Source: an optimization exercise on an open RTL-to-GDS flow (aim: small area). Production flows keep margins and buffers that such runs may drop. RTL that was checked went through simulation tests only; none was proved equivalent to the original. Some runs may be left out. An edit can pass the tests and still lose a function that they never use. No functional check of the RTL was part of runs 2 to 7, 9, 12 and 13. In runs 13 and 14 the design's own scripts or RTL, not TritonCTS, make the clock network. No driver is modelled on the clock port, so clock power and skew are understated where the tree is cut down; a real chip needs a root buffer or a tree.

[design.v]
module invert (input wire i, output wire o);
   assign o = !i;
endmodule
module and2 (input wire i0, i1, output wire o);
  assign o = i0 & i1;
endmodule
module or2 (input wire i0, i1, output wire o);
  assign o = i0 | i1;
endmodule
module xor2 (input wire i0, i1, output wire o);
  assign o = i0 ^ i1;
endmodule
module nand2 (input wire i0, i1, output wire o);
   wire t;
   and2 and2_0 (i0, i1, t);
   invert invert_0 (t, o);
endmodule
module nor2 (input wire i0, i1, output wire o);
   wire t;
   or2 or2_0 (i0, i1, t);
   invert invert_0 (t, o);
endmodule
module xnor2 (input wire i0, i1, output wire o);
   wire t;
   xor2 xor2_0 (i0, i1, t);
   invert invert_0 (t, o);
endmodule
module and3 (input wire i0, i1, i2, output wire o);
   wire t;
   and2 and2_0 (i0, i1, t);
   and2 and2_1 (i2, t, o);
endmodule
module or3 (input wire i0, i1, i2, output wire o);
   wire t;
   or2 or2_0 (i0, i1, t);
   or2 or2_1 (i2, t, o);
endmodule
module nor3 (input wire i0, i1, i2, output wire o);
   wire t;
   or2 or2_0 (i0, i1, t);
   nor2 nor2_0 (i2, t, o);
endmodule
module nand3 (input wire i0, i1, i2, output wire o);
   wire t;
   and2 and2_0 (i0, i1, t);
   nand2 nand2_1 (i2, t, o);
endmodule
module xor3 (input wire i0, i1, i2, output wire o);
   wire t;
   xor2 xor2_0 (i0, i1, t);
   xor2 xor2_1 (i2, t, o);
endmodule
module xnor3 (input wire i0, i1, i2, output wire o);
   wire t;
   xor2 xor2_0 (i0, i1, t);
   xnor2 xnor2_0 (i2, t, o);
endmodule
module mux2 (input wire i0, i1, j, output wire o);
  assign o = (j==0)?i0:i1;
endmodule
module mux4 (input wire [0:3] i, input wire j1, j0, output wire o);
  wire  t0, t1;
  mux2 mux2_0 (i[0], i[1], j1, t0);
  mux2 mux2_1 (i[2], i[3], j1, t1);
  mux2 mux2_2 (t0, t1, j0, o);
endmodule
module mux8 (input wire [0:7] i, input wire j2, j1, j0, output wire o);
  wire  t0, t1;
  mux4 mux4_0 (i[0:3], j2, j1, t0);
  mux4 mux4_1 (i[4:7], j2, j1, t1);
  mux2 mux2_0 (t0, t1, j0, o);
endmodule
module demux2 (input wire i, j, output wire o0, o1);
  assign o0 = (j==0)?i:1'b0;
  assign o1 = (j==1)?i:1'b0;
endmodule
module demux4 (input wire i, j1, j0, output wire [0:3] o);
  wire  t0, t1;
  demux2 demux2_0 (i, j1, t0, t1);
  demux2 demux2_1 (t0, j0, o[0], o[1]);
  demux2 demux2_2 (t1, j0, o[2], o[3]);
endmodule
module demux8 (input wire i, j2, j1, j0, output wire [0:7] o);
  wire  t0, t1;
  demux2 demux2_0 (i, j2, t0, t1);
  demux4 demux4_0 (t0, j1, j0, o[0:3]);
  demux4 demux4_1 (t1, j1, j0, o[4:7]);
endmodule
module df (input wire clk, in, output wire out);
  reg df_out;
  always@(posedge clk) df_out <= in;
  assign out = df_out;
endmodule
module dfr (input wire clk, reset, in, output wire out);
  wire reset_, df_in;
  invert invert_0 (reset, reset_);
  and2 and2_0 (in, reset_, df_in);
  df df_0 (clk, df_in, out);
endmodule
module dfrl (input wire clk, reset, load, in, output wire out);
  wire _in;
  mux2 mux2_0(out, in, load, _in);
  dfr dfr_1(clk, reset, _in, out);
endmodule
module dfs (input wire clk, set, in, output wire out);
  wire dfr_in,dfr_out;
  invert invert_0(in, dfr_in);
  invert invert_1(dfr_out, out);
  dfr dfr_2(clk, set, dfr_in, dfr_out);
endmodule
module dfsl (input wire clk, set, load, in, output wire out);
  wire _in;
  mux2 mux2_0(out, in, load, _in);
  dfs dfs_1(clk, set, _in, out);
endmodule
module fa (input wire i0, i1, cin, output wire sum, cout);
   wire t0, t1, t2;
   xor3 _i0 (i0, i1, cin, sum);
   and2 _i1 (i0, i1, t0);
   and2 _i2 (i1, cin, t1);
   and2 _i3 (cin, i0, t2);
   or3 _i4 (t0, t1, t2, cout);
endmodule
module addsub (input wire addsub, i0, i1, cin, output wire sumdiff, cout);
  wire t;
  fa _i0 (i0, t, cin, sumdiff, cout);
  xor2 _i1 (i1, addsub, t);
endmodule
module alu_slice (input wire [1:0] op, input wire i0, i1, cin, output wire o, cout);
   wire t_sumdiff, t_and, t_or, t_andor;
   addsub _i0 (op[0], i0, i1, cin, t_sumdiff, cout);
   and2 _i1 (i0, i1, t_and);
   or2 _i2 (i0, i1, t_or);
   mux2 _i3 (t_and, t_or, op[0], t_andor);
   mux2 _i4 (t_sumdiff, t_andor, op[1], o);
endmodule
module alu (input wire [1:0] op, input wire [15:0] i0, i1,
    output wire [15:0] o, output wire cout);
   wire	[14:0] c;
   alu_slice _i0 (op, i0[0], i1[0], op[0] , o[0], c[0]);
   alu_slice _i1 (op, i0[1], i1[1], c[0], o[1], c[1]);
   alu_slice _i2 (op, i0[2], i1[2], c[1], o[2], c[2]);
   alu_slice _i3 (op, i0[3], i1[3], c[2], o[3], c[3]);
   alu_slice _i4 (op, i0[4], i1[4], c[3], o[4], c[4]);
   alu_slice _i5 (op, i0[5], i1[5], c[4], o[5], c[5]);
   alu_slice _i6 (op, i0[6], i1[6], c[5], o[6], c[6]);
   alu_slice _i7 (op, i0[7], i1[7], c[6], o[7], c[7]);
   alu_slice _i8 (op, i0[8], i1[8], c[7], o[8], c[8]);
   alu_slice _i9 (op, i0[9], i1[9], c[8], o[9], c[9]);
   alu_slice _i10 (op, i0[10], i1[10], c[9] , o[10], c[10]);
   alu_slice _i11 (op, i0[11], i1[11], c[10], o[11], c[11]);
   alu_slice _i12 (op, i0[12], i1[12], c[11], o[12], c[12]);
   alu_slice _i13 (op, i0[13], i1[13], c[12], o[13], c[13]);
   alu_slice _i14 (op, i0[14], i1[14], c[13], o[14], c[14]);
   alu_slice _i15 (op, i0[15], i1[15], c[14], o[15], cout);
endmodule
module reg_file (input wire clk, reset, wr, input wire [2:0] rd_addr_a, rd_addr_b, wr_addr, input wire [15:0] d_in, output wire [15:0] d_out_a, d_out_b);
	wire [15:0] t0, t1, t2, t3, t4, t5, t6, t7, reg_op0, reg_op1,  reg_op2,  reg_op3,  reg_op4,  reg_op5,  reg_op6,  reg_op7;
	wire [0:7] wrload;
	STBitDemux8 writer(wr_addr, d_in, t0, t1, t2, t3, t4, t5, t6, t7);
	demux8 load_demux(wr, wr_addr[2], wr_addr[1], wr_addr[0], wrload);
	STBitReg reg_0(clk, reset, wrload[0], d_in, reg_op0);
	STBitReg reg_1(clk, reset, wrload[1], d_in, reg_op1);
	STBitReg reg_2(clk, reset, wrload[2], d_in, reg_op2);
	STBitReg reg_3(clk, reset, wrload[3], d_in, reg_op3);
	STBitReg reg_4(clk, reset, wrload[4], d_in, reg_op4);
	STBitReg reg_5(clk, reset, wrload[5], d_in, reg_op5);
	STBitReg reg_6(clk, reset, wrload[6], d_in, reg_op6);
	STBitReg reg_7(clk, reset, wrload[7], d_in, reg_op7);
	STBitMux8 read_a(rd_addr_a, reg_op0, reg_op1,  reg_op2,  reg_op3,  reg_op4,  reg_op5,  reg_op6,  reg_op7, d_out_a);
	STBitMux8 read_b(rd_addr_b, reg_op0, reg_op1,  reg_op2,  reg_op3,  reg_op4,  reg_op5,  reg_op6,  reg_op7, d_out_b);
endmodule
module reg_alu (input wire clk, reset, sel, wr, input wire [1:0] op, input wire [2:0] rd_addr_a,
		rd_addr_b, wr_addr, input wire [15:0] d_in, output wire [15:0] d_out_a, d_out_b, output wire cout);
	wire [15:0] alu_outp, reg_din;
	wire alu_cout;
	reg_file reg_m(clk, reset, wr, rd_addr_a, rd_addr_b, wr_addr, reg_din, d_out_a, d_out_b);
	STBitMux2 din_mux(d_in, alu_outp, sel, reg_din);
	alu alu_m(op, d_out_a, d_out_b, alu_outp, alu_cout);
	dfr cout_dfr(clk, reset, alu_cout, cout);
endmodule
module STBitReg(input wire clk, rst, load, input wire[15:0] inp, output wire [15:0] outp);
	dfrl dfrl_0( clk, rst, load, inp[0], outp[0] );
	dfrl dfrl_1( clk, rst, load, inp[1], outp[1] );
	dfrl dfrl_2( clk, rst, load, inp[2], outp[2] );
	dfrl dfrl_3( clk, rst, load, inp[3], outp[3] );
	dfrl dfrl_4( clk, rst, load, inp[4], outp[4] );
	dfrl dfrl_5( clk, rst, load, inp[5], outp[5] );
	dfrl dfrl_6( clk, rst, load, inp[6], outp[6] );
	dfrl dfrl_7( clk, rst, load, inp[7], outp[7] );
	dfrl dfrl_8( clk, rst, load, inp[8], outp[8] );
	dfrl dfrl_9( clk, rst, load, inp[9], outp[9] );
	dfrl dfrl_10( clk, rst, load, inp[10], outp[10] );
	dfrl dfrl_11( clk, rst, load, inp[11], outp[11] );
	dfrl dfrl_12( clk, rst, load, inp[12], outp[12] );
	dfrl dfrl_13( clk, rst, load, inp[13], outp[13] );
	dfrl dfrl_14( clk, rst, load, inp[14], outp[14] );
	dfrl dfrl_15( clk, rst, load, inp[15], outp[15] );
endmodule
module STBitDemux8(input wire [2:0] s, input wire [15:0] inp, output [15:0] o0, o1, o2, o3, o4, o5, o6, o7);
	demux8 b_0( inp[0], s[2], s[1], s[0], { o0[0], o1[0], o2[0], o3[0], o4[0], o5[0], o6[0], o7[0] } );
	demux8 b_1( inp[1], s[2], s[1], s[0], { o0[1], o1[1], o2[1], o3[1], o4[1], o5[1], o6[1], o7[1] } );
	demux8 b_2( inp[2], s[2], s[1], s[0], { o0[2], o1[2], o2[2], o3[2], o4[2], o5[2], o6[2], o7[2] } );
	demux8 b_3( inp[3], s[2], s[1], s[0], { o0[3], o1[3], o2[3], o3[3], o4[3], o5[3], o6[3], o7[3] } );
	demux8 b_4( inp[4], s[2], s[1], s[0], { o0[4], o1[4], o2[4], o3[4], o4[4], o5[4], o6[4], o7[4] } );
	demux8 b_5( inp[5], s[2], s[1], s[0], { o0[5], o1[5], o2[5], o3[5], o4[5], o5[5], o6[5], o7[5] } );
	demux8 b_6( inp[6], s[2], s[1], s[0], { o0[6], o1[6], o2[6], o3[6], o4[6], o5[6], o6[6], o7[6] } );
	demux8 b_7( inp[7], s[2], s[1], s[0], { o0[7], o1[7], o2[7], o3[7], o4[7], o5[7], o6[7], o7[7] } );
	demux8 b_8( inp[8], s[2], s[1], s[0], { o0[8], o1[8], o2[8], o3[8], o4[8], o5[8], o6[8], o7[8] } );
	demux8 b_9( inp[9], s[2], s[1], s[0], { o0[9], o1[9], o2[9], o3[9], o4[9], o5[9], o6[9], o7[9] } );
	demux8 b_10( inp[10], s[2], s[1], s[0], { o0[10], o1[10], o2[10], o3[10], o4[10], o5[10], o6[10], o7[10] } );
	demux8 b_11( inp[11], s[2], s[1], s[0], { o0[11], o1[11], o2[11], o3[11], o4[11], o5[11], o6[11], o7[11] } );
	demux8 b_12( inp[12], s[2], s[1], s[0], { o0[12], o1[12], o2[12], o3[12], o4[12], o5[12], o6[12], o7[12] } );
	demux8 b_13( inp[13], s[2], s[1], s[0], { o0[13], o1[13], o2[13], o3[13], o4[13], o5[13], o6[13], o7[13] } );
	demux8 b_14( inp[14], s[2], s[1], s[0], { o0[14], o1[14], o2[14], o3[14], o4[14], o5[14], o6[14], o7[14] } );
	demux8 b_15( inp[15], s[2], s[1], s[0], { o0[15], o1[15], o2[15], o3[15], o4[15], o5[15], o6[15], o7[15] } );
endmodule
module STBitMux8(input wire [2:0] s, input wire [15:0] i0, i1, i2, i3, i4, i5, i6, i7, output wire [15:0] out);
	mux8 b_0( { i0[0], i1[0], i2[0], i3[0], i4[0], i5[0], i6[0], i7[0] }, s[0], s[1], s[2], out[0] );
	mux8 b_1( { i0[1], i1[1], i2[1], i3[1], i4[1], i5[1], i6[1], i7[1] }, s[0], s[1], s[2], out[1] );
	mux8 b_2( { i0[2], i1[2], i2[2], i3[2], i4[2], i5[2], i6[2], i7[2] }, s[0], s[1], s[2], out[2] );
	mux8 b_3( { i0[3], i1[3], i2[3], i3[3], i4[3], i5[3], i6[3], i7[3] }, s[0], s[1], s[2], out[3] );
	mux8 b_4( { i0[4], i1[4], i2[4], i3[4], i4[4], i5[4], i6[4], i7[4] }, s[0], s[1], s[2], out[4] );
	mux8 b_5( { i0[5], i1[5], i2[5], i3[5], i4[5], i5[5], i6[5], i7[5] }, s[0], s[1], s[2], out[5] );
	mux8 b_6( { i0[6], i1[6], i2[6], i3[6], i4[6], i5[6], i6[6], i7[6] }, s[0], s[1], s[2], out[6] );
	mux8 b_7( { i0[7], i1[7], i2[7], i3[7], i4[7], i5[7], i6[7], i7[7] }, s[0], s[1], s[2], out[7] );
	mux8 b_8( { i0[8], i1[8], i2[8], i3[8], i4[8], i5[8], i6[8], i7[8] }, s[0], s[1], s[2], out[8] );
	mux8 b_9( { i0[9], i1[9], i2[9], i3[9], i4[9], i5[9], i6[9], i7[9] }, s[0], s[1], s[2], out[9] );
	mux8 b_10( { i0[10], i1[10], i2[10], i3[10], i4[10], i5[10], i6[10], i7[10] }, s[0], s[1], s[2], out[10] );
	mux8 b_11( { i0[11], i1[11], i2[11], i3[11], i4[11], i5[11], i6[11], i7[11] }, s[0], s[1], s[2], out[11] );
	mux8 b_12( { i0[12], i1[12], i2[12], i3[12], i4[12], i5[12], i6[12], i7[12] }, s[0], s[1], s[2], out[12] );
	mux8 b_13( { i0[13], i1[13], i2[13], i3[13], i4[13], i5[13], i6[13], i7[13] }, s[0], s[1], s[2], out[13] );
	mux8 b_14( { i0[14], i1[14], i2[14], i3[14], i4[14], i5[14], i6[14], i7[14] }, s[0], s[1], s[2], out[14] );
	mux8 b_15( { i0[15], i1[15], i2[15], i3[15], i4[15], i5[15], i6[15], i7[15] }, s[0], s[1], s[2], out[15] );
endmodule
module STBitMux2(input [15:0] i0, i1, input s, output [15:0] o);
    mux2 op_0( i0[0], i1[0], s, o[0] );
    mux2 op_1( i0[1], i1[1], s, o[1] );
    mux2 op_2( i0[2], i1[2], s, o[2] );
    mux2 op_3( i0[3], i1[3], s, o[3] );
    mux2 op_4( i0[4], i1[4], s, o[4] );
    mux2 op_5( i0[5], i1[5], s, o[5] );
    mux2 op_6( i0[6], i1[6], s, o[6] );
    mux2 op_7( i0[7], i1[7], s, o[7] );
    mux2 op_8( i0[8], i1[8], s, o[8] );
    mux2 op_9( i0[9], i1[9], s, o[9] );
    mux2 op_10( i0[10], i1[10], s, o[10] );
    mux2 op_11( i0[11], i1[11], s, o[11] );
    mux2 op_12( i0[12], i1[12], s, o[12] );
    mux2 op_13( i0[13], i1[13], s, o[13] );
    mux2 op_14( i0[14], i1[14], s, o[14] );
    mux2 op_15( i0[15], i1[15], s, o[15] );
endmodule
module isEqual(input wire[2:0] din_a,din_b , output wire o);
    wire [2:0] t;
    xnor2 x[2:0] (din_a, din_b, t);
    and3 an1(t[2], t[1], t[0], o);
endmodule
module inc(input wire[2:0] din, output wire[2:0] dout);
    wire t1, t2, t3;
    fa f1(din[0], 1'b1, 1'b0, dout[0], t1);
    fa f2(din[1], 1'b0, t1, dout[1], t2);
    fa f3(din[2], 1'b0, t2, dout[2], t3);
endmodule
module ThreeBitReg(input wire clk, reset, load, input wire[2:0] inp, output wire [2:0] outp);
	dfrl dfrl_0(clk, reset, load, inp[0], outp[0]);
	dfrl dfrl_1(clk, reset, load, inp[1], outp[1]);
	dfrl dfrl_2(clk, reset, load, inp[2], outp[2]);
endmodule
module cq(input wire clk, reset, wr, rd, input wire[15:0] din, output wire empty, full, output wire[15:0] dout);
    wire [2:0] rd_addr, wr_addr;
    wire [2:0] rd_inc, wr_inc;
    wire [15:0] fakeDout; 
    wire wr_load, rd_load;
    inc i2(wr_addr, wr_inc);
    inc i1(rd_addr, rd_inc);
    isEqual empty0(rd_addr, wr_addr, empty);
    isEqual full0(rd_addr, wr_inc, full);
    and2 rl(rd, !empty, rd_load);
    and2 wl(wr, !full, wr_load);
    ThreeBitReg read_addr (clk, reset, rd_load, rd_inc, rd_addr); 
    ThreeBitReg write_addr (clk, reset, wr_load, wr_inc, wr_addr);
    reg_file rf1 (clk, reset, wr_load, rd_addr[2:0], 3'b000, wr_addr[2:0], din[15:0], dout[15:0], fakeDout[15:0]); 
endmodule
`default_nettype wire
[config.mk]
export PLATFORM = sky130hd
export DESIGN_NAME = cq
export DESIGN_NICKNAME = cq
export VERILOG_FILES = /design/flow/design.v
export SDC_FILE = /design/flow/constraint.sdc
export NUM_CORES = 4
export LEC_CHECK = 0
export CAP_MARGIN = 20
export CORE_MARGIN = 2
export CORE_UTILIZATION = 40
export SLEW_MARGIN = 20
[run.sh]
#!/bin/bash
# synth_recipe.tcl (not shown) runs the flow's synth.tcl, then flattens the netlist and writes it again
# the make line also repeats each setting of config.mk as NAME=value (left out here)
make -C /OpenROAD-flow-scripts/flow DESIGN_CONFIG=/design/flow/config.mk WORK_HOME=/design/flow/orfs CLKGATE_MAP_FILE= SYNTH_SCRIPT=/design/flow/synth_recipe.tcl finish
[constraint.sdc]
create_clock -name core_clock -period 5.0 [get_ports {clk}]
set_input_delay 1.0000 -clock core_clock [delete_from_list [all_inputs] [get_ports {clk}]]
set_output_delay 1.0000 -clock core_clock [all_outputs]
set_load 0.01 [all_outputs]
Figure 1. The metal 1 layer (run 1).
Scale bar: 50 um. Supply wires on this layer in grey.
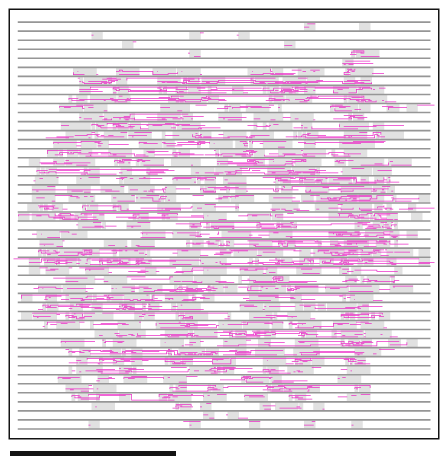
share of all routed wire: 47%
nets with wire on the layer: 535
drt total wl: 13100 um
vias after detailed routing: 3909
met1 Track Usage GR: 21.5%

Figure 2. M3 wires (run 1).
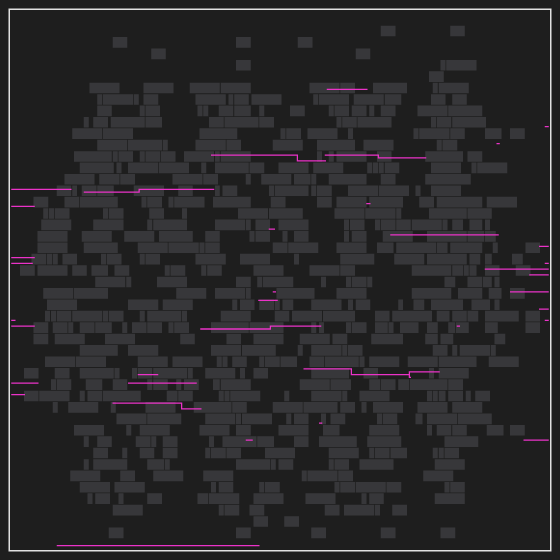
wire length on this layer: 368 um
main direction: horizontal
longest straight run: 48.1 um
share of all routed wire: 2.8%
grt met3 use: 4.41%

Figure 3. Metal 4 (run 1).
Supply wires on this layer in grey.
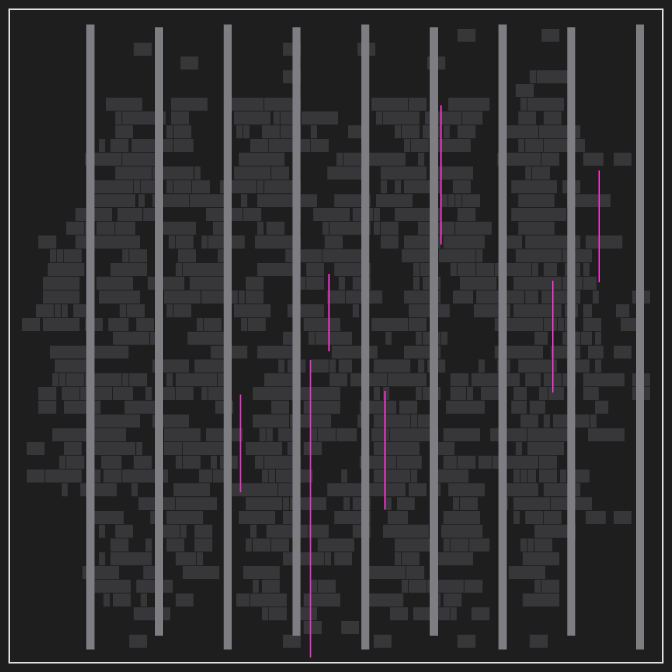
wire length on this layer: 186 um
nets with wire on the layer: 5
main direction: vertical
share of all routed wire: 1.4%
longest straight run: 58.5 um

==> results by group, run 1 <==
Status
  – Outcome: timing/DRC/antenna clean

Finish
  – Final core utilization: 46.4%
  – Non-clock inverter instance count of the final layout: 4
  – Area taken by flip-flops and latches: 0.00269 sq mm
  – Fraction of standard cell area that is sequential: 38.0%
  – Multi-input gate share of total cell area: 44.2%
  – Finished Layout Cells: 746
  – Number of multi-input logic gates: 342
  – Fraction of layout cells with a size suffix above 1: 17.6%
  – Count of filler cells inserted in the layout: 1378
  – Clock-cell share: 7.74%
  – Buffering overhead: 6.49%
  – Synthesis-to-layout area growth: 13.4%

Global routing
  – Peak-usage layer in the global routing report: met2
  – Wire length of the first global-routing pass: 21300 um
  – Initial antenna violation count: 0
  – Pin count of the biggest net entering global routing: 95

Drt
  – First-pass iteration count of the detailed router: 4
  – Vias/cell: 5.24

STA
  – Share of the cycle needed by the critical path after routing: 80.8%
  – Maximum operating frequency: 248 MHz
  – Worst slew margin: 25.7%
  – Number of hold violations in the final report: 0
  – Worst Hold Slack: 0.488 ns
  – Finish-stage setup viols: 0

Synthesis
  – Yosys synthesis warning count: 1
  – Commonest register cell after synthesis: dfxtp_1
  – Share of synthesized area spent on multiplexers: 35.4%
  – Post-Synth Adder-Cell Area: 0.402%
  – Number of cells produced by synthesis: 551
  – Number of synthesized register bits: 134
  – Post-synth cell types: 29

Clocking
  – Number of clock sinks seen by CTS: 134
  – Cells resized by post-CTS repair: 0
  – Clock tree from TritonCTS: yes
  – Clock H-tree levels: 4
  – Later-pin clock latency in the skew report: 0.41 ns

Critical path
  – Origin of the critical flop-to-flop path: read_addr.dfrl_1.dfr_1.df_0.df_out
  – Beginning of the critical path: write_addr.dfrl_1.dfr_1.df_0.df_out
  – Kind of start point of the critical path: flop
  – Critical path fanouts, max: 11
  – Arr. time, crit path: 3.04 ns
  – Setup Crit Path Kind: flop to output port

Placed design
  – Cell count after placement: 717
  – IO buf count: 37
  – HPWL reported at the end of detailed placement: 7850 um

Hold path
  – Worst hold path depth: 2

Run
  – Max-Cap Viols: 0

Floorplanning
  – Num ports: 38
## Run 2: what changed since run 1
--- a/design.v
+++ b/design.v
@@ -253,33 +253,38 @@
 endmodule
-module isEqual(input wire[2:0] din_a,din_b , output wire o);
-    wire [2:0] t;
-    xnor2 x[2:0] (din_a, din_b, t);
-    and3 an1(t[2], t[1], t[0], o);
-endmodule
-module inc(input wire[2:0] din, output wire[2:0] dout);
-    wire t1, t2, t3;
-    fa f1(din[0], 1'b1, 1'b0, dout[0], t1);
-    fa f2(din[1], 1'b0, t1, dout[1], t2);
-    fa f3(din[2], 1'b0, t2, dout[2], t3);
-endmodule
-module ThreeBitReg(input wire clk, reset, load, input wire[2:0] inp, output wire [2:0] outp);
-	dfrl dfrl_0(clk, reset, load, inp[0], outp[0]);
-	dfrl dfrl_1(clk, reset, load, inp[1], outp[1]);
-	dfrl dfrl_2(clk, reset, load, inp[2], outp[2]);
-endmodule
 module cq(input wire clk, reset, wr, rd, input wire[15:0] din, output wire empty, full, output wire[15:0] dout);
-    wire [2:0] rd_addr, wr_addr;
-    wire [2:0] rd_inc, wr_inc;
-    wire [15:0] fakeDout; 
-    wire wr_load, rd_load;
-    inc i2(wr_addr, wr_inc);
-    inc i1(rd_addr, rd_inc);
-    isEqual empty0(rd_addr, wr_addr, empty);
-    isEqual full0(rd_addr, wr_inc, full);
-    and2 rl(rd, !empty, rd_load);
-    and2 wl(wr, !full, wr_load);
-    ThreeBitReg read_addr (clk, reset, rd_load, rd_inc, rd_addr); 
-    ThreeBitReg write_addr (clk, reset, wr_load, wr_inc, wr_addr);
-    reg_file rf1 (clk, reset, wr_load, rd_addr[2:0], 3'b000, wr_addr[2:0], din[15:0], dout[15:0], fakeDout[15:0]); 
-endmodule
-`default_nettype wire
+    reg [2:0] cnt;
+    reg [15:0] e0, e1, e2, e3, e4, e5, e6;
+    assign empty = (cnt == 3'd0);
+    assign full  = (cnt == 3'd7);
+    wire push = wr & ~full;
+    wire pop  = rd & ~empty;
+    always @(posedge clk) begin
+        if (reset)
+            cnt <= 3'd0;
+        else if (push & ~pop)
+            cnt <= cnt + 3'd1;
+        else if (pop & ~push)
+            cnt <= cnt - 3'd1;
+    end
+    always @(posedge clk) begin
+        if (push) begin
+            e0 <= din;
+            e1 <= e0;
+            e2 <= e1;
+            e3 <= e2;
+            e4 <= e3;
+            e5 <= e4;
+            e6 <= e5;
+        end
+    end
+    wire s1 = (cnt == 3'd1);
+    wire s2 = (cnt == 3'd2);
+    wire s3 = (cnt == 3'd3);
+    wire s4 = (cnt == 3'd4);
+    wire s5 = (cnt == 3'd5);
+    wire s6 = (cnt == 3'd6);
+    wire s7 = (cnt == 3'd7);
+    assign dout = ({16{s1}} & e0) | ({16{s2}} & e1) | ({16{s3}} & e2) |
+                  ({16{s4}} & e3) | ({16{s5}} & e4) | ({16{s6}} & e5) |
+                  ({16{s7}} & e6);
+endmodule
--- a/config.mk
+++ b/config.mk
@@ -9,3 +9,5 @@
 export CORE_MARGIN = 2
-export CORE_UTILIZATION = 40
+export CORE_UTILIZATION = 80
+export CTS_BUF_LIST = sky130_fd_sc_hd__clkbuf_8
+export CTS_CLUSTER_SIZE = 30
 export SLEW_MARGIN = 20
==> run 2 against run 1 <==
The flow now stops in clock tree synthesis (4_1_cts). Area after synthesis decreased by 30%. Synthesized cell count decreased by 57%.
==> results by group, run 2 <==
Synthesis
  – Area leader, netlist: edfxtp_1
  – Combinational family with the most area after synthesis: compound AO/OA/AOI/OAI gates
  – Commonest register cell after synthesis: edfxtp_1
  – Share of the yosys chip area belonging to registers: 78.4%
  – Yosys synthesis warning count: 1 (unchanged)
  – Mean instance size in the synthesized netlist: 18.3 sq um
  – Number of cells produced by synthesis: 238 (-57%)
  – Most repeated cell in the gate-level netlist after synthesis: edfxtp_1
  – Number of enable-type register cells in the synthesized netlist: 112
  – Proportion of netlist area held by the largest area contributor: 77.0%
  – Post-synth cell types: 34 (+17%)
  – Cell area after synthesis: 0.00437 sq mm
  – Post-synthesis async set-or-reset flop share: 0%
  – Top cells by instance count after synthesis: edfxtp_1 (112), a222oi_1 (10), nand2_1 (10)
  – Xor/xnor cell area share of the yosys netlist: 0.401%
  – Number of synthesized register bits: 115 (-14%)
  – Share of synthesized area spent on multiplexers: 2.21% (-33 points)
  – Compound-Gate Fraction of Synth Area: 11.6%
  – Post-Synth Adder-Cell Area: 2.29% (+1.9 points)

Clocking
  – Number of clock sinks seen by CTS: 115 (-14%)
  – Clock H-tree levels: 4 (unchanged)
  – Buffer depth of the longest clock path: 2
  – Inserted Clock Buffers: 17

Floorplanning
  – Die outline width: 77.9 um
  – Vertical extent of the die: 77.9 um
  – Num ports: 38 (unchanged)
  – Row count: 26
  – Starting Density: 84.4%

Status
  – First Err: [ERROR DPL-0038] Utilization greater than 100%, impossible to legalize
  – Outcome: stopped before the end
  – Stage at which the run stopped: clock tree synthesis (4_1_cts)

Placed design
  – RePlAce Congestion: 0.774
  – IO buf count: 37 (unchanged)
  – Cell count after placement: 337 (-53%)
  – HPWL reported at the end of detailed placement: 5790 um (-26%)
  – Worst slack after detailed placement: 1.38 ns
## Run 3: what changed since run 2
--- a/config.mk
+++ b/config.mk
@@ -9,5 +9,5 @@
 export CORE_MARGIN = 2
-export CORE_UTILIZATION = 80
-export CTS_BUF_LIST = sky130_fd_sc_hd__clkbuf_8
-export CTS_CLUSTER_SIZE = 30
+export CORE_UTILIZATION = 70
+export CTS_BUF_LIST = sky130_fd_sc_hd__clkbuf_4
+export CTS_CLUSTER_SIZE = 20
 export SLEW_MARGIN = 20
Figure 4. The metal 1 layer (run 3).
Scale bar: 20 um. Supply wires on this layer in grey.
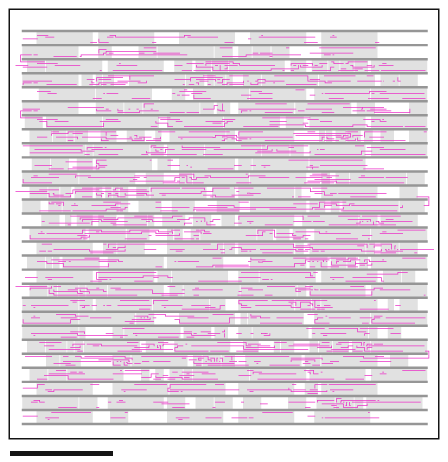
drt total wl: 8480 um
met1 Track Usage GR: 36.4%
vias after detailed routing: 2483

Figure 5. M3 wires (run 3).
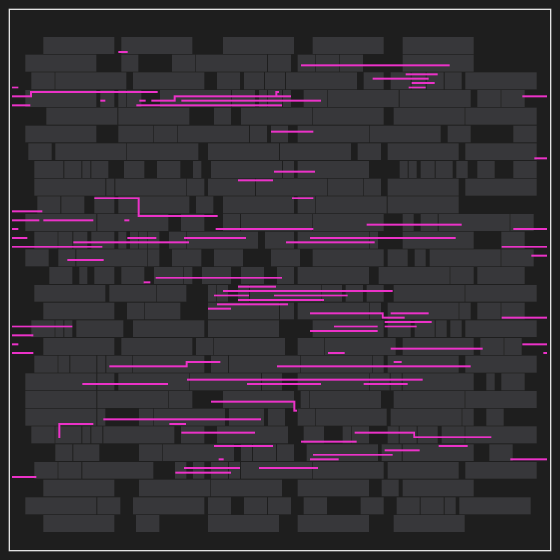
longest straight run: 35.9 um
share of all routed wire: 9.2%
nets with wire on the layer: 58
grt met3 use: 9.94%

Figure 6. Clock tree after CTS (run 3).
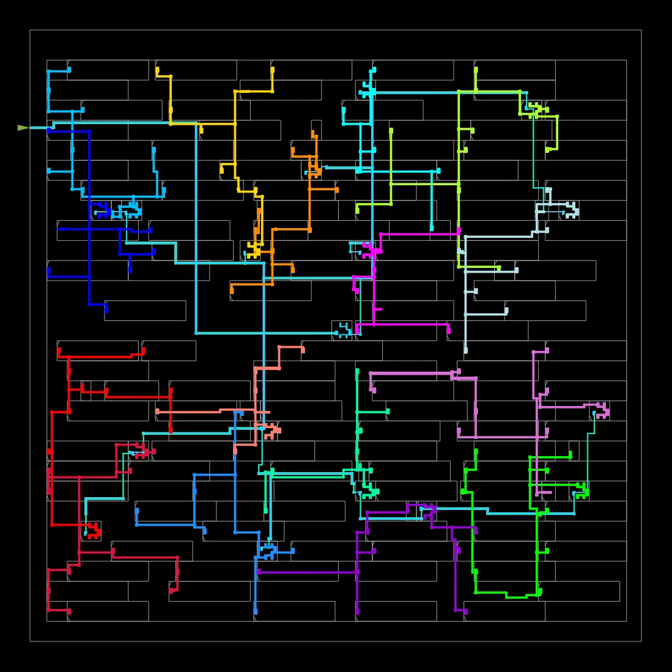
root cell of the clock tree: clkbuf_4
number of clock sinks seen by CTS: 115
FFs & Latches: 115

==> run 3 against run 2 <==
Now clean on timing, DRC and antenna. Area after synthesis unchanged. Synthesized cell count unchanged.
==> results by group, run 3 <==
Placed design
  – Cell count after placement: 341 (+1.2%)
  – IO buf count: 37 (unchanged)
  – RePlAce Congestion: 0.785 (+1.3%)
  – Worst slack after detailed placement: 1.24 ns (-0.139 ns)
  – HPWL reported at the end of detailed placement: 4760 um (-18%)

Synthesis
  – Number of synthesized register bits: 115 (unchanged)
  – Post-Synth Adder-Cell Area: 2.29% (unchanged)
  – Post-synth cell types: 34 (unchanged)
  – Mean instance size in the synthesized netlist: 18.3 sq um (unchanged)
  – Yosys synthesis warning count: 1 (unchanged)
  – Xor/xnor cell area share of the yosys netlist: 0.401% (unchanged)
  – Proportion of netlist area held by the largest area contributor: 77.0% (unchanged)
  – Share of the yosys chip area belonging to registers: 78.4% (unchanged)
  – Number of enable-type register cells in the synthesized netlist: 112 (unchanged)
  – Number of cells produced by synthesis: 238 (unchanged)
  – Most repeated cell in the gate-level netlist after synthesis: edfxtp_1
  – Share of synthesized area spent on multiplexers: 2.21% (unchanged)
  – Post-synthesis async set-or-reset flop share: 0% (unchanged)
  – Cell area after synthesis: 0.00437 sq mm (unchanged)
  – Top cells by instance count after synthesis: edfxtp_1 (112), a222oi_1 (10), nand2_1 (10)
  – Commonest register cell after synthesis: edfxtp_1
  – Compound-Gate Fraction of Synth Area: 11.6% (unchanged)
  – Area leader, netlist: edfxtp_1
  – Combinational family with the most area after synthesis: compound AO/OA/AOI/OAI gates

Finish
  – Cell class ranked first by area: flip-flops and latches
  – Number of multi-input logic gates: 107
  – Multi-input gate share of total cell area: 16.6%

Floorplanning
  – Starting Density: 72.9% (-12 points)
  – Vertical extent of the die: 83.0 um (+6.5%)
  – Die outline width: 83.0 um (+6.5%)
  – Num ports: 38 (unchanged)
  – Row count: 28 (+7.7%)
  – Well-Tap Cells: 75

Hold path
  – Worst hold path depth: 0

Clocking
  – Clock H-tree levels: 4 (unchanged)
  – Buffer depth of the longest clock path: 2 (unchanged)
  – Hold bufs inserted after CTS: 0
  – Inserted Clock Buffers: 17 (unchanged)

STA
  – Setup repair after global routing missed its margin: false
  – Number of hold violations in the final report: 0

Critical path
  – Arr. time, crit path: 3.40 ns

Status
  – Outcome: timing/DRC/antenna clean

Global routing
  – Peak-usage layer in the global routing report: met2
Figure 7. Ports around the boundary (run 3).
Scale bar: 20 um. Pins as bars across the die edge, other pins in grey.
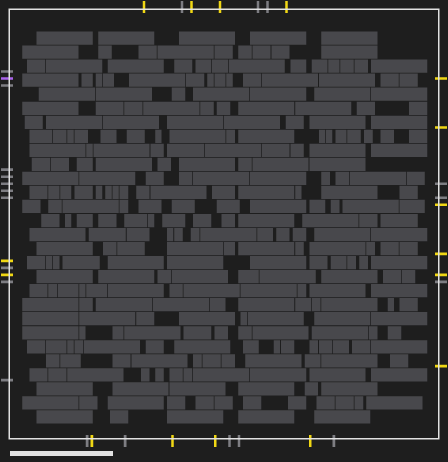

## Run 4: what changed since run 3
--- a/design.v
+++ b/design.v
@@ -254,6 +254,6 @@
 module cq(input wire clk, reset, wr, rd, input wire[15:0] din, output wire empty, full, output wire[15:0] dout);
-    reg [2:0] cnt;
+    reg [7:0] p;    
     reg [15:0] e0, e1, e2, e3, e4, e5, e6;
-    assign empty = (cnt == 3'd0);
-    assign full  = (cnt == 3'd7);
+    assign empty = p[0];
+    assign full  = p[7];
     wire push = wr & ~full;
@@ -261,30 +261,12 @@
     always @(posedge clk) begin
-        if (reset)
-            cnt <= 3'd0;
-        else if (push & ~pop)
-            cnt <= cnt + 3'd1;
-        else if (pop & ~push)
-            cnt <= cnt - 3'd1;
+        if (reset) p <= 8'd1;
+        else if (push & ~pop) p <= {p[6:0], 1'b0};
+        else if (pop & ~push) p <= {1'b0, p[7:1]};
     end
-    always @(posedge clk) begin
-        if (push) begin
-            e0 <= din;
-            e1 <= e0;
-            e2 <= e1;
-            e3 <= e2;
-            e4 <= e3;
-            e5 <= e4;
-            e6 <= e5;
-        end
+    always @(posedge clk) if (push) begin
+        e0 <= din; e1 <= e0; e2 <= e1; e3 <= e2; e4 <= e3; e5 <= e4; e6 <= e5;
     end
-    wire s1 = (cnt == 3'd1);
-    wire s2 = (cnt == 3'd2);
-    wire s3 = (cnt == 3'd3);
-    wire s4 = (cnt == 3'd4);
-    wire s5 = (cnt == 3'd5);
-    wire s6 = (cnt == 3'd6);
-    wire s7 = (cnt == 3'd7);
-    assign dout = ({16{s1}} & e0) | ({16{s2}} & e1) | ({16{s3}} & e2) |
-                  ({16{s4}} & e3) | ({16{s5}} & e4) | ({16{s6}} & e5) |
-                  ({16{s7}} & e6);
-endmodule
+    assign dout = ({16{p[1]}} & e0) | ({16{p[2]}} & e1) | ({16{p[3]}} & e2) |
+                  ({16{p[4]}} & e3) | ({16{p[5]}} & e4) | ({16{p[6]}} & e5) |
+                  ({16{p[7]}} & e6);
+endmodule
--- a/config.mk
+++ b/config.mk
@@ -9,5 +9,5 @@
 export CORE_MARGIN = 2
-export CORE_UTILIZATION = 70
-export CTS_BUF_LIST = sky130_fd_sc_hd__clkbuf_4
-export CTS_CLUSTER_SIZE = 20
+export CORE_UTILIZATION = 60
+export CTS_BUF_LIST = sky130_fd_sc_hd__clkbuf_8
+export CTS_CLUSTER_SIZE = 30
 export SLEW_MARGIN = 20
Figure 8. Ports around the boundary (run 4).
Scale bar: 20 um. Pins as bars across the die edge, other pins in grey.
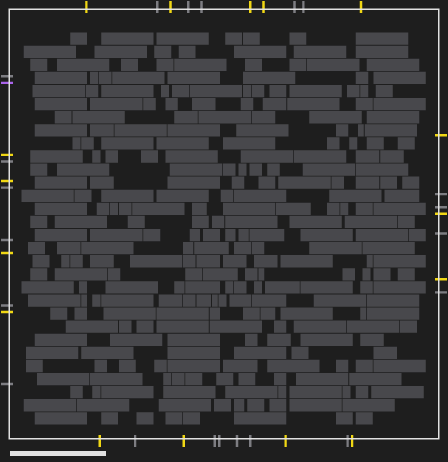
| colour | port | pins | direction | edge |
|---|---|---|---|---|
| yellow | dout | 16 | output | 5 top, 4 bottom, 4 left, 3 right |
| purple | clk | 1 | input | left |

Figure 9. M3 wires (run 4).
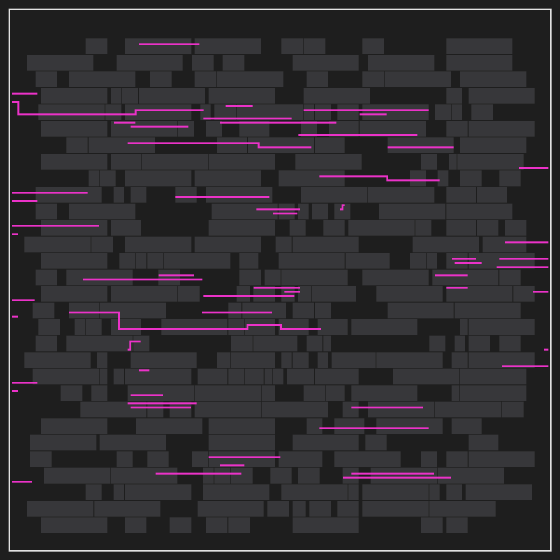
share of all routed wire: 7.1%
main direction: horizontal
longest straight run: 21.4 um
wire length on this layer: 551 um
nets with wire on the layer: 42

Figure 10. The metal 1 layer (run 4).
Scale bar: 20 um. Supply wires on this layer in grey.
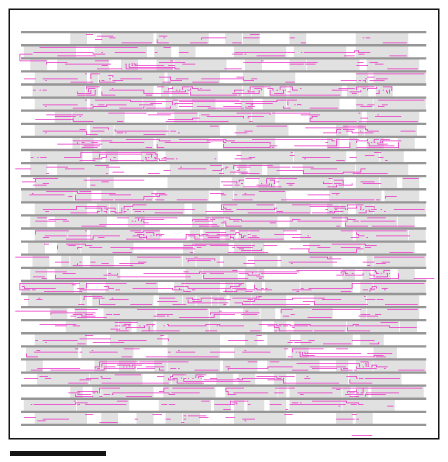
nets with wire on the layer: 268
share of all routed wire: 43%
main direction: horizontal
longest straight run: 24.4 um
drt total wl: 7780 um
vias after detailed routing: 2331
met1 Track Usage GR: 30.0%

==> run 4 against run 3 <==
Critical path depth down 3. Die area up 15%. Utilization down 10 points. Routed wire length down 8.2%. Still clean. Register-to-register slack gained 0.98 ns. Via count down 6.1%. Highest routed layer unchanged.
==> results by group, run 4 <==
Critical path
  – Critical path fanouts, max: 19

Placed design
  – RePlAce Congestion: 0.751 (-4.2%)
  – Worst slack after detailed placement: 1.83 ns (+0.598 ns)
  – IO buf count: 37 (unchanged)
  – HPWL reported at the end of detailed placement: 3930 um (-18%)

Clocking
  – Hold bufs inserted after CTS: 0 (unchanged)
  – Number of clock sinks seen by CTS: 120 (+4.3%)
  – Buffer depth of the longest clock path: 2 (unchanged)
  – Root cell of the clock tree: clkbuf_8
  – Inserted Clock Buffers: 17 (unchanged)
  – Clock H-tree levels: 4 (unchanged)

Global routing
  – Peak-usage layer in the global routing report: met2

Floorplanning
  – Well-Tap Cells: 96 (+28%)
  – Die outline width: 88.9 um (+7.2%)
  – Num ports: 38 (unchanged)
  – Vertical extent of the die: 88.9 um (+7.2%)
  – Row count: 30 (+7.1%)

Synthesis
  – Number of synthesized register bits: 120 (+4.3%)
  – Yosys synthesis warning count: 1 (unchanged)
  – Proportion of netlist area held by the largest area contributor: 77.7% (+0.69 points)
  – Share of synthesized area spent on multiplexers: 1.39% (-0.82 points)
  – Combinational family with the most area after synthesis: compound AO/OA/AOI/OAI gates
  – Share of the yosys chip area belonging to registers: 81.4% (+3.0 points)
  – Compound-Gate Fraction of Synth Area: 10.6% (-0.97 points)
  – Top cells by instance count after synthesis: edfxtp_1 (112), a22oi_1 (32), a222oi_1 (16), nand3_1 (16), buf_2 (9)
  – Most repeated cell in the gate-level netlist after synthesis: edfxtp_1
  – Commonest register cell after synthesis: edfxtp_1
  – Cell area after synthesis: 0.00433 sq mm (-0.89%)

Status
  – Outcome: timing/DRC/antenna clean

Finish
  – Multi-input gate share of total cell area: 13.4% (-3.2 points)
  – Number of multi-input logic gates: 91 (-15%)
  – Cell class ranked first by area: flip-flops and latches

Hold path
  – Worst hold path depth: 0 (unchanged)

STA
  – Setup repair after global routing missed its margin: false
Figure 11. Clock tree after CTS (run 4).
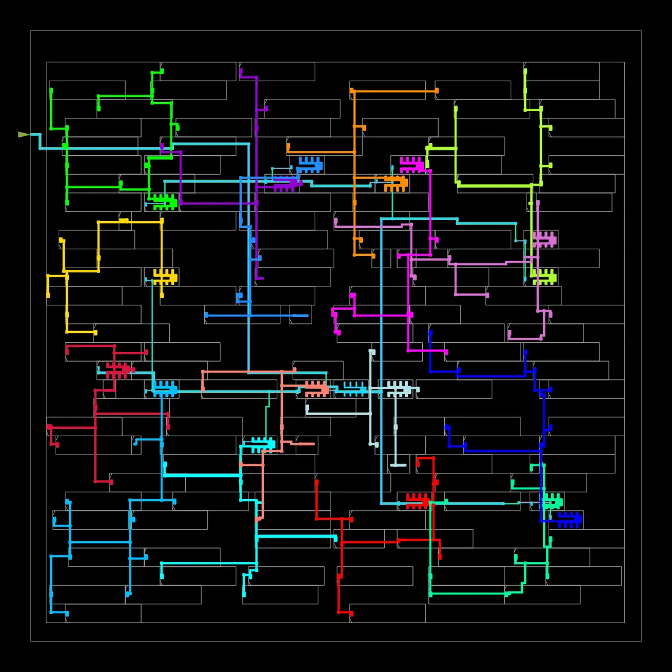

## Run 5: what changed since run 4
==> flow/run.sh (new file) <==
#!/bin/bash
# Standard ORFS layout, with the port buffers made as sky130_fd_sc_hd__buf_1.
set -euo pipefail
bash standard.sh synth > synth.log 2>&1
BUFFER_PORTS_ARGS="-buffer_cell sky130_fd_sc_hd__buf_1" bash standard.sh > layout.log 2>&1
==> standard.sh (new file) <==
#!/bin/bash
# synth_recipe.tcl (not shown) runs the flow's synth.tcl, then flattens the netlist and writes it again
# the make line also repeats each setting of config.mk as NAME=value (left out here)
make -C /OpenROAD-flow-scripts/flow DESIGN_CONFIG=/design/flow/config.mk WORK_HOME=/design/flow/orfs CLKGATE_MAP_FILE= SYNTH_SCRIPT=/design/flow/synth_recipe.tcl "${@:-finish}"
--- a/config.mk
+++ b/config.mk
@@ -9,5 +9,5 @@
 export CORE_MARGIN = 2
-export CORE_UTILIZATION = 60
-export CTS_BUF_LIST = sky130_fd_sc_hd__clkbuf_8
-export CTS_CLUSTER_SIZE = 30
+export CORE_UTILIZATION = 70
+export CTS_BUF_LIST = sky130_fd_sc_hd__clkbuf_4
+export CTS_CLUSTER_SIZE = 20
 export SLEW_MARGIN = 20
removed: run.sh
Figure 12. Clock tree after CTS (run 5).
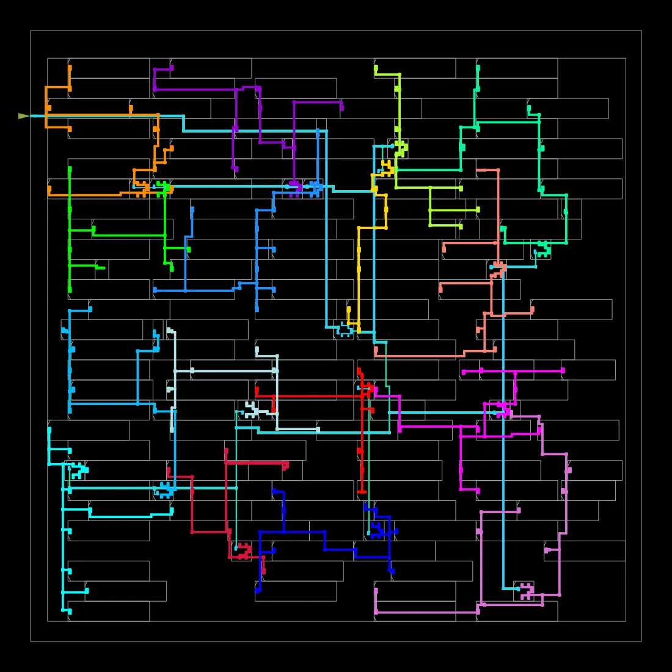
FFs & Latches: 120
number of clock sinks seen by CTS: 120
Inserted Clock Buffers: 17

Figure 13. The metal 1 layer (run 5).
Scale bar: 20 um. Supply wires on this layer in grey.
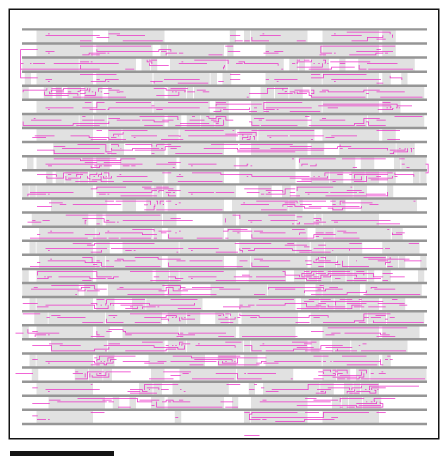
longest straight run: 18.6 um
share of all routed wire: 40%
met1 Track Usage GR: 34.6%
drt total wl: 8210 um
vias after detailed routing: 2377

==> run 5 against run 4 <==
Still clean. Synthesized cell count is the same. Final cell count down 5.6%. Area after synthesis is the same. Worst hold slack got worse by 0.0016 ns. Flip-flop and latch count unchanged. Via count up 2.0%. Maximum frequency grew 9.0%. Final area fell by 7.9%. Clock skew is 0.010 ns higher. Highest routed layer unchanged.
==> results by group, run 5 <==
Floorplanning
  – Die Footprint: 0.00683 sq mm
  – Die outline width: 82.6 um (-7.1%)
  – Num ports: 38 (unchanged)
  – Vertical extent of the die: 82.6 um (-7.1%)
  – Well-Tap Cells: 75 (-22%)
  – Row count: 28 (-6.7%)

Clocking
  – Clock H-tree levels: 4 (unchanged)
  – Root cell of the clock tree: clkbuf_4
  – Hold bufs inserted after CTS: 0 (unchanged)
  – Buffer depth of the longest clock path: 2 (unchanged)

Placed design
  – Worst slack after detailed placement: 1.85 ns (+0.0203 ns)
  – RePlAce Congestion: 0.797 (+6.1%)
  – IO buf count: 37 (unchanged)
  – HPWL reported at the end of detailed placement: 4750 um (+21%)

Run
  – Max-Cap Viols: 0

Synthesis
  – Post-synthesis async set-or-reset flop share: 0%
  – Cell area after synthesis: 0.00433 sq mm (unchanged)
  – Commonest register cell after synthesis: edfxtp_1
  – Combinational family with the most area after synthesis: compound AO/OA/AOI/OAI gates
  – Share of the yosys chip area belonging to registers: 81.4% (unchanged)
  – Share of synthesized area spent on multiplexers: 1.39% (unchanged)
  – Proportion of netlist area held by the largest area contributor: 77.7% (unchanged)
  – Yosys synthesis warning count: 1 (unchanged)
  – Number of synthesized register bits: 120 (unchanged)
  – Most repeated cell in the gate-level netlist after synthesis: edfxtp_1
  – Top cells by instance count after synthesis: edfxtp_1 (112), a22oi_1 (32), a222oi_1 (16), nand3_1 (16), buf_2 (9)
  – Compound-Gate Fraction of Synth Area: 10.6% (unchanged)

Finish
  – Commonest cells after routing, fill and taps aside: edfxtp_1 (112), buf_1 (37), a22oi_1 (32), clkbuf_4 (19)
  – Cell class ranked first by area: flip-flops and latches
  – Number of multi-input logic gates: 91 (unchanged)
  – Multi-input gate share of total cell area: 14.5% (+1.1 points)
  – Antenna Cells: 0

Hold path
  – Worst hold path depth: 0 (unchanged)

Critical path
  – Kind of start point of the critical path: flop
  – Buf+Inv Stages, Crit Path: 1
  – Setup Crit Path Kind: flop to output port
  – Reg2reg end: p[6]

Status
  – Outcome: timing/DRC/antenna clean

Global routing
  – Wire length of the first global-routing pass: 12000 um
  – Met2 demand-to-capacity share in global routing: 38.8%
  – Total global routing track utilization: 25.7%
  – Peak-usage layer in the global routing report: met2

STA
  – Tightest Pin Transition: 1.02 ns
  – Worst Hold Slack: 0.450 ns
  – Setup repair after global routing missed its margin: false

Drt
  – Routed len/inst: 23.0 um
  – DRC errors left: 0
Figure 14. Metal 4 (run 5).
Supply wires on this layer in grey.
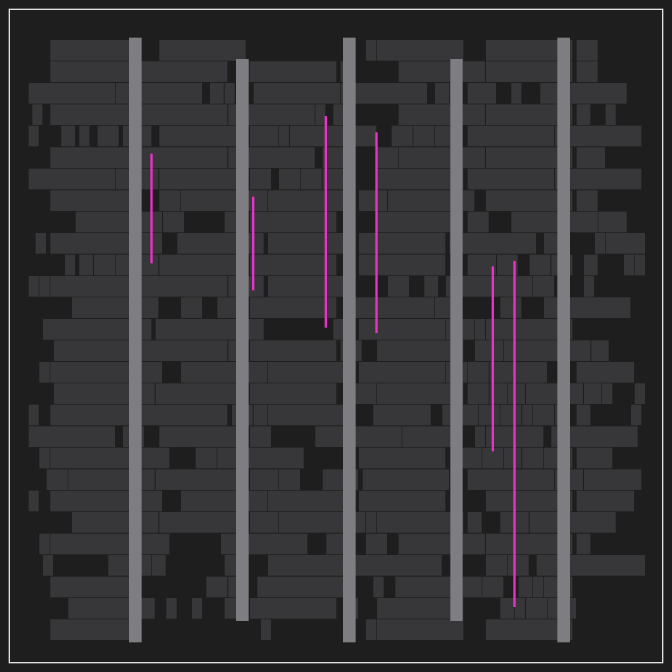
nets with wire on the layer: 5
main direction: vertical
wire length on this layer: 144 um

Figure 15. Ports around the boundary (run 5).
Scale bar: 20 um. Pins as bars across the die edge, other pins in grey.
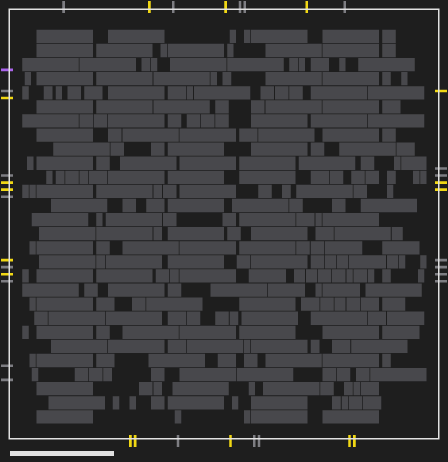

## Run 6: what changed since run 5
==> flow/run.sh (replaced) <==
#!/bin/bash
# Standard ORFS layout, with the port buffers made as sky130_fd_sc_hd__buf_1
# and a clock tree without dummy loads.
set -euo pipefail
bash standard.sh synth > synth.log 2>&1
export BUFFER_PORTS_ARGS="-buffer_cell sky130_fd_sc_hd__buf_1"
export CTS_ARGS="-sink_clustering_enable -repair_clock_nets -dont_use_dummy_load -buf_list sky130_fd_sc_hd__clkbuf_8 -sink_clustering_size 30"
bash standard.sh > layout.log 2>&1
Figure 16. Ports around the boundary (run 6).
Scale bar: 20 um. Pins as bars across the die edge, other pins in grey.
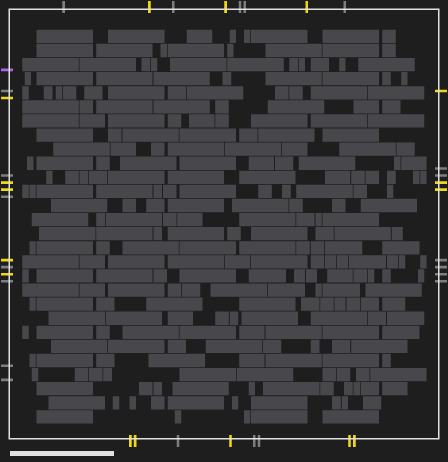
| colour | port | pins | direction | edge |
|---|---|---|---|---|
| yellow | dout | 16 | output | 5 bottom, 5 left, 3 top, 3 right |
| purple | clk | 1 | input | left |
die outline width: 82.6 um
vertical extent of the die: 82.6 um

Figure 17. Metal 4 (run 6).
Supply wires on this layer in grey.
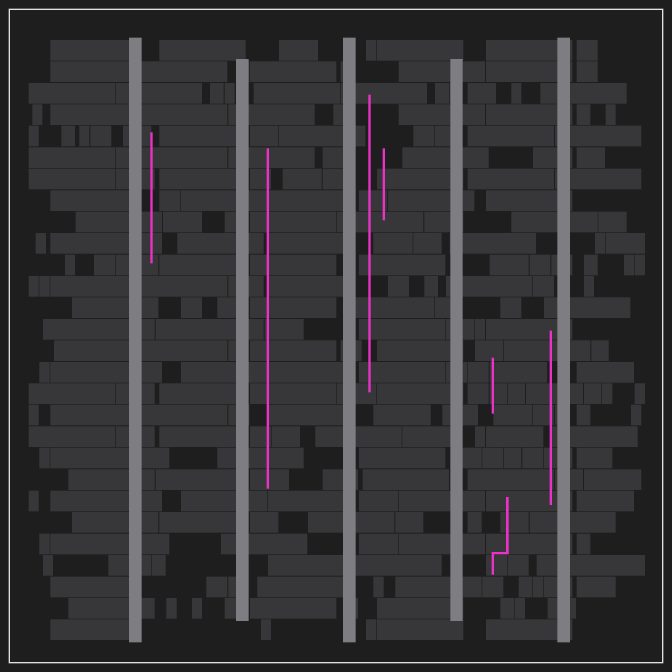
nets with wire on the layer: 6
longest straight run: 42.8 um
wire length on this layer: 145 um

Figure 18. M3 wires (run 6).
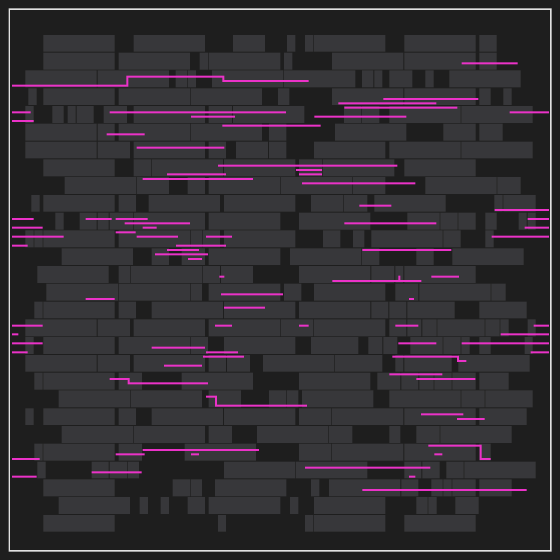
longest straight run: 27.1 um
nets with wire on the layer: 50
drt total wl: 8260 um
vias after detailed routing: 2374

==> run 6 against run 5 <==
First-iteration DRC count grew 16%. Maximum frequency grew 2.2%. Largest cell class unchanged. Clock skew is essentially flat. Critical path depth is the same. Worst hold slack lost 0.0053 ns. Via count shrank 0.13%. Die area is the same. Global-route usage grew 0.36 points. Setup slack gained 0.065 ns. Highest routed layer unchanged.
==> results by group, run 6 <==
Status
  – Outcome: timing/DRC/antenna clean

Finish
  – Commonest cells after routing, fill and taps aside: edfxtp_1 (112), buf_1 (37), a22oi_1 (32), clkbuf_8 (17)
  – Antenna Cells: 0 (unchanged)
  – FFs & Latches: 120 (unchanged)
  – Multi-input gate area in the final layout: 689 sq um
  – Number of multi-input logic gates: 91 (unchanged)
  – Fraction of standard cell area that is sequential: 75.0%

Global routing
  – Peak-usage layer in the global routing report: met2
  – Wire length of the first global-routing pass: 12100 um (+0.98%)
  – Total global routing track utilization: 26.0% (+0.36 points)
  – Vias in the first global route: 2303
  – Met2 demand-to-capacity share in global routing: 39.3% (+0.48 points)
  – Met1 Track Usage GR: 34.4% (-0.24 points)

STA
  – Worst Hold Slack: 0.445 ns (-0.00535 ns)
  – Setup repair after global routing missed its margin: false
  – Clock period minus final worst setup slack: 2.94 ns
  – Setup_tns: 0 ns
  – Setup Skew: 0.0176 ns

Clocking
  – Root cell of the clock tree: clkbuf_8
  – Buffer depth of the longest clock path: 2 (unchanged)
  – Hold bufs inserted after CTS: 0 (unchanged)
  – Number of clock sinks seen by CTS: 120 (unchanged)
  – Clock edge transition at the registers on the reported setup and hold paths: 0.06 ns
  – Clock H-tree levels: 4 (unchanged)

Drt
  – DRC errors left: 0 (unchanged)
  – DRC marker count from the first detailed-route iteration: 319

Floorplanning
  – Num ports: 38 (unchanged)
  – Row count: 28 (unchanged)
  – Well-Tap Cells: 75 (unchanged)
  – Die Footprint: 0.00683 sq mm (unchanged)

Synthesis
  – Share of the yosys chip area belonging to registers: 81.4% (unchanged)
  – Cell area after synthesis: 0.00433 sq mm (unchanged)
  – Number of synthesized register bits: 120 (unchanged)
  – Commonest register cell after synthesis: edfxtp_1
  – Top cells by instance count after synthesis: edfxtp_1 (112), a22oi_1 (32), a222oi_1 (16), nand3_1 (16), buf_2 (9)
  – Share of synthesized area spent on multiplexers: 1.39% (unchanged)
  – Post-synthesis async set-or-reset flop share: 0% (unchanged)
  – Most repeated cell in the gate-level netlist after synthesis: edfxtp_1
  – Number of enable-type register cells in the synthesized netlist: 112
  – Compound-Gate Fraction of Synth Area: 10.6% (unchanged)
  – Yosys synthesis warning count: 1 (unchanged)
  – Proportion of netlist area held by the largest area contributor: 77.7% (unchanged)
  – Number of cells produced by synthesis: 229

Critical path
  – Setup Crit Path Kind: flop to output port
  – Slowest stage cell on the critical path: dfxtp_1
  – Buf+Inv Stages, Crit Path: 1 (unchanged)
  – Reg2reg end: p[6]
  – Kind of start point of the critical path: flop

Placed design
  – Worst slack after detailed placement: 1.85 ns (unchanged)
  – RePlAce Congestion: 0.797 (unchanged)
  – HPWL reported at the end of detailed placement: 4750 um (unchanged)

Run
  – Max-Cap Viols: 0 (unchanged)

Hold path
  – Worst hold path depth: 0 (unchanged)
Figure 19. Clock tree after CTS (run 6).
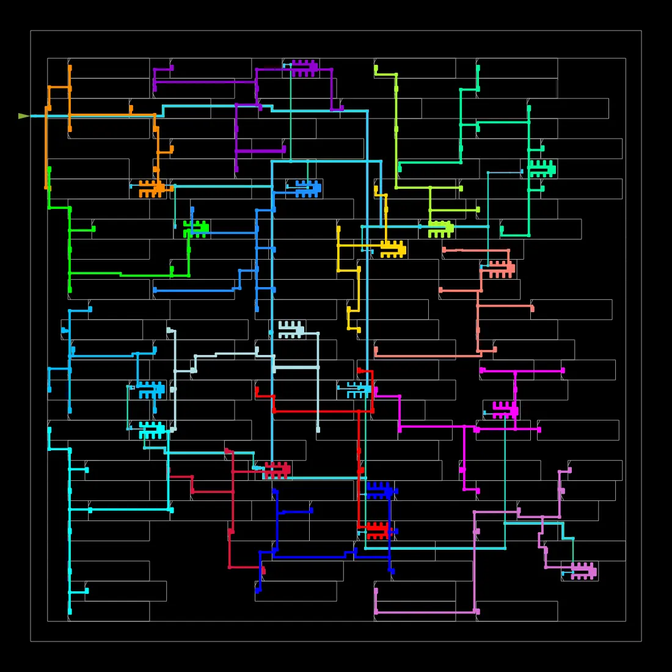

## Run 7: what changed since run 6
==> flow/run.sh (replaced) <==
#!/bin/bash
# Standard ORFS layout, with the port buffers made as sky130_fd_sc_hd__buf_1
# and a clock tree without dummy loads.
set -euo pipefail
bash standard.sh synth > synth.log 2>&1
export BUFFER_PORTS_ARGS="-buffer_cell sky130_fd_sc_hd__buf_1"
export CTS_ARGS="-sink_clustering_enable -repair_clock_nets -dont_use_dummy_load -buf_list sky130_fd_sc_hd__clkbuf_16 -sink_clustering_size 60 -sink_clustering_max_diameter 300"
bash standard.sh > layout.log 2>&1
Figure 20. Clock tree after CTS (run 7).
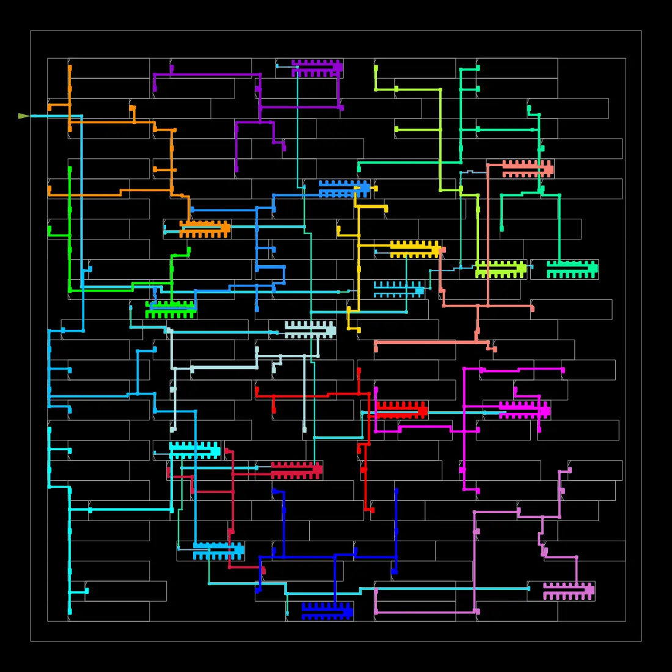
Clock H-tree levels: 4
root cell of the clock tree: clkbuf_16

Figure 21. Layout detail (run 7).
Scale bar: 10 um. Region (21, 38) to (61, 78) um. Cells in grey, sequential cells in the stronger grey; small squares are vias.
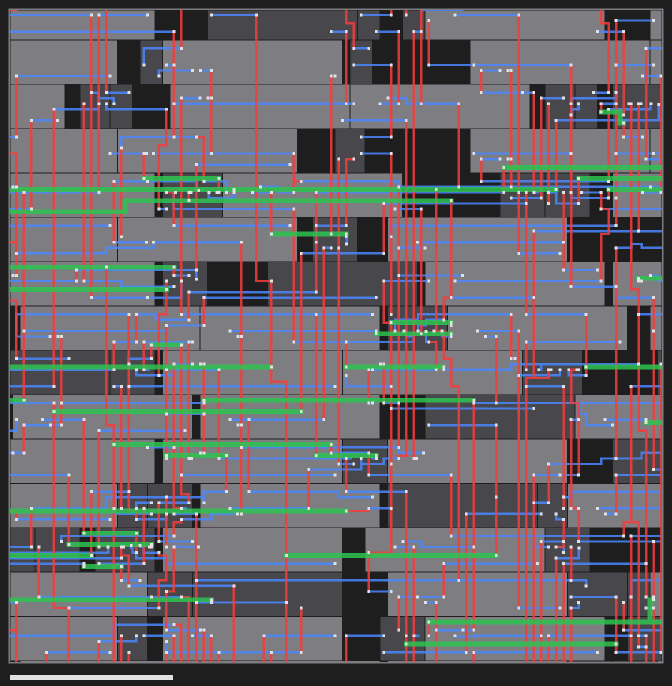
| colour | layer |
|---|---|
| red | metal 2 |
| green | metal 3 |
| blue | metal 1 |
netlist names of flops here include: e3 (7), e6 (7), e4 (6)
sequential cells in the window: 37
most frequent: edfxtp_1 (37), a22oi_1 (9)
cells with their middle in the window: 74

Figure 22. The metal 1 layer (run 7).
Scale bar: 20 um. Supply wires on this layer in grey.
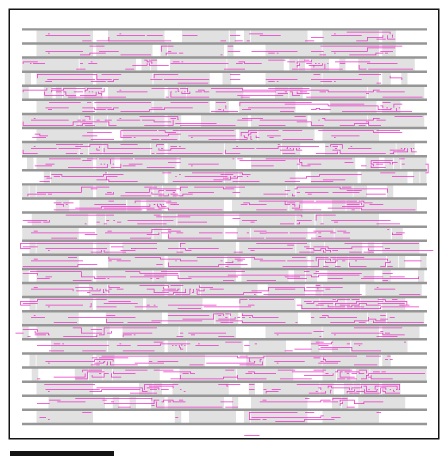
nets with wire on the layer: 263
longest straight run: 26.2 um
main direction: horizontal

==> run 7 against run 6 <==
Utilization is 3.2 points higher. Non-clock buffer count stayed put. Area after synthesis stayed put. Die area stayed put. Register-to-register slack worse by 0.02 ns. First-iteration DRC count is 14% lower. Sequential share of layout area is 2.9 points lower. Critical path type unchanged.
==> results by group, run 7 <==
Status
  – Outcome: timing/DRC/antenna clean

Synthesis
  – Number of cells produced by synthesis: 229 (unchanged)
  – Post-synthesis async set-or-reset flop share: 0% (unchanged)
  – Number of synthesized register bits: 120 (unchanged)
  – Compound-Gate Fraction of Synth Area: 10.6% (unchanged)
  – Share of the yosys chip area belonging to registers: 81.4% (unchanged)
  – Commonest register cell after synthesis: edfxtp_1
  – Most repeated cell in the gate-level netlist after synthesis: edfxtp_1
  – Combinational family with the most area after synthesis: compound AO/OA/AOI/OAI gates
  – Yosys synthesis warning count: 1 (unchanged)
  – Number of enable-type register cells in the synthesized netlist: 112 (unchanged)
  – Top cells by instance count after synthesis: edfxtp_1 (112), a22oi_1 (32), a222oi_1 (16), nand3_1 (16), buf_2 (9)
  – Cell area after synthesis: 0.00433 sq mm (unchanged)
  – Proportion of netlist area held by the largest area contributor: 77.7% (unchanged)
  – Share of synthesized area spent on multiplexers: 1.39% (unchanged)

Floorplanning
  – Die Footprint: 0.00683 sq mm (unchanged)
  – Die outline width: 82.6 um (unchanged)
  – Vertical extent of the die: 82.6 um (unchanged)
  – Num ports: 38 (unchanged)
  – Well-Tap Cells: 75 (unchanged)
  – Row count: 28 (unchanged)

Finish
  – Number of multi-input logic gates: 91 (unchanged)
  – Multi-input gate area in the final layout: 689 sq um (unchanged)
  – Non-clock inverter instance count of the final layout: 1
  – Commonest cells after routing, fill and taps aside: edfxtp_1 (112), buf_1 (37), a22oi_1 (32), clkbuf_16 (17)
  – FFs & Latches: 120 (unchanged)
  – Antenna Cells: 0 (unchanged)

STA
  – Worst Hold Slack: 0.436 ns (-0.00879 ns)
  – Setup repair after global routing missed its margin: false
  – Setup_tns: 0 ns (unchanged)
  – Clock period minus final worst setup slack: 2.94 ns (+0.00507 ns)
  – Setup Skew: 0.0162 ns (-0.00140 ns)

Critical path
  – Reg2reg end: p[6]
  – Kind of start point of the critical path: flop
  – Buf+Inv Stages, Crit Path: 1 (unchanged)
  – Slowest stage cell on the critical path: dfxtp_1

Hold path
  – Worst hold path depth: 0 (unchanged)

Clocking
  – Buffer depth of the longest clock path: 2 (unchanged)
  – Number of clock sinks seen by CTS: 120 (unchanged)
  – Hold bufs inserted after CTS: 0 (unchanged)

Placed design
  – HPWL reported at the end of detailed placement: 4750 um (unchanged)
  – Worst slack after detailed placement: 1.85 ns (unchanged)

Drt
  – Vias/cell: 7.09
  – DRC errors left: 0 (unchanged)
  – Drt total wl: 8530 um (+3.2%)

Global routing
  – Met1 Track Usage GR: 35.5% (+1.1 points)
  – Met2 demand-to-capacity share in global routing: 39.8% (+0.48 points)
  – Total global routing track utilization: 26.9% (+0.91 points)
  – Peak-usage layer in the global routing report: met2
  – Wire length of the first global-routing pass: 12400 um (+2.8%)

Run
  – Max-Cap Viols: 0 (unchanged)
Figure 23. M3 wires (run 7).
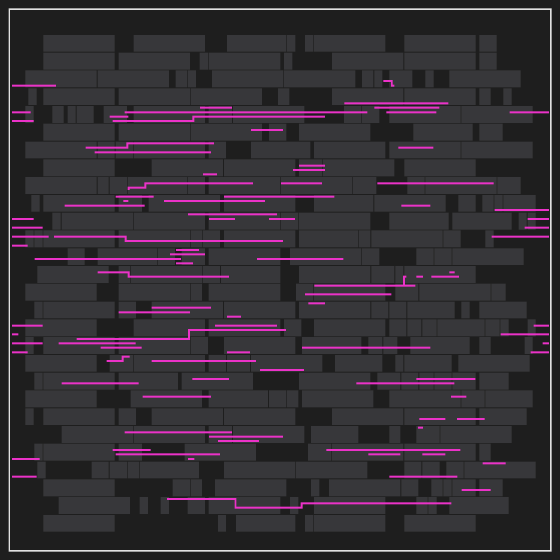

## Run 8: what changed since run 7
--- a/design.v
+++ b/design.v
@@ -254,5 +254,5 @@
 module cq(input wire clk, reset, wr, rd, input wire[15:0] din, output wire empty, full, output wire[15:0] dout);
-    reg [7:0] p;    
+    reg [7:1] p;    
     reg [15:0] e0, e1, e2, e3, e4, e5, e6;
-    assign empty = p[0];
+    assign empty = ~|p;
     assign full  = p[7];
@@ -260,7 +260,8 @@
     wire pop  = rd & ~empty;
-    always @(posedge clk) begin
-        if (reset) p <= 8'd1;
-        else if (push & ~pop) p <= {p[6:0], 1'b0};
-        else if (pop & ~push) p <= {1'b0, p[7:1]};
-    end
+    wire inc = push & ~pop, dec = pop & ~push, hld = ~(inc | dec);
+    wire [8:0] q = {1'b0, p, empty};
+    integer i;
+    always @(posedge clk)
+        for (i = 1; i < 8; i = i + 1)
+            p[i] <= ~reset & ((inc & q[i-1]) | (dec & q[i+1]) | (hld & q[i]));
     always @(posedge clk) if (push) begin
==> flow/run.sh (replaced) <==
#!/bin/bash
# Standard ORFS layout, with the port buffers made as sky130_fd_sc_hd__buf_1
# and a clock tree of sky130_fd_sc_hd__clkbuf_4 without dummy loads.
set -euo pipefail
bash standard.sh synth > synth.log 2>&1
export BUFFER_PORTS_ARGS="-buffer_cell sky130_fd_sc_hd__buf_1"
export CTS_ARGS="-sink_clustering_enable -repair_clock_nets -dont_use_dummy_load -buf_list sky130_fd_sc_hd__clkbuf_4"
bash standard.sh > layout.log 2>&1
--- a/config.mk
+++ b/config.mk
@@ -9,5 +9,3 @@
 export CORE_MARGIN = 2
-export CORE_UTILIZATION = 70
-export CTS_BUF_LIST = sky130_fd_sc_hd__clkbuf_4
-export CTS_CLUSTER_SIZE = 20
+export CORE_UTILIZATION = 55
 export SLEW_MARGIN = 20
Figure 24. M3 wires (run 8).
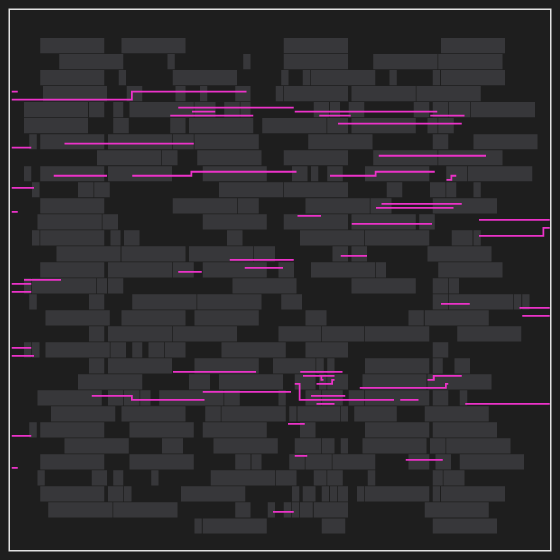
nets with wire on the layer: 39
main direction: horizontal
longest straight run: 23.9 um
wire length on this layer: 510 um
share of all routed wire: 6.6%
drt total wl: 7780 um
grt met3 use: 6.74%
vias after detailed routing: 2291

Figure 25. Ports around the boundary (run 8).
Scale bar: 20 um. Pins as bars across the die edge, other pins in grey.
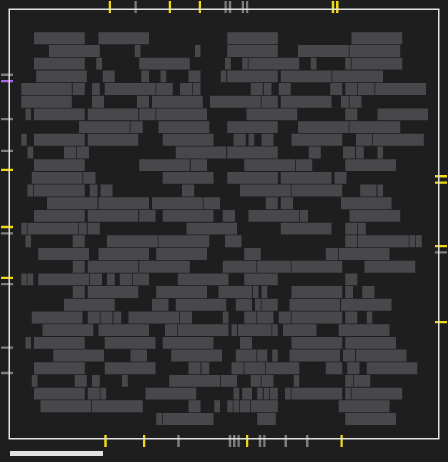
| colour | port | pins | direction | edge |
|---|---|---|---|---|
| yellow | dout | 16 | output | 5 top, 4 right, 4 bottom, 3 left |
| purple | clk | 1 | input | left |
vertical extent of the die: 91.7 um
die outline width: 91.7 um
IO buf count: 37

Figure 26. Clock tree after CTS (run 8).
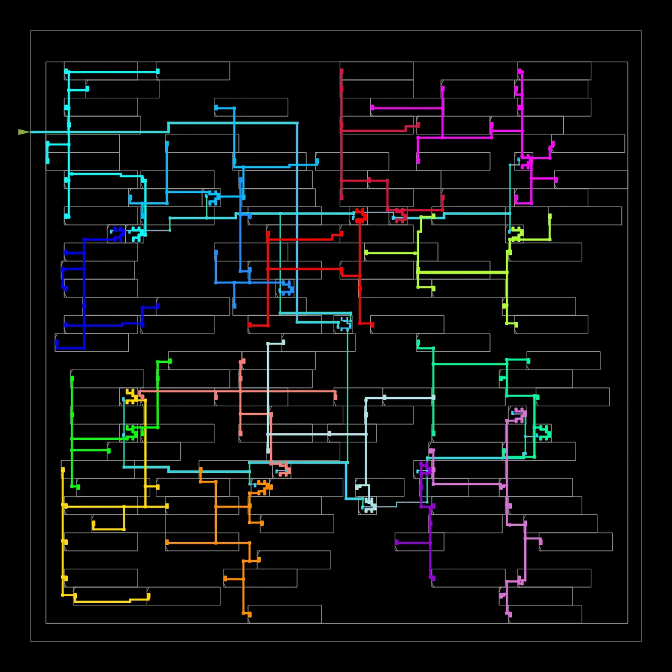
FFs & Latches: 119
number of clock sinks seen by CTS: 119
root cell of the clock tree: clkbuf_4

==> run 8 against run 7 <==
Maximum frequency shrank 4.4%. Synthesized cell count decreased by 3.1%. Flip-flop and latch count decreased by 1. Routed wire length shrank 8.8%. First-iteration DRC count up 14%. Global-route usage is 6.9 points lower. Critical path depth stayed put. Utilization is 20 points lower. Largest cell class unchanged. Register-to-register slack better by 0.30 ns.
==> results by group, run 8 <==
Status
  – Outcome: timing/DRC/antenna clean

Clocking
  – Clock H-tree levels: 4 (unchanged)
  – Buffer depth of the longest clock path: 2 (unchanged)
  – Hold bufs inserted after CTS: 0 (unchanged)
  – Inserted Clock Buffers: 17

Global routing
  – Wire length of the first global-routing pass: 12500 um (+0.89%)
  – Met2 demand-to-capacity share in global routing: 30.6% (-9.2 points)
  – Vias in the first global route: 2359
  – Met1 Track Usage GR: 27.0% (-8.4 points)
  – Peak-usage layer in the global routing report: met2
  – Total global routing track utilization: 20.0% (-6.9 points)

Synthesis
  – Compound-Gate Fraction of Synth Area: 11.7% (+1.0 points)
  – Number of cells produced by synthesis: 222 (-3.1%)
  – Combinational family with the most area after synthesis: compound AO/OA/AOI/OAI gates
  – Post-synthesis async set-or-reset flop share: 0% (unchanged)
  – Most repeated cell in the gate-level netlist after synthesis: edfxtp_1
  – Proportion of netlist area held by the largest area contributor: 79.4% (+1.7 points)
  – Cell area after synthesis: 0.00423 sq mm (-2.1%)
  – Commonest register cell after synthesis: edfxtp_1
  – Yosys synthesis warning count: 1 (unchanged)
  – Share of the yosys chip area belonging to registers: 82.7% (+1.3 points)
  – Number of enable-type register cells in the synthesized netlist: 112 (unchanged)
  – Top cells by instance count after synthesis: edfxtp_1 (112), a22oi_1 (34), a222oi_1 (21)
  – Number of synthesized register bits: 119 (-0.83%)

Finish
  – Antenna Cells: 0 (unchanged)
  – Non-clock inverter instance count of the final layout: 1 (unchanged)
  – Final Instance Area: 0.00456 sq mm
  – Commonest cells after routing, fill and taps aside: edfxtp_1 (112), buf_1 (37), a22oi_1 (34), a222oi_1 (21), clkbuf_4 (17)
  – Number of multi-input logic gates: 87 (-4.4%)

Floorplanning
  – Well-Tap Cells: 99 (+32%)
  – Num ports: 38 (unchanged)
  – Row count: 31 (+11%)
  – Die Footprint: 0.00842 sq mm (+23%)

Critical path
  – Kind of start point of the critical path: flop
  – Reg2reg end: e5[4]
  – Buf+Inv Stages, Crit Path: 1 (unchanged)

Hold path
  – Worst hold path depth: 0 (unchanged)

Placed design
  – HPWL reported at the end of detailed placement: 4300 um (-9.5%)
  – Worst slack after detailed placement: 2.16 ns (+0.310 ns)

STA
  – Setup Skew: 0.0290 ns (+0.0127 ns)
  – Worst Hold Slack: 0.417 ns (-0.0190 ns)
  – Clock period minus final worst setup slack: 3.08 ns (+0.135 ns)
  – Setup repair after global routing missed its margin: false
  – Final Max Slew Viols: 0
  – Setup_tns: 0 ns (unchanged)

Run
  – Max-Cap Viols: 0 (unchanged)

Drt
  – DRC errors left: 0 (unchanged)
Figure 27. The metal 1 layer (run 8).
Scale bar: 20 um. Supply wires on this layer in grey.
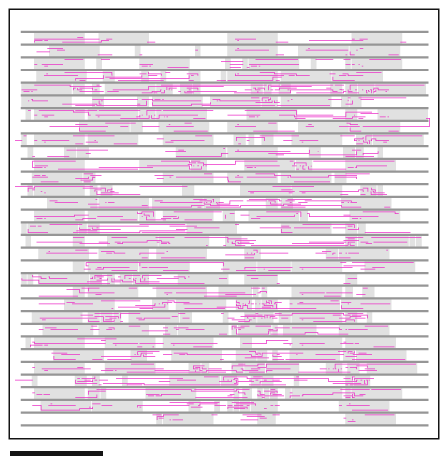

## Run 9: what changed since run 8
--- a/design.v
+++ b/design.v
@@ -253,21 +253,47 @@
 endmodule
+module cq_dec(input wire [2:0] c, output wire [7:1] s);
+    assign s[1] = ~c[2] & ~c[1] &  c[0];
+    assign s[2] = ~c[2] &  c[1] & ~c[0];
+    assign s[3] = ~c[2] &  c[1] &  c[0];
+    assign s[4] =  c[2] & ~c[1] & ~c[0];
+    assign s[5] =  c[2] & ~c[1] &  c[0];
+    assign s[6] =  c[2] &  c[1] & ~c[0];
+    assign s[7] =  c[2] &  c[1] &  c[0];
+endmodule
+module cq_rmux(input wire [7:1] s, input wire [15:0] e0, e1, e2, e3, e4, e5, e6,
+               output wire [15:0] o);
+    assign o = ({16{s[1]}} & e0) | ({16{s[2]}} & e1) | ({16{s[3]}} & e2) |
+               ({16{s[4]}} & e3) | ({16{s[5]}} & e4) | ({16{s[6]}} & e5) |
+               ({16{s[7]}} & e6);
+endmodule
 module cq(input wire clk, reset, wr, rd, input wire[15:0] din, output wire empty, full, output wire[15:0] dout);
-    reg [7:1] p;    
+    reg [2:0] c;
     reg [15:0] e0, e1, e2, e3, e4, e5, e6;
-    assign empty = ~|p;
-    assign full  = p[7];
+    wire [7:1] s;
+    assign empty = ~c[2] & ~c[1] & ~c[0];
+    assign full  = s[7];
     wire push = wr & ~full;
     wire pop  = rd & ~empty;
-    wire inc = push & ~pop, dec = pop & ~push, hld = ~(inc | dec);
-    wire [8:0] q = {1'b0, p, empty};
-    integer i;
-    always @(posedge clk)
-        for (i = 1; i < 8; i = i + 1)
-            p[i] <= ~reset & ((inc & q[i-1]) | (dec & q[i+1]) | (hld & q[i]));
-    always @(posedge clk) if (push) begin
-        e0 <= din; e1 <= e0; e2 <= e1; e3 <= e2; e4 <= e3; e5 <= e4; e6 <= e5;
+    wire inc = push & ~pop, dec = pop & ~push;
+    always @(posedge clk) begin
+        if (reset) c <= 3'b000;
+        else begin
+            c[0] <= c[0] ^ (inc | dec);
+            c[1] <= c[1] ^ ((inc & c[0]) | (dec & ~c[0]));
+            c[2] <= c[2] ^ ((inc & c[0] & c[1]) | (dec & ~c[0] & ~c[1]));
+        end
     end
-    assign dout = ({16{p[1]}} & e0) | ({16{p[2]}} & e1) | ({16{p[3]}} & e2) |
-                  ({16{p[4]}} & e3) | ({16{p[5]}} & e4) | ({16{p[6]}} & e5) |
-                  ({16{p[7]}} & e6);
-endmodule
+    always @(posedge clk) begin
+        if (push) begin
+            e0 <= din;
+            e1 <= e0;
+            e2 <= e1;
+            e3 <= e2;
+            e4 <= e3;
+            e5 <= e4;
+            e6 <= e5;
+        end
+    end
+    cq_dec dec0 (c, s);
+    cq_rmux rmux0 (s, e0, e1, e2, e3, e4, e5, e6, dout);
+endmodule
--- a/config.mk
+++ b/config.mk
@@ -11 +11,2 @@
 export SLEW_MARGIN = 20
+export SYNTH_HIERARCHICAL = 1
Figure 28. The metal 1 layer (run 9).
Scale bar: 20 um. Supply wires on this layer in grey.
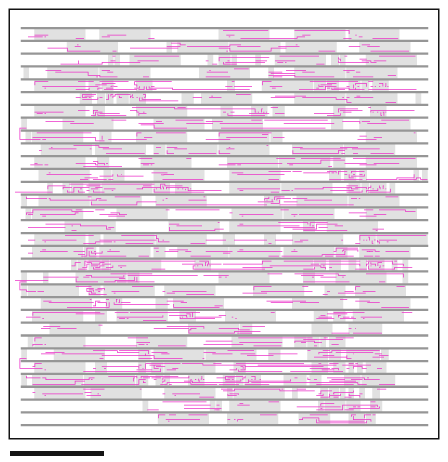
main direction: horizontal
nets with wire on the layer: 255
longest straight run: 23.5 um
vias after detailed routing: 2215
met1 Track Usage GR: 25.3%
drt total wl: 7300 um

Figure 29. Ports around the boundary (run 9).
Scale bar: 20 um. Pins as bars across the die edge, other pins in grey.
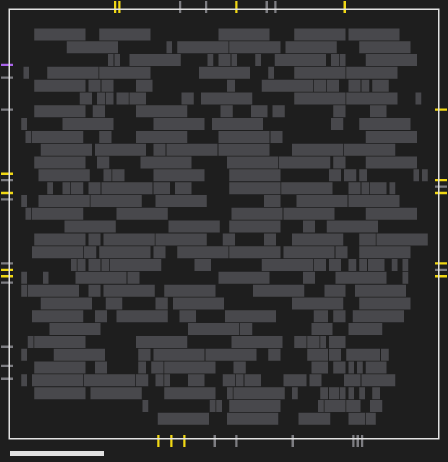
| colour | port | pins | direction | edge |
|---|---|---|---|---|
| yellow | dout | 16 | output | 5 right, 4 left, 4 top, 3 bottom |
| purple | clk | 1 | input | left |
die outline width: 90.9 um
vertical extent of the die: 90.9 um

Figure 30. Layout detail (run 9).
Scale bar: 10 um. Region (25, 44) to (65, 84) um. Cells in grey, sequential cells in the stronger grey; small squares are vias.
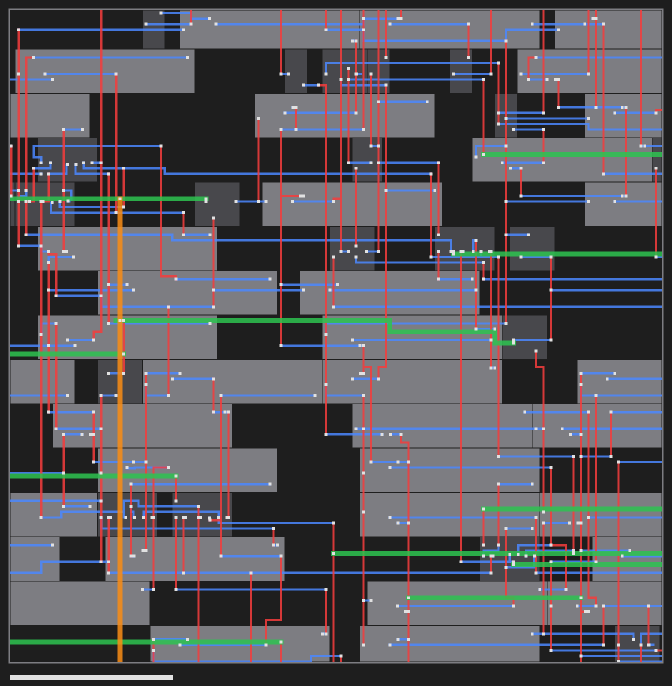
| colour | layer |
|---|---|
| blue | metal 1 |
| red | metal 2 |
| orange | metal 4 |
| green | metal 3 |
sequential cells in the window: 28
netlist names of flops here include: e5 (6), e6 (6), e0 (4)
most frequent: edfxtp_1 (28), a222oi_1 (6), buf_1 (5)
cells with their middle in the window: 47

==> run 9 against run 8 <==
Still clean on timing, DRC and antenna. Utilization up 0.26 points. Maximum frequency decreased by 9.7%. Register-to-register slack improved by 0.42 ns. Routed wire length is 6.1% lower. Clock-buffer cell count stayed put. Critical path depth grew 1. Via count decreased by 3.3%. Die area is 1.9% lower.
==> results by group, run 9 <==
Status
  – Outcome: timing/DRC/antenna clean

Synthesis
  – Post-synthesis async set-or-reset flop share: 0% (unchanged)
  – Number of synthesized register bits: 115 (-3.4%)
  – Cell area after synthesis: 0.00415 sq mm (-2.0%)
  – Combinational family with the most area after synthesis: compound AO/OA/AOI/OAI gates

Finish
  – Commonest cells after routing, fill and taps aside: edfxtp_1 (112), buf_1 (37), a22oi_1 (32), clkbuf_4 (17)
  – FFs & Latches: 115 (-3.4%)
  – Final Instance Area: 0.00453 sq mm (-0.63%)

STA
  – Clock period minus final worst setup slack: 3.41 ns (+0.332 ns)
  – Setup Skew: 0.0283 ns (-0.000692 ns)
  – Final Max Slew Viols: 0 (unchanged)

Floorplanning
  – Well-Tap Cells: 99 (unchanged)
  – Die Footprint: 0.00826 sq mm (-1.9%)
  – Row count: 31 (unchanged)

Global routing
  – Wire length of the first global-routing pass: 11600 um (-7.6%)
  – Met2 demand-to-capacity share in global routing: 28.7% (-1.9 points)

Run
  – Max-Cap Viols: 0 (unchanged)

Critical path
  – Reg2reg end: c[2]
  – Buf+Inv Stages, Crit Path: 1 (unchanged)

Clocking
  – Number of clock sinks seen by CTS: 115 (-3.4%)
  – Clock H-tree levels: 4 (unchanged)

Drt
  – DRC errors left: 0 (unchanged)
Figure 31. M3 wires (run 9).
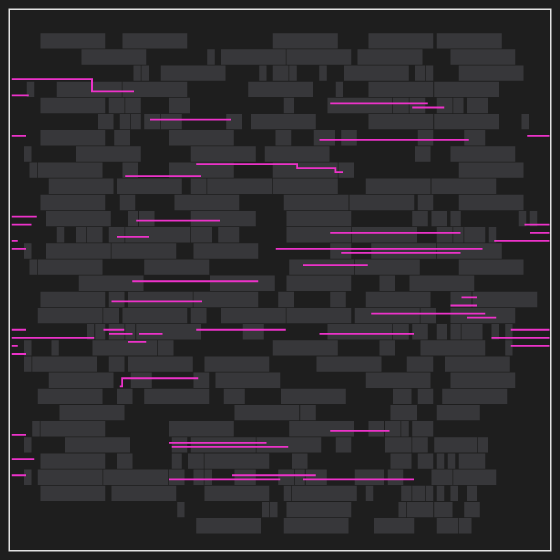

## Run 10: what changed since run 9
--- a/design.v
+++ b/design.v
@@ -262,7 +262,19 @@
 endmodule
+module cq_aoi222(input wire a0, b0, a1, b1, a2, b2, output wire y);
+    assign y = ~((a0 & b0) | (a1 & b1) | (a2 & b2));
+endmodule
+module cq_rbit(input wire [7:1] s, input wire [6:0] e, output wire o);
+    wire n0, n1;
+    cq_aoi222 g0 (s[1], e[0], s[2], e[1], s[3], e[2], n0);
+    cq_aoi222 g1 (s[4], e[3], s[5], e[4], s[6], e[5], n1);
+    assign o = ~(n0 & n1 & ~(s[7] & e[6]));
+endmodule
 module cq_rmux(input wire [7:1] s, input wire [15:0] e0, e1, e2, e3, e4, e5, e6,
                output wire [15:0] o);
-    assign o = ({16{s[1]}} & e0) | ({16{s[2]}} & e1) | ({16{s[3]}} & e2) |
-               ({16{s[4]}} & e3) | ({16{s[5]}} & e4) | ({16{s[6]}} & e5) |
-               ({16{s[7]}} & e6);
+    genvar i;
+    generate
+        for (i = 0; i < 16; i = i + 1) begin : b
+            cq_rbit r (s, {e6[i], e5[i], e4[i], e3[i], e2[i], e1[i], e0[i]}, o[i]);
+        end
+    endgenerate
 endmodule
--- a/config.mk
+++ b/config.mk
@@ -7,6 +7,6 @@
 export LEC_CHECK = 0
-export CAP_MARGIN = 20
+export CAP_MARGIN = 0
 export CORE_MARGIN = 2
 export CORE_UTILIZATION = 55
-export SLEW_MARGIN = 20
+export SLEW_MARGIN = 0
 export SYNTH_HIERARCHICAL = 1
Figure 32. M3 wires (run 10).
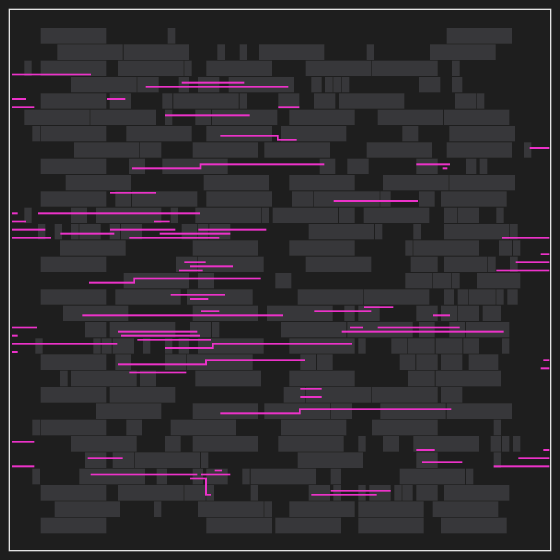
grt met3 use: 7.38%
drt total wl: 7620 um
vias after detailed routing: 2272

Figure 33. The metal 1 layer (run 10).
Scale bar: 20 um. Supply wires on this layer in grey.
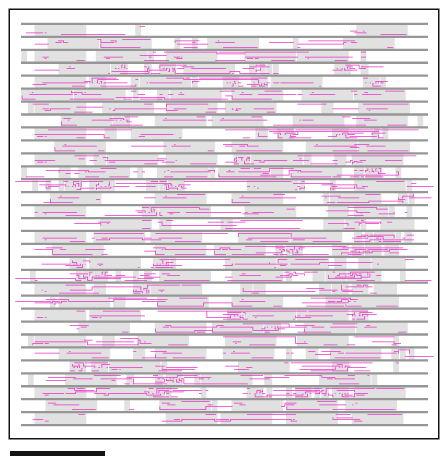
longest straight run: 31.3 um
nets with wire on the layer: 266
main direction: horizontal

Figure 34. Layout detail (run 10).
Scale bar: 10 um. Region (25, 43) to (65, 83) um. Cells in grey, sequential cells in the stronger grey; small squares are vias.
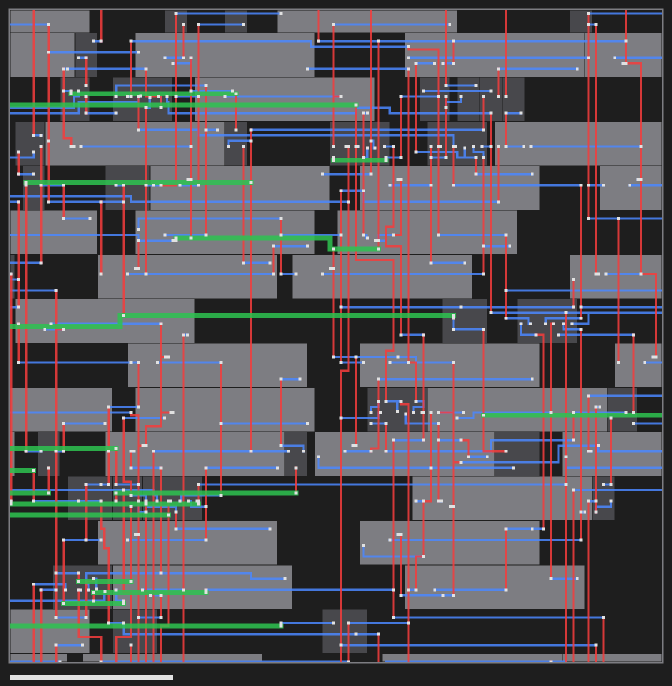
| colour | layer |
|---|---|
| green | metal 3 |
| red | metal 2 |
| blue | metal 1 |
netlist names of flops here include: e0 (5), e6 (5), e4 (4)
cells with their middle in the window: 57
most frequent: edfxtp_1 (27), a222oi_1 (7)
sequential cells in the window: 27

==> run 10 against run 9 <==
Area after synthesis is 2.1% lower. Utilization grew 0.41 points. Register-to-register slack worse by 0.60 ns. Final area decreased by 0.41%. Still clean. Setup slack improved by 0.17 ns. Synthesized cell count is 5.1% lower. Critical path type unchanged.
==> results by group, run 10 <==
Status
  – Outcome: timing/DRC/antenna clean

Floorplanning
  – Row count: 31 (unchanged)
  – Die outline width: 90.0 um (-0.98%)
  – Die Footprint: 0.00809 sq mm (-2.0%)
  – Vertical extent of the die: 90.0 um (-0.98%)
  – Area of the core region: 0.00721 sq mm
  – Well-Tap Cells: 99 (unchanged)

STA
  – Clock period minus final worst setup slack: 3.24 ns (-0.175 ns)
  – Setup repair after global routing missed its margin: false
  – Setup Skew: 0.0326 ns (+0.00436 ns)
  – Final Max Slew Viols: 0 (unchanged)

Finish
  – Cell class ranked first by area: flip-flops and latches
  – Final Instance Area: 0.00452 sq mm (-0.41%)
  – Area taken by flip-flops and latches: 0.00342 sq mm
  – FFs & Latches: 115 (unchanged)
  – Most common cell after layout, fill and taps aside: edfxtp_1

Placed design
  – RePlAce Congestion: 0.725

Global routing
  – Wire length of the first global-routing pass: 12000 um (+3.8%)
  – Met1 Track Usage GR: 27.8% (+2.5 points)
  – Met2 demand-to-capacity share in global routing: 28.7% (about the same)

Synthesis
  – Basic-gate share of the synthesized area counting and, or, nand and nor cells: 6.31%
  – Post-Syn Nets: 225
  – Proportion of netlist area held by the largest area contributor: 82.7%
  – Cell area after synthesis: 0.00407 sq mm (-2.1%)
  – Number of synthesized register bits: 115 (unchanged)

Critical path
  – Reg2reg end: e4[3]
  – Beginning of the critical path: c[2]
  – Buf+Inv Stages, Crit Path: 2 (+1)

Run
  – Max-Cap Viols: 0 (unchanged)

Clocking
  – Clock H-tree levels: 4 (unchanged)
  – Cells resized by post-CTS repair: 0
  – Number of clock sinks seen by CTS: 115 (unchanged)

Drt
  – DRC errors left: 0 (unchanged)
## Run 11: what changed since run 10
--- a/config.mk
+++ b/config.mk
@@ -7,6 +7,6 @@
 export LEC_CHECK = 0
-export CAP_MARGIN = 0
+export CAP_MARGIN = 20
 export CORE_MARGIN = 2
 export CORE_UTILIZATION = 55
-export SLEW_MARGIN = 0
+export SLEW_MARGIN = 20
 export SYNTH_HIERARCHICAL = 1
Figure 35. Ports around the boundary (run 11).
Scale bar: 20 um. Pins as bars across the die edge, other pins in grey.
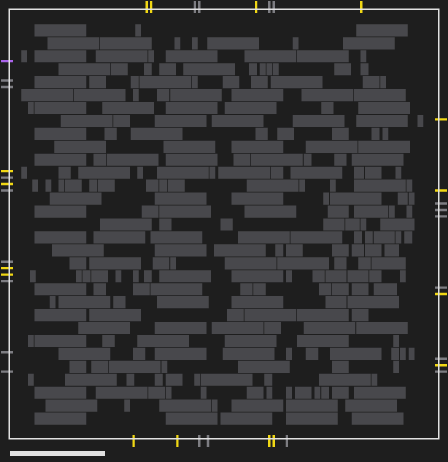
vertical extent of the die: 90.0 um
die outline width: 90.0 um

==> run 11 against run 10 <==
Still clean. Synthesized cell count stayed put. Final area stayed put. Maximum frequency stayed put. Setup slack stayed put. Clock-buffer cell count stayed put. Area after synthesis stayed put. Critical endpoint unchanged.
==> results by group, run 11 <==
Critical path
  – Buf+Inv Stages, Crit Path: 2 (unchanged)
  – Reg2reg end: e4[3]
  – Number of logic stages on the critical path including buffering: 5
  – Beginning of the critical path: c[2]
  – Setup crit end: dout[15]
  – Arr. time, crit path: 2.24 ns

Finish
  – Final core utilization: 62.6%
  – Most common cell after layout, fill and taps aside: edfxtp_1
  – Cell class ranked first by area: flip-flops and latches
  – Buffering overhead: 3.91%
  – Area taken by flip-flops and latches: 0.00342 sq mm (unchanged)
  – Final Instance Area: 0.00452 sq mm (unchanged)

Synthesis
  – Cell area after synthesis: 0.00407 sq mm (unchanged)
  – Top cells by instance count after synthesis: edfxtp_1 (112), a222oi_1 (32), nand2_1 (16), nand3_1 (16), nor3b_1 (4)
  – Number of synthesized register bits: 115 (unchanged)
  – Proportion of netlist area held by the largest area contributor: 82.7% (unchanged)
  – Post-Syn Nets: 225 (unchanged)
  – Basic-gate share of the synthesized area counting and, or, nand and nor cells: 6.31% (unchanged)

STA
  – Final Max Slew Viols: 0 (unchanged)
  – Setup repair after global routing missed its margin: false
  – Number of hold violations in the final report: 0
  – Setup Skew: 0.0326 ns (unchanged)
  – Clock period minus final worst setup slack: 3.24 ns (unchanged)
  – Worst path setup slack after routing: 1.76 ns
  – Setup_tns: 0 ns

Status
  – Outcome: timing/DRC/antenna clean

Floorplanning
  – Well-Tap Cells: 99 (unchanged)
  – Die Footprint: 0.00809 sq mm (unchanged)
  – Row count: 31 (unchanged)

Global routing
  – Met1 Track Usage GR: 27.8% (unchanged)
  – Grt met3 use: 7.38% (unchanged)
  – Met2 demand-to-capacity share in global routing: 28.7% (unchanged)
  – Wire length of the first global-routing pass: 12000 um (unchanged)

Placed design
  – Total placed instance area: 0.00439 sq mm
  – Worst slack after detailed placement: 2.05 ns
  – RePlAce Congestion: 0.725 (unchanged)

Clocking
  – Cells resized by post-CTS repair: 0 (unchanged)
  – Clock H-tree levels: 4 (unchanged)

Drt
  – Drt total wl: 7620 um (unchanged)
  – DRC errors left: 0 (unchanged)
  – Vias after detailed routing: 2272 (unchanged)

Run
  – Max-Cap Viols: 0 (unchanged)
Figure 36. Clock tree after CTS (run 11).
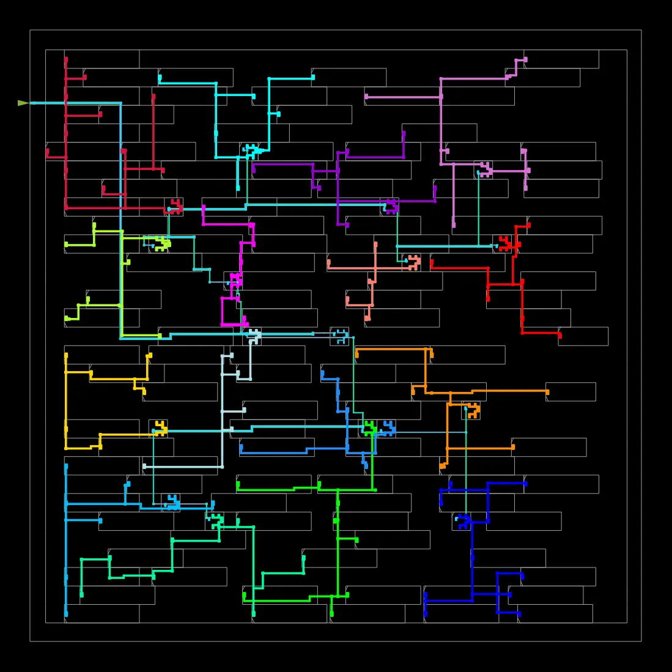
FFs & Latches: 115
number of clock sinks seen by CTS: 115

## Run 12: what changed since run 11
--- a/design.v
+++ b/design.v
@@ -253,10 +253,20 @@
 endmodule
+module cq_and3(input wire a, b, c, output wire y);
+    assign y = a & b & c;
+endmodule
+module cq_inv(input wire a, output wire y);
+    assign y = ~a;
+endmodule
 module cq_dec(input wire [2:0] c, output wire [7:1] s);
-    assign s[1] = ~c[2] & ~c[1] &  c[0];
-    assign s[2] = ~c[2] &  c[1] & ~c[0];
-    assign s[3] = ~c[2] &  c[1] &  c[0];
-    assign s[4] =  c[2] & ~c[1] & ~c[0];
-    assign s[5] =  c[2] & ~c[1] &  c[0];
-    assign s[6] =  c[2] &  c[1] & ~c[0];
-    assign s[7] =  c[2] &  c[1] &  c[0];
+    wire [2:0] n;
+    cq_inv i0 (c[0], n[0]);
+    cq_inv i1 (c[1], n[1]);
+    cq_inv i2 (c[2], n[2]);
+    cq_and3 d1 (n[2], n[1], c[0], s[1]);
+    cq_and3 d2 (n[2], c[1], n[0], s[2]);
+    cq_and3 d3 (n[2], c[1], c[0], s[3]);
+    cq_and3 d4 (c[2], n[1], n[0], s[4]);
+    cq_and3 d5 (c[2], n[1], c[0], s[5]);
+    cq_and3 d6 (c[2], c[1], n[0], s[6]);
+    cq_and3 d7 (c[2], c[1], c[0], s[7]);
 endmodule
Figure 37. M3 wires (run 12).
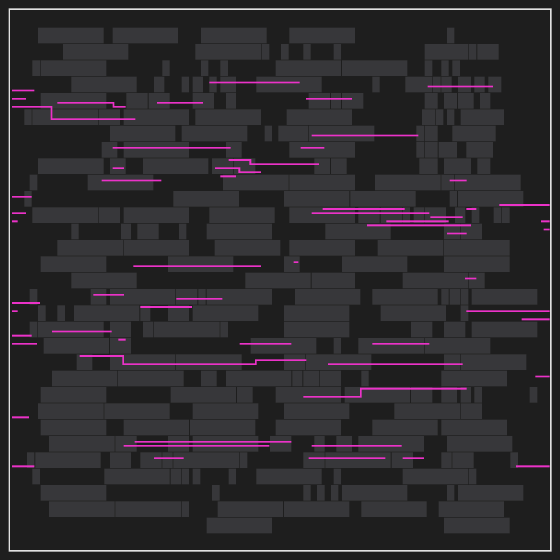
wire length on this layer: 533 um
nets with wire on the layer: 37
drt total wl: 7320 um
grt met3 use: 5.78%

Figure 38. Ports around the boundary (run 12).
Scale bar: 20 um. Pins as bars across the die edge, other pins in grey.
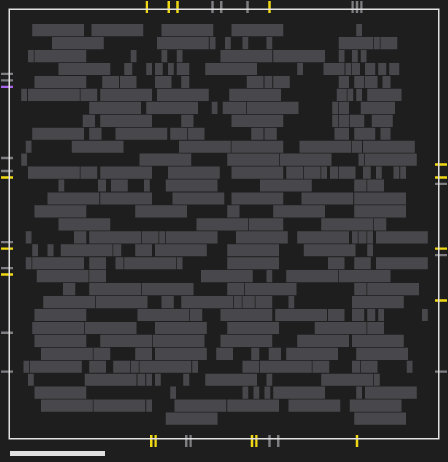
| colour | port | pins | direction | edge |
|---|---|---|---|---|
| yellow | dout | 16 | output | 5 bottom, 4 right, 4 top, 3 left |
| purple | clk | 1 | input | left |
vertical extent of the die: 89.9 um
die outline width: 89.9 um

==> run 12 against run 11 <==
Still clean. Via count decreased by 2.2%. Area after synthesis is 0.12% lower. Maximum frequency shrank 2.9%. Synthesized cell count is 1.5% higher. Critical endpoint is now dout[0]. Largest cell class unchanged.
==> results by group, run 12 <==
Synthesis
  – Top cells by instance count after synthesis: edfxtp_1 (112), a222oi_1 (32), nand2_1 (16), nand3_1 (16), and3_1 (8)
  – Cell area after synthesis: 0.00406 sq mm (-0.12%)
  – Top post-synthesis cells by area: edfxtp_1 (83%), a222oi_1 (7.9%), nand3_1 (2.0%), dfxtp_1 (1.5%), nand2_1 (1.5%)
  – Proportion of netlist area held by the largest area contributor: 82.8% (+0.10 points)
  – Basic-gate share of the synthesized area counting and, or, nand and nor cells: 5.92% (-0.39 points)
  – Post-Syn Nets: 228 (+1.3%)

Drt
  – Vias after detailed routing: 2223 (-2.2%)
  – DRC errors left: 0 (unchanged)
  – Uppermost routed layer: met4
  – Residual antenna-violating net count after detailed routing: 0
  – Routed len/inst: 20.3 um

Floorplanning
  – Row count: 31 (unchanged)
  – Die Footprint: 0.00809 sq mm (-0.11%)
  – Well-Tap Cells: 99 (unchanged)

Finish
  – Final Instance Area: 0.00448 sq mm (-0.83%)
  – Cell class ranked first by area: flip-flops and latches
  – Clock-cell share: 2.85%
  – Most common cell after layout, fill and taps aside: edfxtp_1
  – Area taken by flip-flops and latches: 0.00342 sq mm (unchanged)
  – Buffering overhead: 3.55% (-0.36 points)
  – Antenna Cells: 0
  – FFs & Latches: 115 (unchanged)
  – Final core utilization: 62.1% (-0.52 points)

Global routing
  – Met1 Track Usage GR: 25.6% (-2.3 points)
  – Met2 demand-to-capacity share in global routing: 29.8% (+1.1 points)
  – Wire length of the first global-routing pass: 11800 um (-1.7%)

Status
  – Outcome: timing/DRC/antenna clean

Critical path
  – Number of logic stages on the critical path including buffering: 5 (unchanged)
  – Worst reg-to-reg setup slack: 2.34 ns
  – Buf+Inv Stages, Crit Path: 2 (unchanged)
  – Setup crit end: dout[0]
  – Cells on worst reg2reg path: 7
  – Reg2reg end: c[1]
  – Arr. time, crit path: 2.33 ns (+0.09 ns)
  – Beginning of the critical path: c[0]

Run
  – Max-Cap Viols: 0 (unchanged)

STA
  – Setup repair after global routing missed its margin: false
  – Setup Skew: 0.0270 ns (-0.00567 ns)
  – Number of hold violations in the final report: 0 (unchanged)
  – Worst path setup slack after routing: 1.67 ns (-0.0966 ns)
  – Clock period minus final worst setup slack: 3.33 ns (+0.0966 ns)
  – Setup_tns: 0 ns (unchanged)

Clocking
  – Cells resized by post-CTS repair: 0 (unchanged)
  – Number of clock sinks seen by CTS: 115 (unchanged)
  – Clock H-tree levels: 4 (unchanged)

Placed design
  – Worst slack after detailed placement: 2.19 ns (+0.145 ns)
  – RePlAce Congestion: 0.760 (+4.8%)
  – Total placed instance area: 0.00435 sq mm (-0.86%)
Figure 39. Clock tree after CTS (run 12).
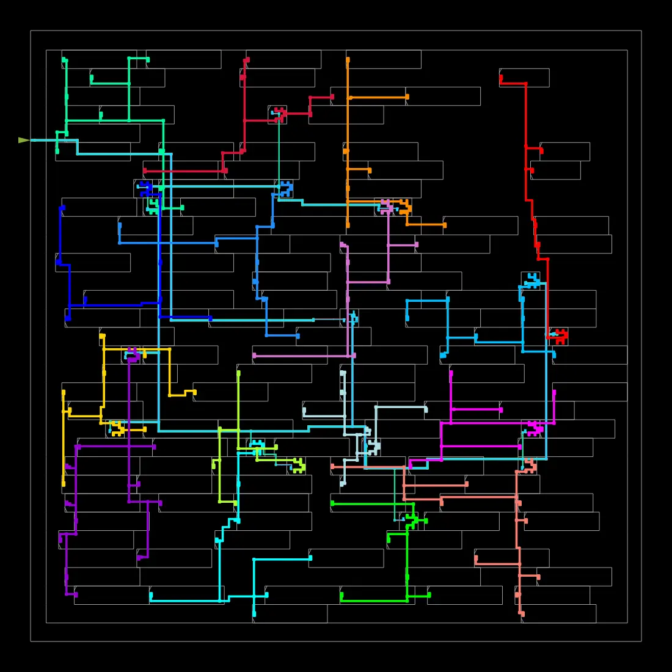

Figure 40. The metal 1 layer (run 12).
Scale bar: 20 um. Supply wires on this layer in grey.
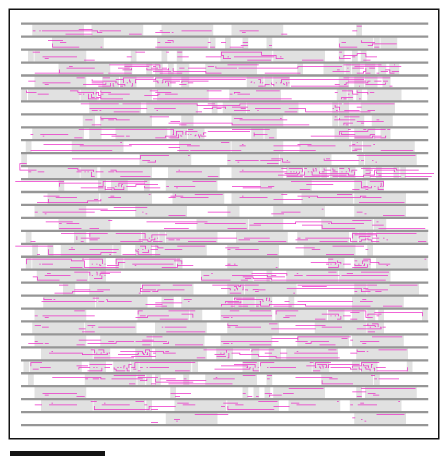

## Run 13: what changed since run 12
==> flow/run.sh (replaced) <==
#!/bin/bash
# Standard ORFS layout, with the port buffers made as sky130_fd_sc_hd__buf_1
# and a clock tree built by flow/cts_pre.tcl (see there).
set -euo pipefail
here=$(pwd)
bash standard.sh synth > synth.log 2>&1
export BUFFER_PORTS_ARGS="-buffer_cell sky130_fd_sc_hd__buf_1"
export PRE_CTS_TCL="$here/flow/cts_pre.tcl"
bash standard.sh > layout.log 2>&1
==> flow/cts_pre.tcl (new file) <==
# Sourced by ORFS's cts.tcl before clock_tree_synthesis (PRE_CTS_TCL).
# Builds the clock tree here: the flip-flops are split by place into
# balanced groups, each driven by one clock buffer at its centre, and the
# group buffers are driven by one root buffer fed by the clock port.
# TritonCTS is then skipped.
source [file join [file dirname [info script]] mytree.tcl]
mytree 6 sky130_fd_sc_hd__clkbuf_8 sky130_fd_sc_hd__clkbuf_4
set_propagated_clock [all_clocks]
proc clock_tree_synthesis {args} {
  puts "clock tree built by cts_pre.tcl; clock_tree_synthesis skipped"
}
==> flow/mytree.tcl (new file) <==
# Manual clock tree: cluster the flip-flops by place into K groups (k-means),
# give each group a clock buffer at its centre, and drive the group buffers
# from one root buffer next to the clock port.
proc mytree {K leafcell rootcell} {
  set block [ord::get_db_block]
  set db [ord::get_db]
  set clknet [$block findNet clk]
  set lm [$db findMaster $leafcell]
  set rm [$db findMaster $rootcell]
  set sinks {}
  foreach it [$clknet getITerms] {
    set inst [$it getInst]
    set bb [$inst getBBox]
    lappend sinks [list $it [expr {([$bb xMin]+[$bb xMax])/2.0}] [expr {([$bb yMin]+[$bb yMax])/2.0}]]
  }
  set n [llength $sinks]
  # k-means, seeded by sorting on y then x
  set sorted [lsort -real -index 2 $sinks]
  set cx {}; set cy {}
  for {set k 0} {$k < $K} {incr k} {
    set s [lindex $sorted [expr {int(($k + 0.5) * $n / $K)}]]
    lappend cx [lindex $s 1]; lappend cy [lindex $s 2]
  }
  for {set iter 0} {$iter < 50} {incr iter} {
    set asg {}
    foreach s $sinks {
      set best 0; set bd 1e30
      for {set k 0} {$k < $K} {incr k} {
        set d [expr {abs([lindex $s 1]-[lindex $cx $k]) + abs([lindex $s 2]-[lindex $cy $k])}]
        if {$d < $bd} {set bd $d; set best $k}
      }
      lappend asg $best
    }
    set sx [lrepeat $K 0.0]; set sy [lrepeat $K 0.0]; set cnt [lrepeat $K 0]
    foreach s $sinks a $asg {
      lset sx $a [expr {[lindex $sx $a] + [lindex $s 1]}]
      lset sy $a [expr {[lindex $sy $a] + [lindex $s 2]}]
      lset cnt $a [expr {[lindex $cnt $a] + 1}]
    }
    for {set k 0} {$k < $K} {incr k} {
      if {[lindex $cnt $k] > 0} {
        lset cx $k [expr {[lindex $sx $k] / [lindex $cnt $k]}]
        lset cy $k [expr {[lindex $sy $k] / [lindex $cnt $k]}]
      }
    }
  }
  # balance: move the sinks farthest from their centre out of clusters over
  # capacity into the nearest cluster with room
  set cap [expr {int(ceil(double($n) / $K))}]
  for {set pass 0} {$pass < 200} {incr pass} {
    set over -1
    for {set k 0} {$k < $K} {incr k} { if {[lindex $cnt $k] > $cap} { set over $k; break } }
    if {$over < 0} break
    set far -1; set fd -1
    set i 0
    foreach s $sinks a $asg {
      if {$a == $over} {
        set d [expr {abs([lindex $s 1]-[lindex $cx $a]) + abs([lindex $s 2]-[lindex $cy $a])}]
        set bd 1e30
        for {set k 0} {$k < $K} {incr k} {
          if {[lindex $cnt $k] < $cap} {
            set dd [expr {abs([lindex $s 1]-[lindex $cx $k]) + abs([lindex $s 2]-[lindex $cy $k])}]
            if {$dd < $bd} { set bd $dd; set bk $k }
          }
        }
        set cost [expr {$bd - $d}]
        if {$far < 0 || $cost < $fd} { set far $i; set fd $cost; set fk $bk }
      }
      incr i
    }
    lset asg $far $fk
    lset cnt $over [expr {[lindex $cnt $over] - 1}]
    lset cnt $fk [expr {[lindex $cnt $fk] + 1}]
  }
  # recentre
  set sx [lrepeat $K 0.0]; set sy [lrepeat $K 0.0]
  foreach s $sinks a $asg {
    lset sx $a [expr {[lindex $sx $a] + [lindex $s 1]}]
    lset sy $a [expr {[lindex $sy $a] + [lindex $s 2]}]
  }
  for {set k 0} {$k < $K} {incr k} {
    lset cx $k [expr {[lindex $sx $k] / [lindex $cnt $k]}]
    lset cy $k [expr {[lindex $sy $k] / [lindex $cnt $k]}]
  }
  puts "mytree: cluster sizes $cnt"
  # root buffer at the centre of the leaf buffers
  set rx 0.0; set ry 0.0
  for {set k 0} {$k < $K} {incr k} { set rx [expr {$rx + [lindex $cx $k]/$K}]; set ry [expr {$ry + [lindex $cy $k]/$K}] }
  set root [odb::dbInst_create $block $rm "clkbuf_root"]
  $root setLocation [expr {int($rx)}] [expr {int($ry)}]
  $root setPlacementStatus PLACED
  set rnet [odb::dbNet_create $block "clknet_root"]
  $rnet setSigType CLOCK
  [$root findITerm A] connect $clknet
  [$root findITerm X] connect $rnet
  for {set k 0} {$k < $K} {incr k} {
    set b [odb::dbInst_create $block $lm "clkbuf_leaf_$k"]
    $b setLocation [expr {int([lindex $cx $k])}] [expr {int([lindex $cy $k])}]
    $b setPlacementStatus PLACED
    set net [odb::dbNet_create $block "clknet_leaf_$k"]
    $net setSigType CLOCK
    [$b findITerm A] connect $rnet
    [$b findITerm X] connect $net
    foreach s $sinks a $asg {
      if {$a == $k} {
        set it [lindex $s 0]
        $it disconnect
        $it connect $net
      }
    }
  }
}
Figure 41. The metal 1 layer (run 13).
Scale bar: 20 um. Supply wires on this layer in grey.
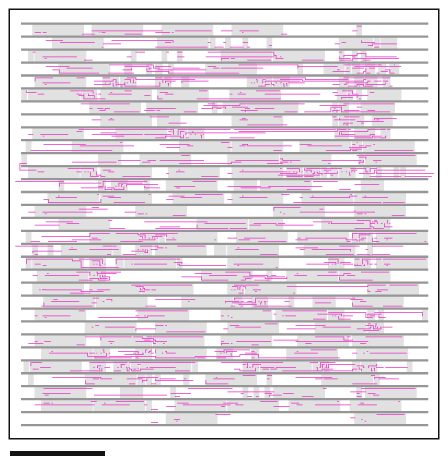
longest straight run: 29.7 um
nets with wire on the layer: 254
vias after detailed routing: 2178
met1 Track Usage GR: 25.0%
drt total wl: 7160 um

Figure 42. M3 wires (run 13).
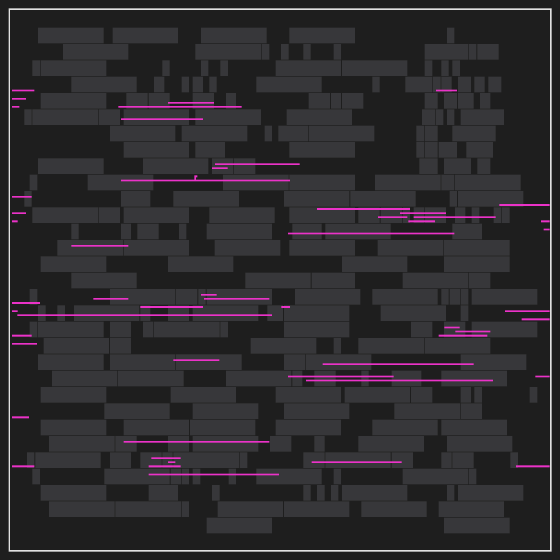
grt met3 use: 1.93%

==> run 13 against run 12 <==
Setup slack gained 0.051 ns. Routed wire length shrank 2.3%. Via count shrank 2.0%. Maximum frequency grew 1.5%. Register-to-register slack lost 0.02 ns. Area after synthesis is the same. First-iteration DRC count shrank 17%. Final cell count shrank 2.8%. Flip-flop and latch count is the same. Utilization shrank 0.52 points.
==> results by group, run 13 <==
Floorplanning
  – Vertical extent of the die: 89.9 um (unchanged)
  – Row count: 31 (unchanged)
  – Die outline width: 89.9 um (unchanged)

STA
  – Setup_tns: 0 ns (unchanged)
  – Number of hold violations in the final report: 0 (unchanged)
  – Worst path setup slack after routing: 1.72 ns (+0.0507 ns)
  – Setup Skew: 0.00779 ns (-0.0192 ns)

Critical path
  – Number of logic stages on the critical path including buffering: 5 (unchanged)
  – Setup crit end: dout[0]
  – Arr. time, crit path: 2.28 ns (-0.05 ns)
  – Buf+Inv Stages, Crit Path: 2 (unchanged)

Finish
  – Final core utilization: 61.6% (-0.52 points)
  – FFs & Latches: 115 (unchanged)
  – Area taken by flip-flops and latches: 0.00342 sq mm (unchanged)
  – Final Instance Area: 0.00444 sq mm (-0.84%)
  – Cell class ranked first by area: flip-flops and latches
  – Antenna Cells: 0 (unchanged)

Synthesis
  – Post-Syn Nets: 228 (unchanged)
  – Proportion of netlist area held by the largest area contributor: 82.8% (unchanged)
  – Top post-synthesis cells by area: edfxtp_1 (83%), a222oi_1 (7.9%), nand3_1 (2.0%), dfxtp_1 (1.5%), nand2_1 (1.5%)

Global routing
  – Wire length of the first global-routing pass: 11600 um (-1.7%)

Status
  – Outcome: timing/DRC/antenna clean

Placed design
  – Total placed instance area: 0.00435 sq mm (unchanged)

Drt
  – DRC errors left: 0 (unchanged)
Figure 43. Layout detail (run 13).
Scale bar: 10 um. Region (25, 43) to (65, 83) um. Cells in grey, sequential cells in the stronger grey; small squares are vias.
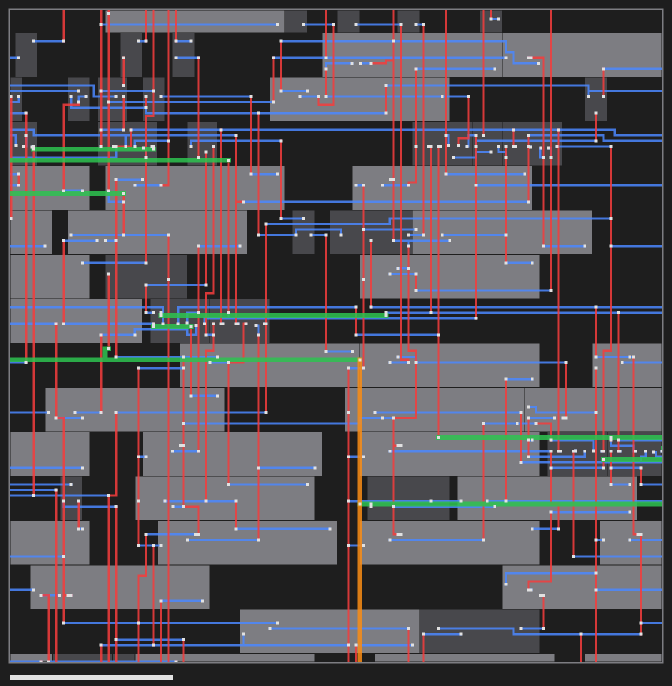
| colour | layer |
|---|---|
| red | metal 2 |
| orange | metal 4 |
| blue | metal 1 |
| green | metal 3 |
netlist names of flops here include: e4 (5), e5 (4), e6 (4)
most frequent: edfxtp_1 (24), a222oi_1 (7), buf_1 (7)
cells with their middle in the window: 50
sequential cells in the window: 24

Figure 44. Ports around the boundary (run 13).
Scale bar: 20 um. Pins as bars across the die edge, other pins in grey.
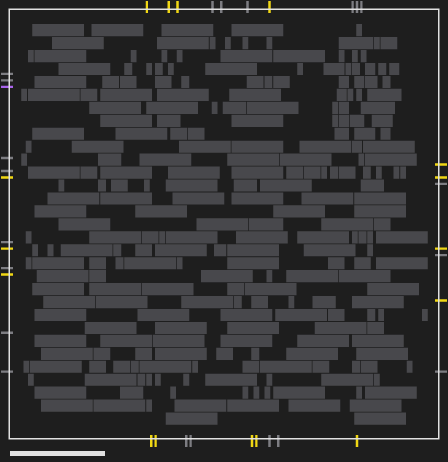

## Run 14: what changed since run 13
--- a/design.v
+++ b/design.v
@@ -259,2 +259,26 @@
 endmodule
+module cq_nor2(input wire a, b, output wire y);
+    assign y = ~(a | b);
+endmodule
+module cq_nor3(input wire a, b, c, output wire y);
+    assign y = ~(a | b | c);
+endmodule
+module cq_push(input wire full, wr, output wire push);
+    assign push = wr & ~full;
+endmodule
+module cq_pop(input wire [2:0] c, input wire rd, output wire pop);
+    assign pop = rd & (c[2] | c[1] | c[0]);
+endmodule
+module cq_nand2(input wire a, b, output wire y);
+    assign y = ~(a & b);
+endmodule
+module cq_nand3(input wire a, b, c, output wire y);
+    assign y = ~(a & b & c);
+endmodule
+module cq_xor2(input wire a, b, output wire y);
+    assign y = a ^ b;
+endmodule
+module cq_xnor2(input wire a, b, output wire y);
+    assign y = ~(a ^ b);
+endmodule
 module cq_dec(input wire [2:0] c, output wire [7:1] s);
@@ -294,15 +318,21 @@
     wire [7:1] s;
-    assign empty = ~c[2] & ~c[1] & ~c[0];
-    assign full  = s[7];
-    wire push = wr & ~full;
-    wire pop  = rd & ~empty;
-    wire inc = push & ~pop, dec = pop & ~push;
-    always @(posedge clk) begin
-        if (reset) c <= 3'b000;
-        else begin
-            c[0] <= c[0] ^ (inc | dec);
-            c[1] <= c[1] ^ ((inc & c[0]) | (dec & ~c[0]));
-            c[2] <= c[2] ^ ((inc & c[0] & c[1]) | (dec & ~c[0] & ~c[1]));
-        end
-    end
+    cq_nor3 g_empty (c[2], c[1], c[0], empty);
+    assign full = s[7];
+    wire push, pop;
+    cq_push g_push (full, wr, push);
+    cq_pop g_pop (c, rd, pop);
+    wire t, k0, k1, x0, n1, x1, n2, x2;
+    wire [2:0] cn;
+    cq_xor2 g_t (push, pop, t);
+    cq_xnor2 g_k0 (c[0], push, k0);
+    cq_xnor2 g_k1 (c[1], push, k1);
+    cq_xnor2 g_x0 (c[0], t, x0);
+    cq_nor2 g_c0 (reset, x0, cn[0]);
+    cq_nand2 g_n1 (t, k0, n1);
+    cq_xor2 g_x1 (c[1], n1, x1);
+    cq_nor2 g_c1 (reset, x1, cn[1]);
+    cq_nand3 g_n2 (t, k0, k1, n2);
+    cq_xor2 g_x2 (c[2], n2, x2);
+    cq_nor2 g_c2 (reset, x2, cn[2]);
+    always @(posedge clk) c <= cn;
     always @(posedge clk) begin
Figure 45. Ports around the boundary (run 14).
Scale bar: 20 um. Pins as bars across the die edge, other pins in grey.
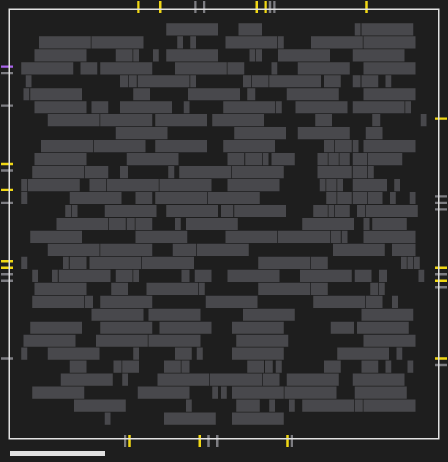
| colour | port | pins | direction | edge |
|---|---|---|---|---|
| yellow | dout | 16 | output | 5 top, 4 left, 4 right, 3 bottom |
| purple | clk | 1 | input | left |
all pins by edge: 12 left, 10 right, 9 top, 7 bottom
vertical extent of the die: 89.7 um
die outline width: 89.7 um

Figure 46. M3 wires (run 14).
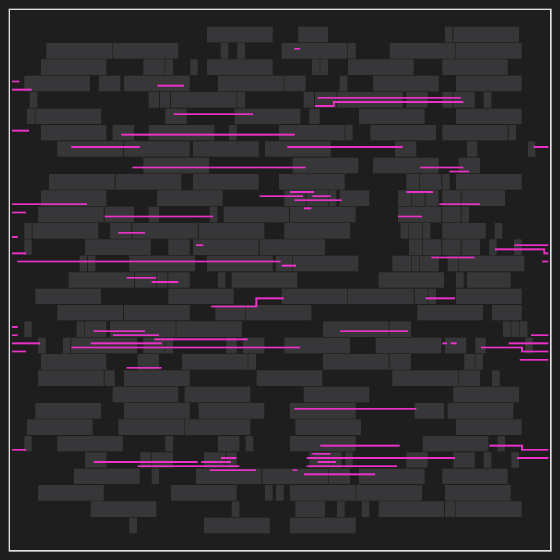
main direction: horizontal
nets with wire on the layer: 44
grt met3 use: 1.51%
drt total wl: 7230 um
vias after detailed routing: 2200

Figure 47. The metal 1 layer (run 14).
Scale bar: 20 um. Supply wires on this layer in grey.
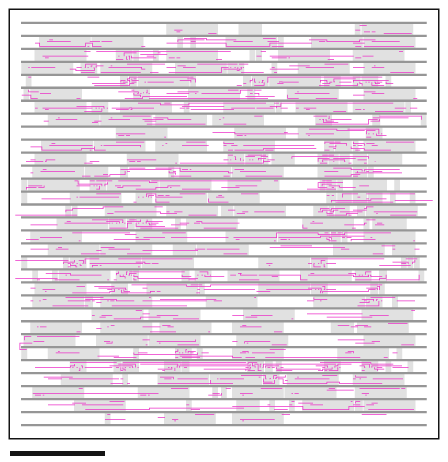
wire length on this layer: 3020 um
nets with wire on the layer: 247
longest straight run: 35.9 um

==> run 14 against run 13 <==
Final cell count down 0.86%. Flip-flop and latch count unchanged. Area after synthesis down 0.40%. Final area down 0.54%. Critical endpoint unchanged.
==> results by group, run 14 <==
Finish
  – Antenna Cells: 0 (unchanged)
  – FFs & Latches: 115 (unchanged)
  – Area taken by flip-flops and latches: 0.00342 sq mm (unchanged)
  – Cell class ranked first by area: flip-flops and latches
  – Final core utilization: 61.6% (about the same)

Global routing
  – Met2 demand-to-capacity share in global routing: 27.8%
  – Met1 Track Usage GR: 27.2% (+2.2 points)

STA
  – Setup_tns: 0 ns (unchanged)
  – Number of hold violations in the final report: 0 (unchanged)
  – Setup Skew: 0.0141 ns (+0.00626 ns)
  – Worst path setup slack after routing: 1.66 ns (-0.0547 ns)

Synthesis
  – Post-synth cell types: 13
  – Post-Syn Nets: 223 (-2.2%)
  – Proportion of netlist area held by the largest area contributor: 83.2% (+0.33 points)
  – Top post-synthesis cells by area: edfxtp_1 (83%), a222oi_1 (7.9%), nand3_1 (2.1%), nand2_1 (1.6%), dfxtp_1 (1.5%)
  – Yosys synthesis warning count: 7

Critical path
  – Buf+Inv Stages, Crit Path: 2 (unchanged)
  – Arr. time, crit path: 2.34 ns (+0.06 ns)
  – Number of logic stages on the critical path including buffering: 5 (unchanged)
  – Setup crit end: dout[0]

Hold path
  – Type of the tightest min-delay check: flop to flop

Placed design
  – Total placed instance area: 0.00433 sq mm (-0.55%)

Status
  – Outcome: timing/DRC/antenna clean

Run
  – Max-Cap Viols: 0

Drt
  – DRC errors left: 0 (unchanged)

## port drivers added, routing unchanged
How much do the figures lean on ideal ports? The routed layouts below were timed once more, with nothing changed but the port constraints. Step 1 sets driving cells, clkbuf_16 on the clock port and buf_2 on the other inputs (assumed; they add their load-dependent delay and slew). Step 2 moves the port delays by t, midway between the first and last clock arrival at a register: inputs arrive t later, outputs are due t later. That takes back most of the time a late clock gives input paths. Slacks: ideal / step 1 / step 2; pairs: ideal / step 1.
run	t (ns)	slack for setup (ns)	hold slack, ns	worst register clock-pin slew, ns	worst data-port slew with drivers (ns)
run 1	0.445	0.961 / 0.922 / 1.367	0.488 / 0.488 / 0.488	0.06 / 0.06	0.04
run 3	0.533	0.596 / 0.567 / 1.100	0.438 / 0.438 / 0.438	0.11 / 0.11	0.04
run 4	0.438	1.726 / 1.694 / 1.818	0.452 / 0.452 / 0.452	0.07 / 0.07	0.03
run 5	0.512	1.996 / 1.968 / 1.894	0.450 / 0.450 / 0.450	0.11 / 0.11	0.03
run 6	0.442	2.061 / 2.027 / 1.844	0.445 / 0.445 / 0.445	0.06 / 0.06	0.03
run 7	0.426	2.056 / 2.022 / 1.818	0.436 / 0.436 / 0.436	0.05 / 0.05	0.03
run 8	0.483	1.921 / 1.891 / 2.178	0.417 / 0.417 / 0.417	0.10 / 0.10	0.04
run 9	0.492	1.589 / 1.559 / 2.052	0.435 / 0.435 / 0.435	0.10 / 0.10	0.03
run 10	0.482	1.763 / 1.734 / 2.055	0.442 / 0.442 / 0.442	0.11 / 0.11	0.04
run 11	0.482	1.763 / 1.734 / 2.055	0.442 / 0.442 / 0.442	0.11 / 0.11	0.04
run 12	0.504	1.667 / 1.640 / 2.144	0.435 / 0.435 / 0.435	0.10 / 0.10	0.04
run 13	0.451	1.718 / 1.691 / 2.142	0.460 / 0.460 / 0.460	0.11 / 0.11	0.04
run 14	0.445	1.663 / 1.637 / 2.082	0.454 / 0.454 / 0.454	0.11 / 0.11	0.03
After both steps setup and hold are still met in every run listed. The setup slack of run 7, which loses most, moves by -0.034 ns with the drivers and by -0.238 ns with both steps.
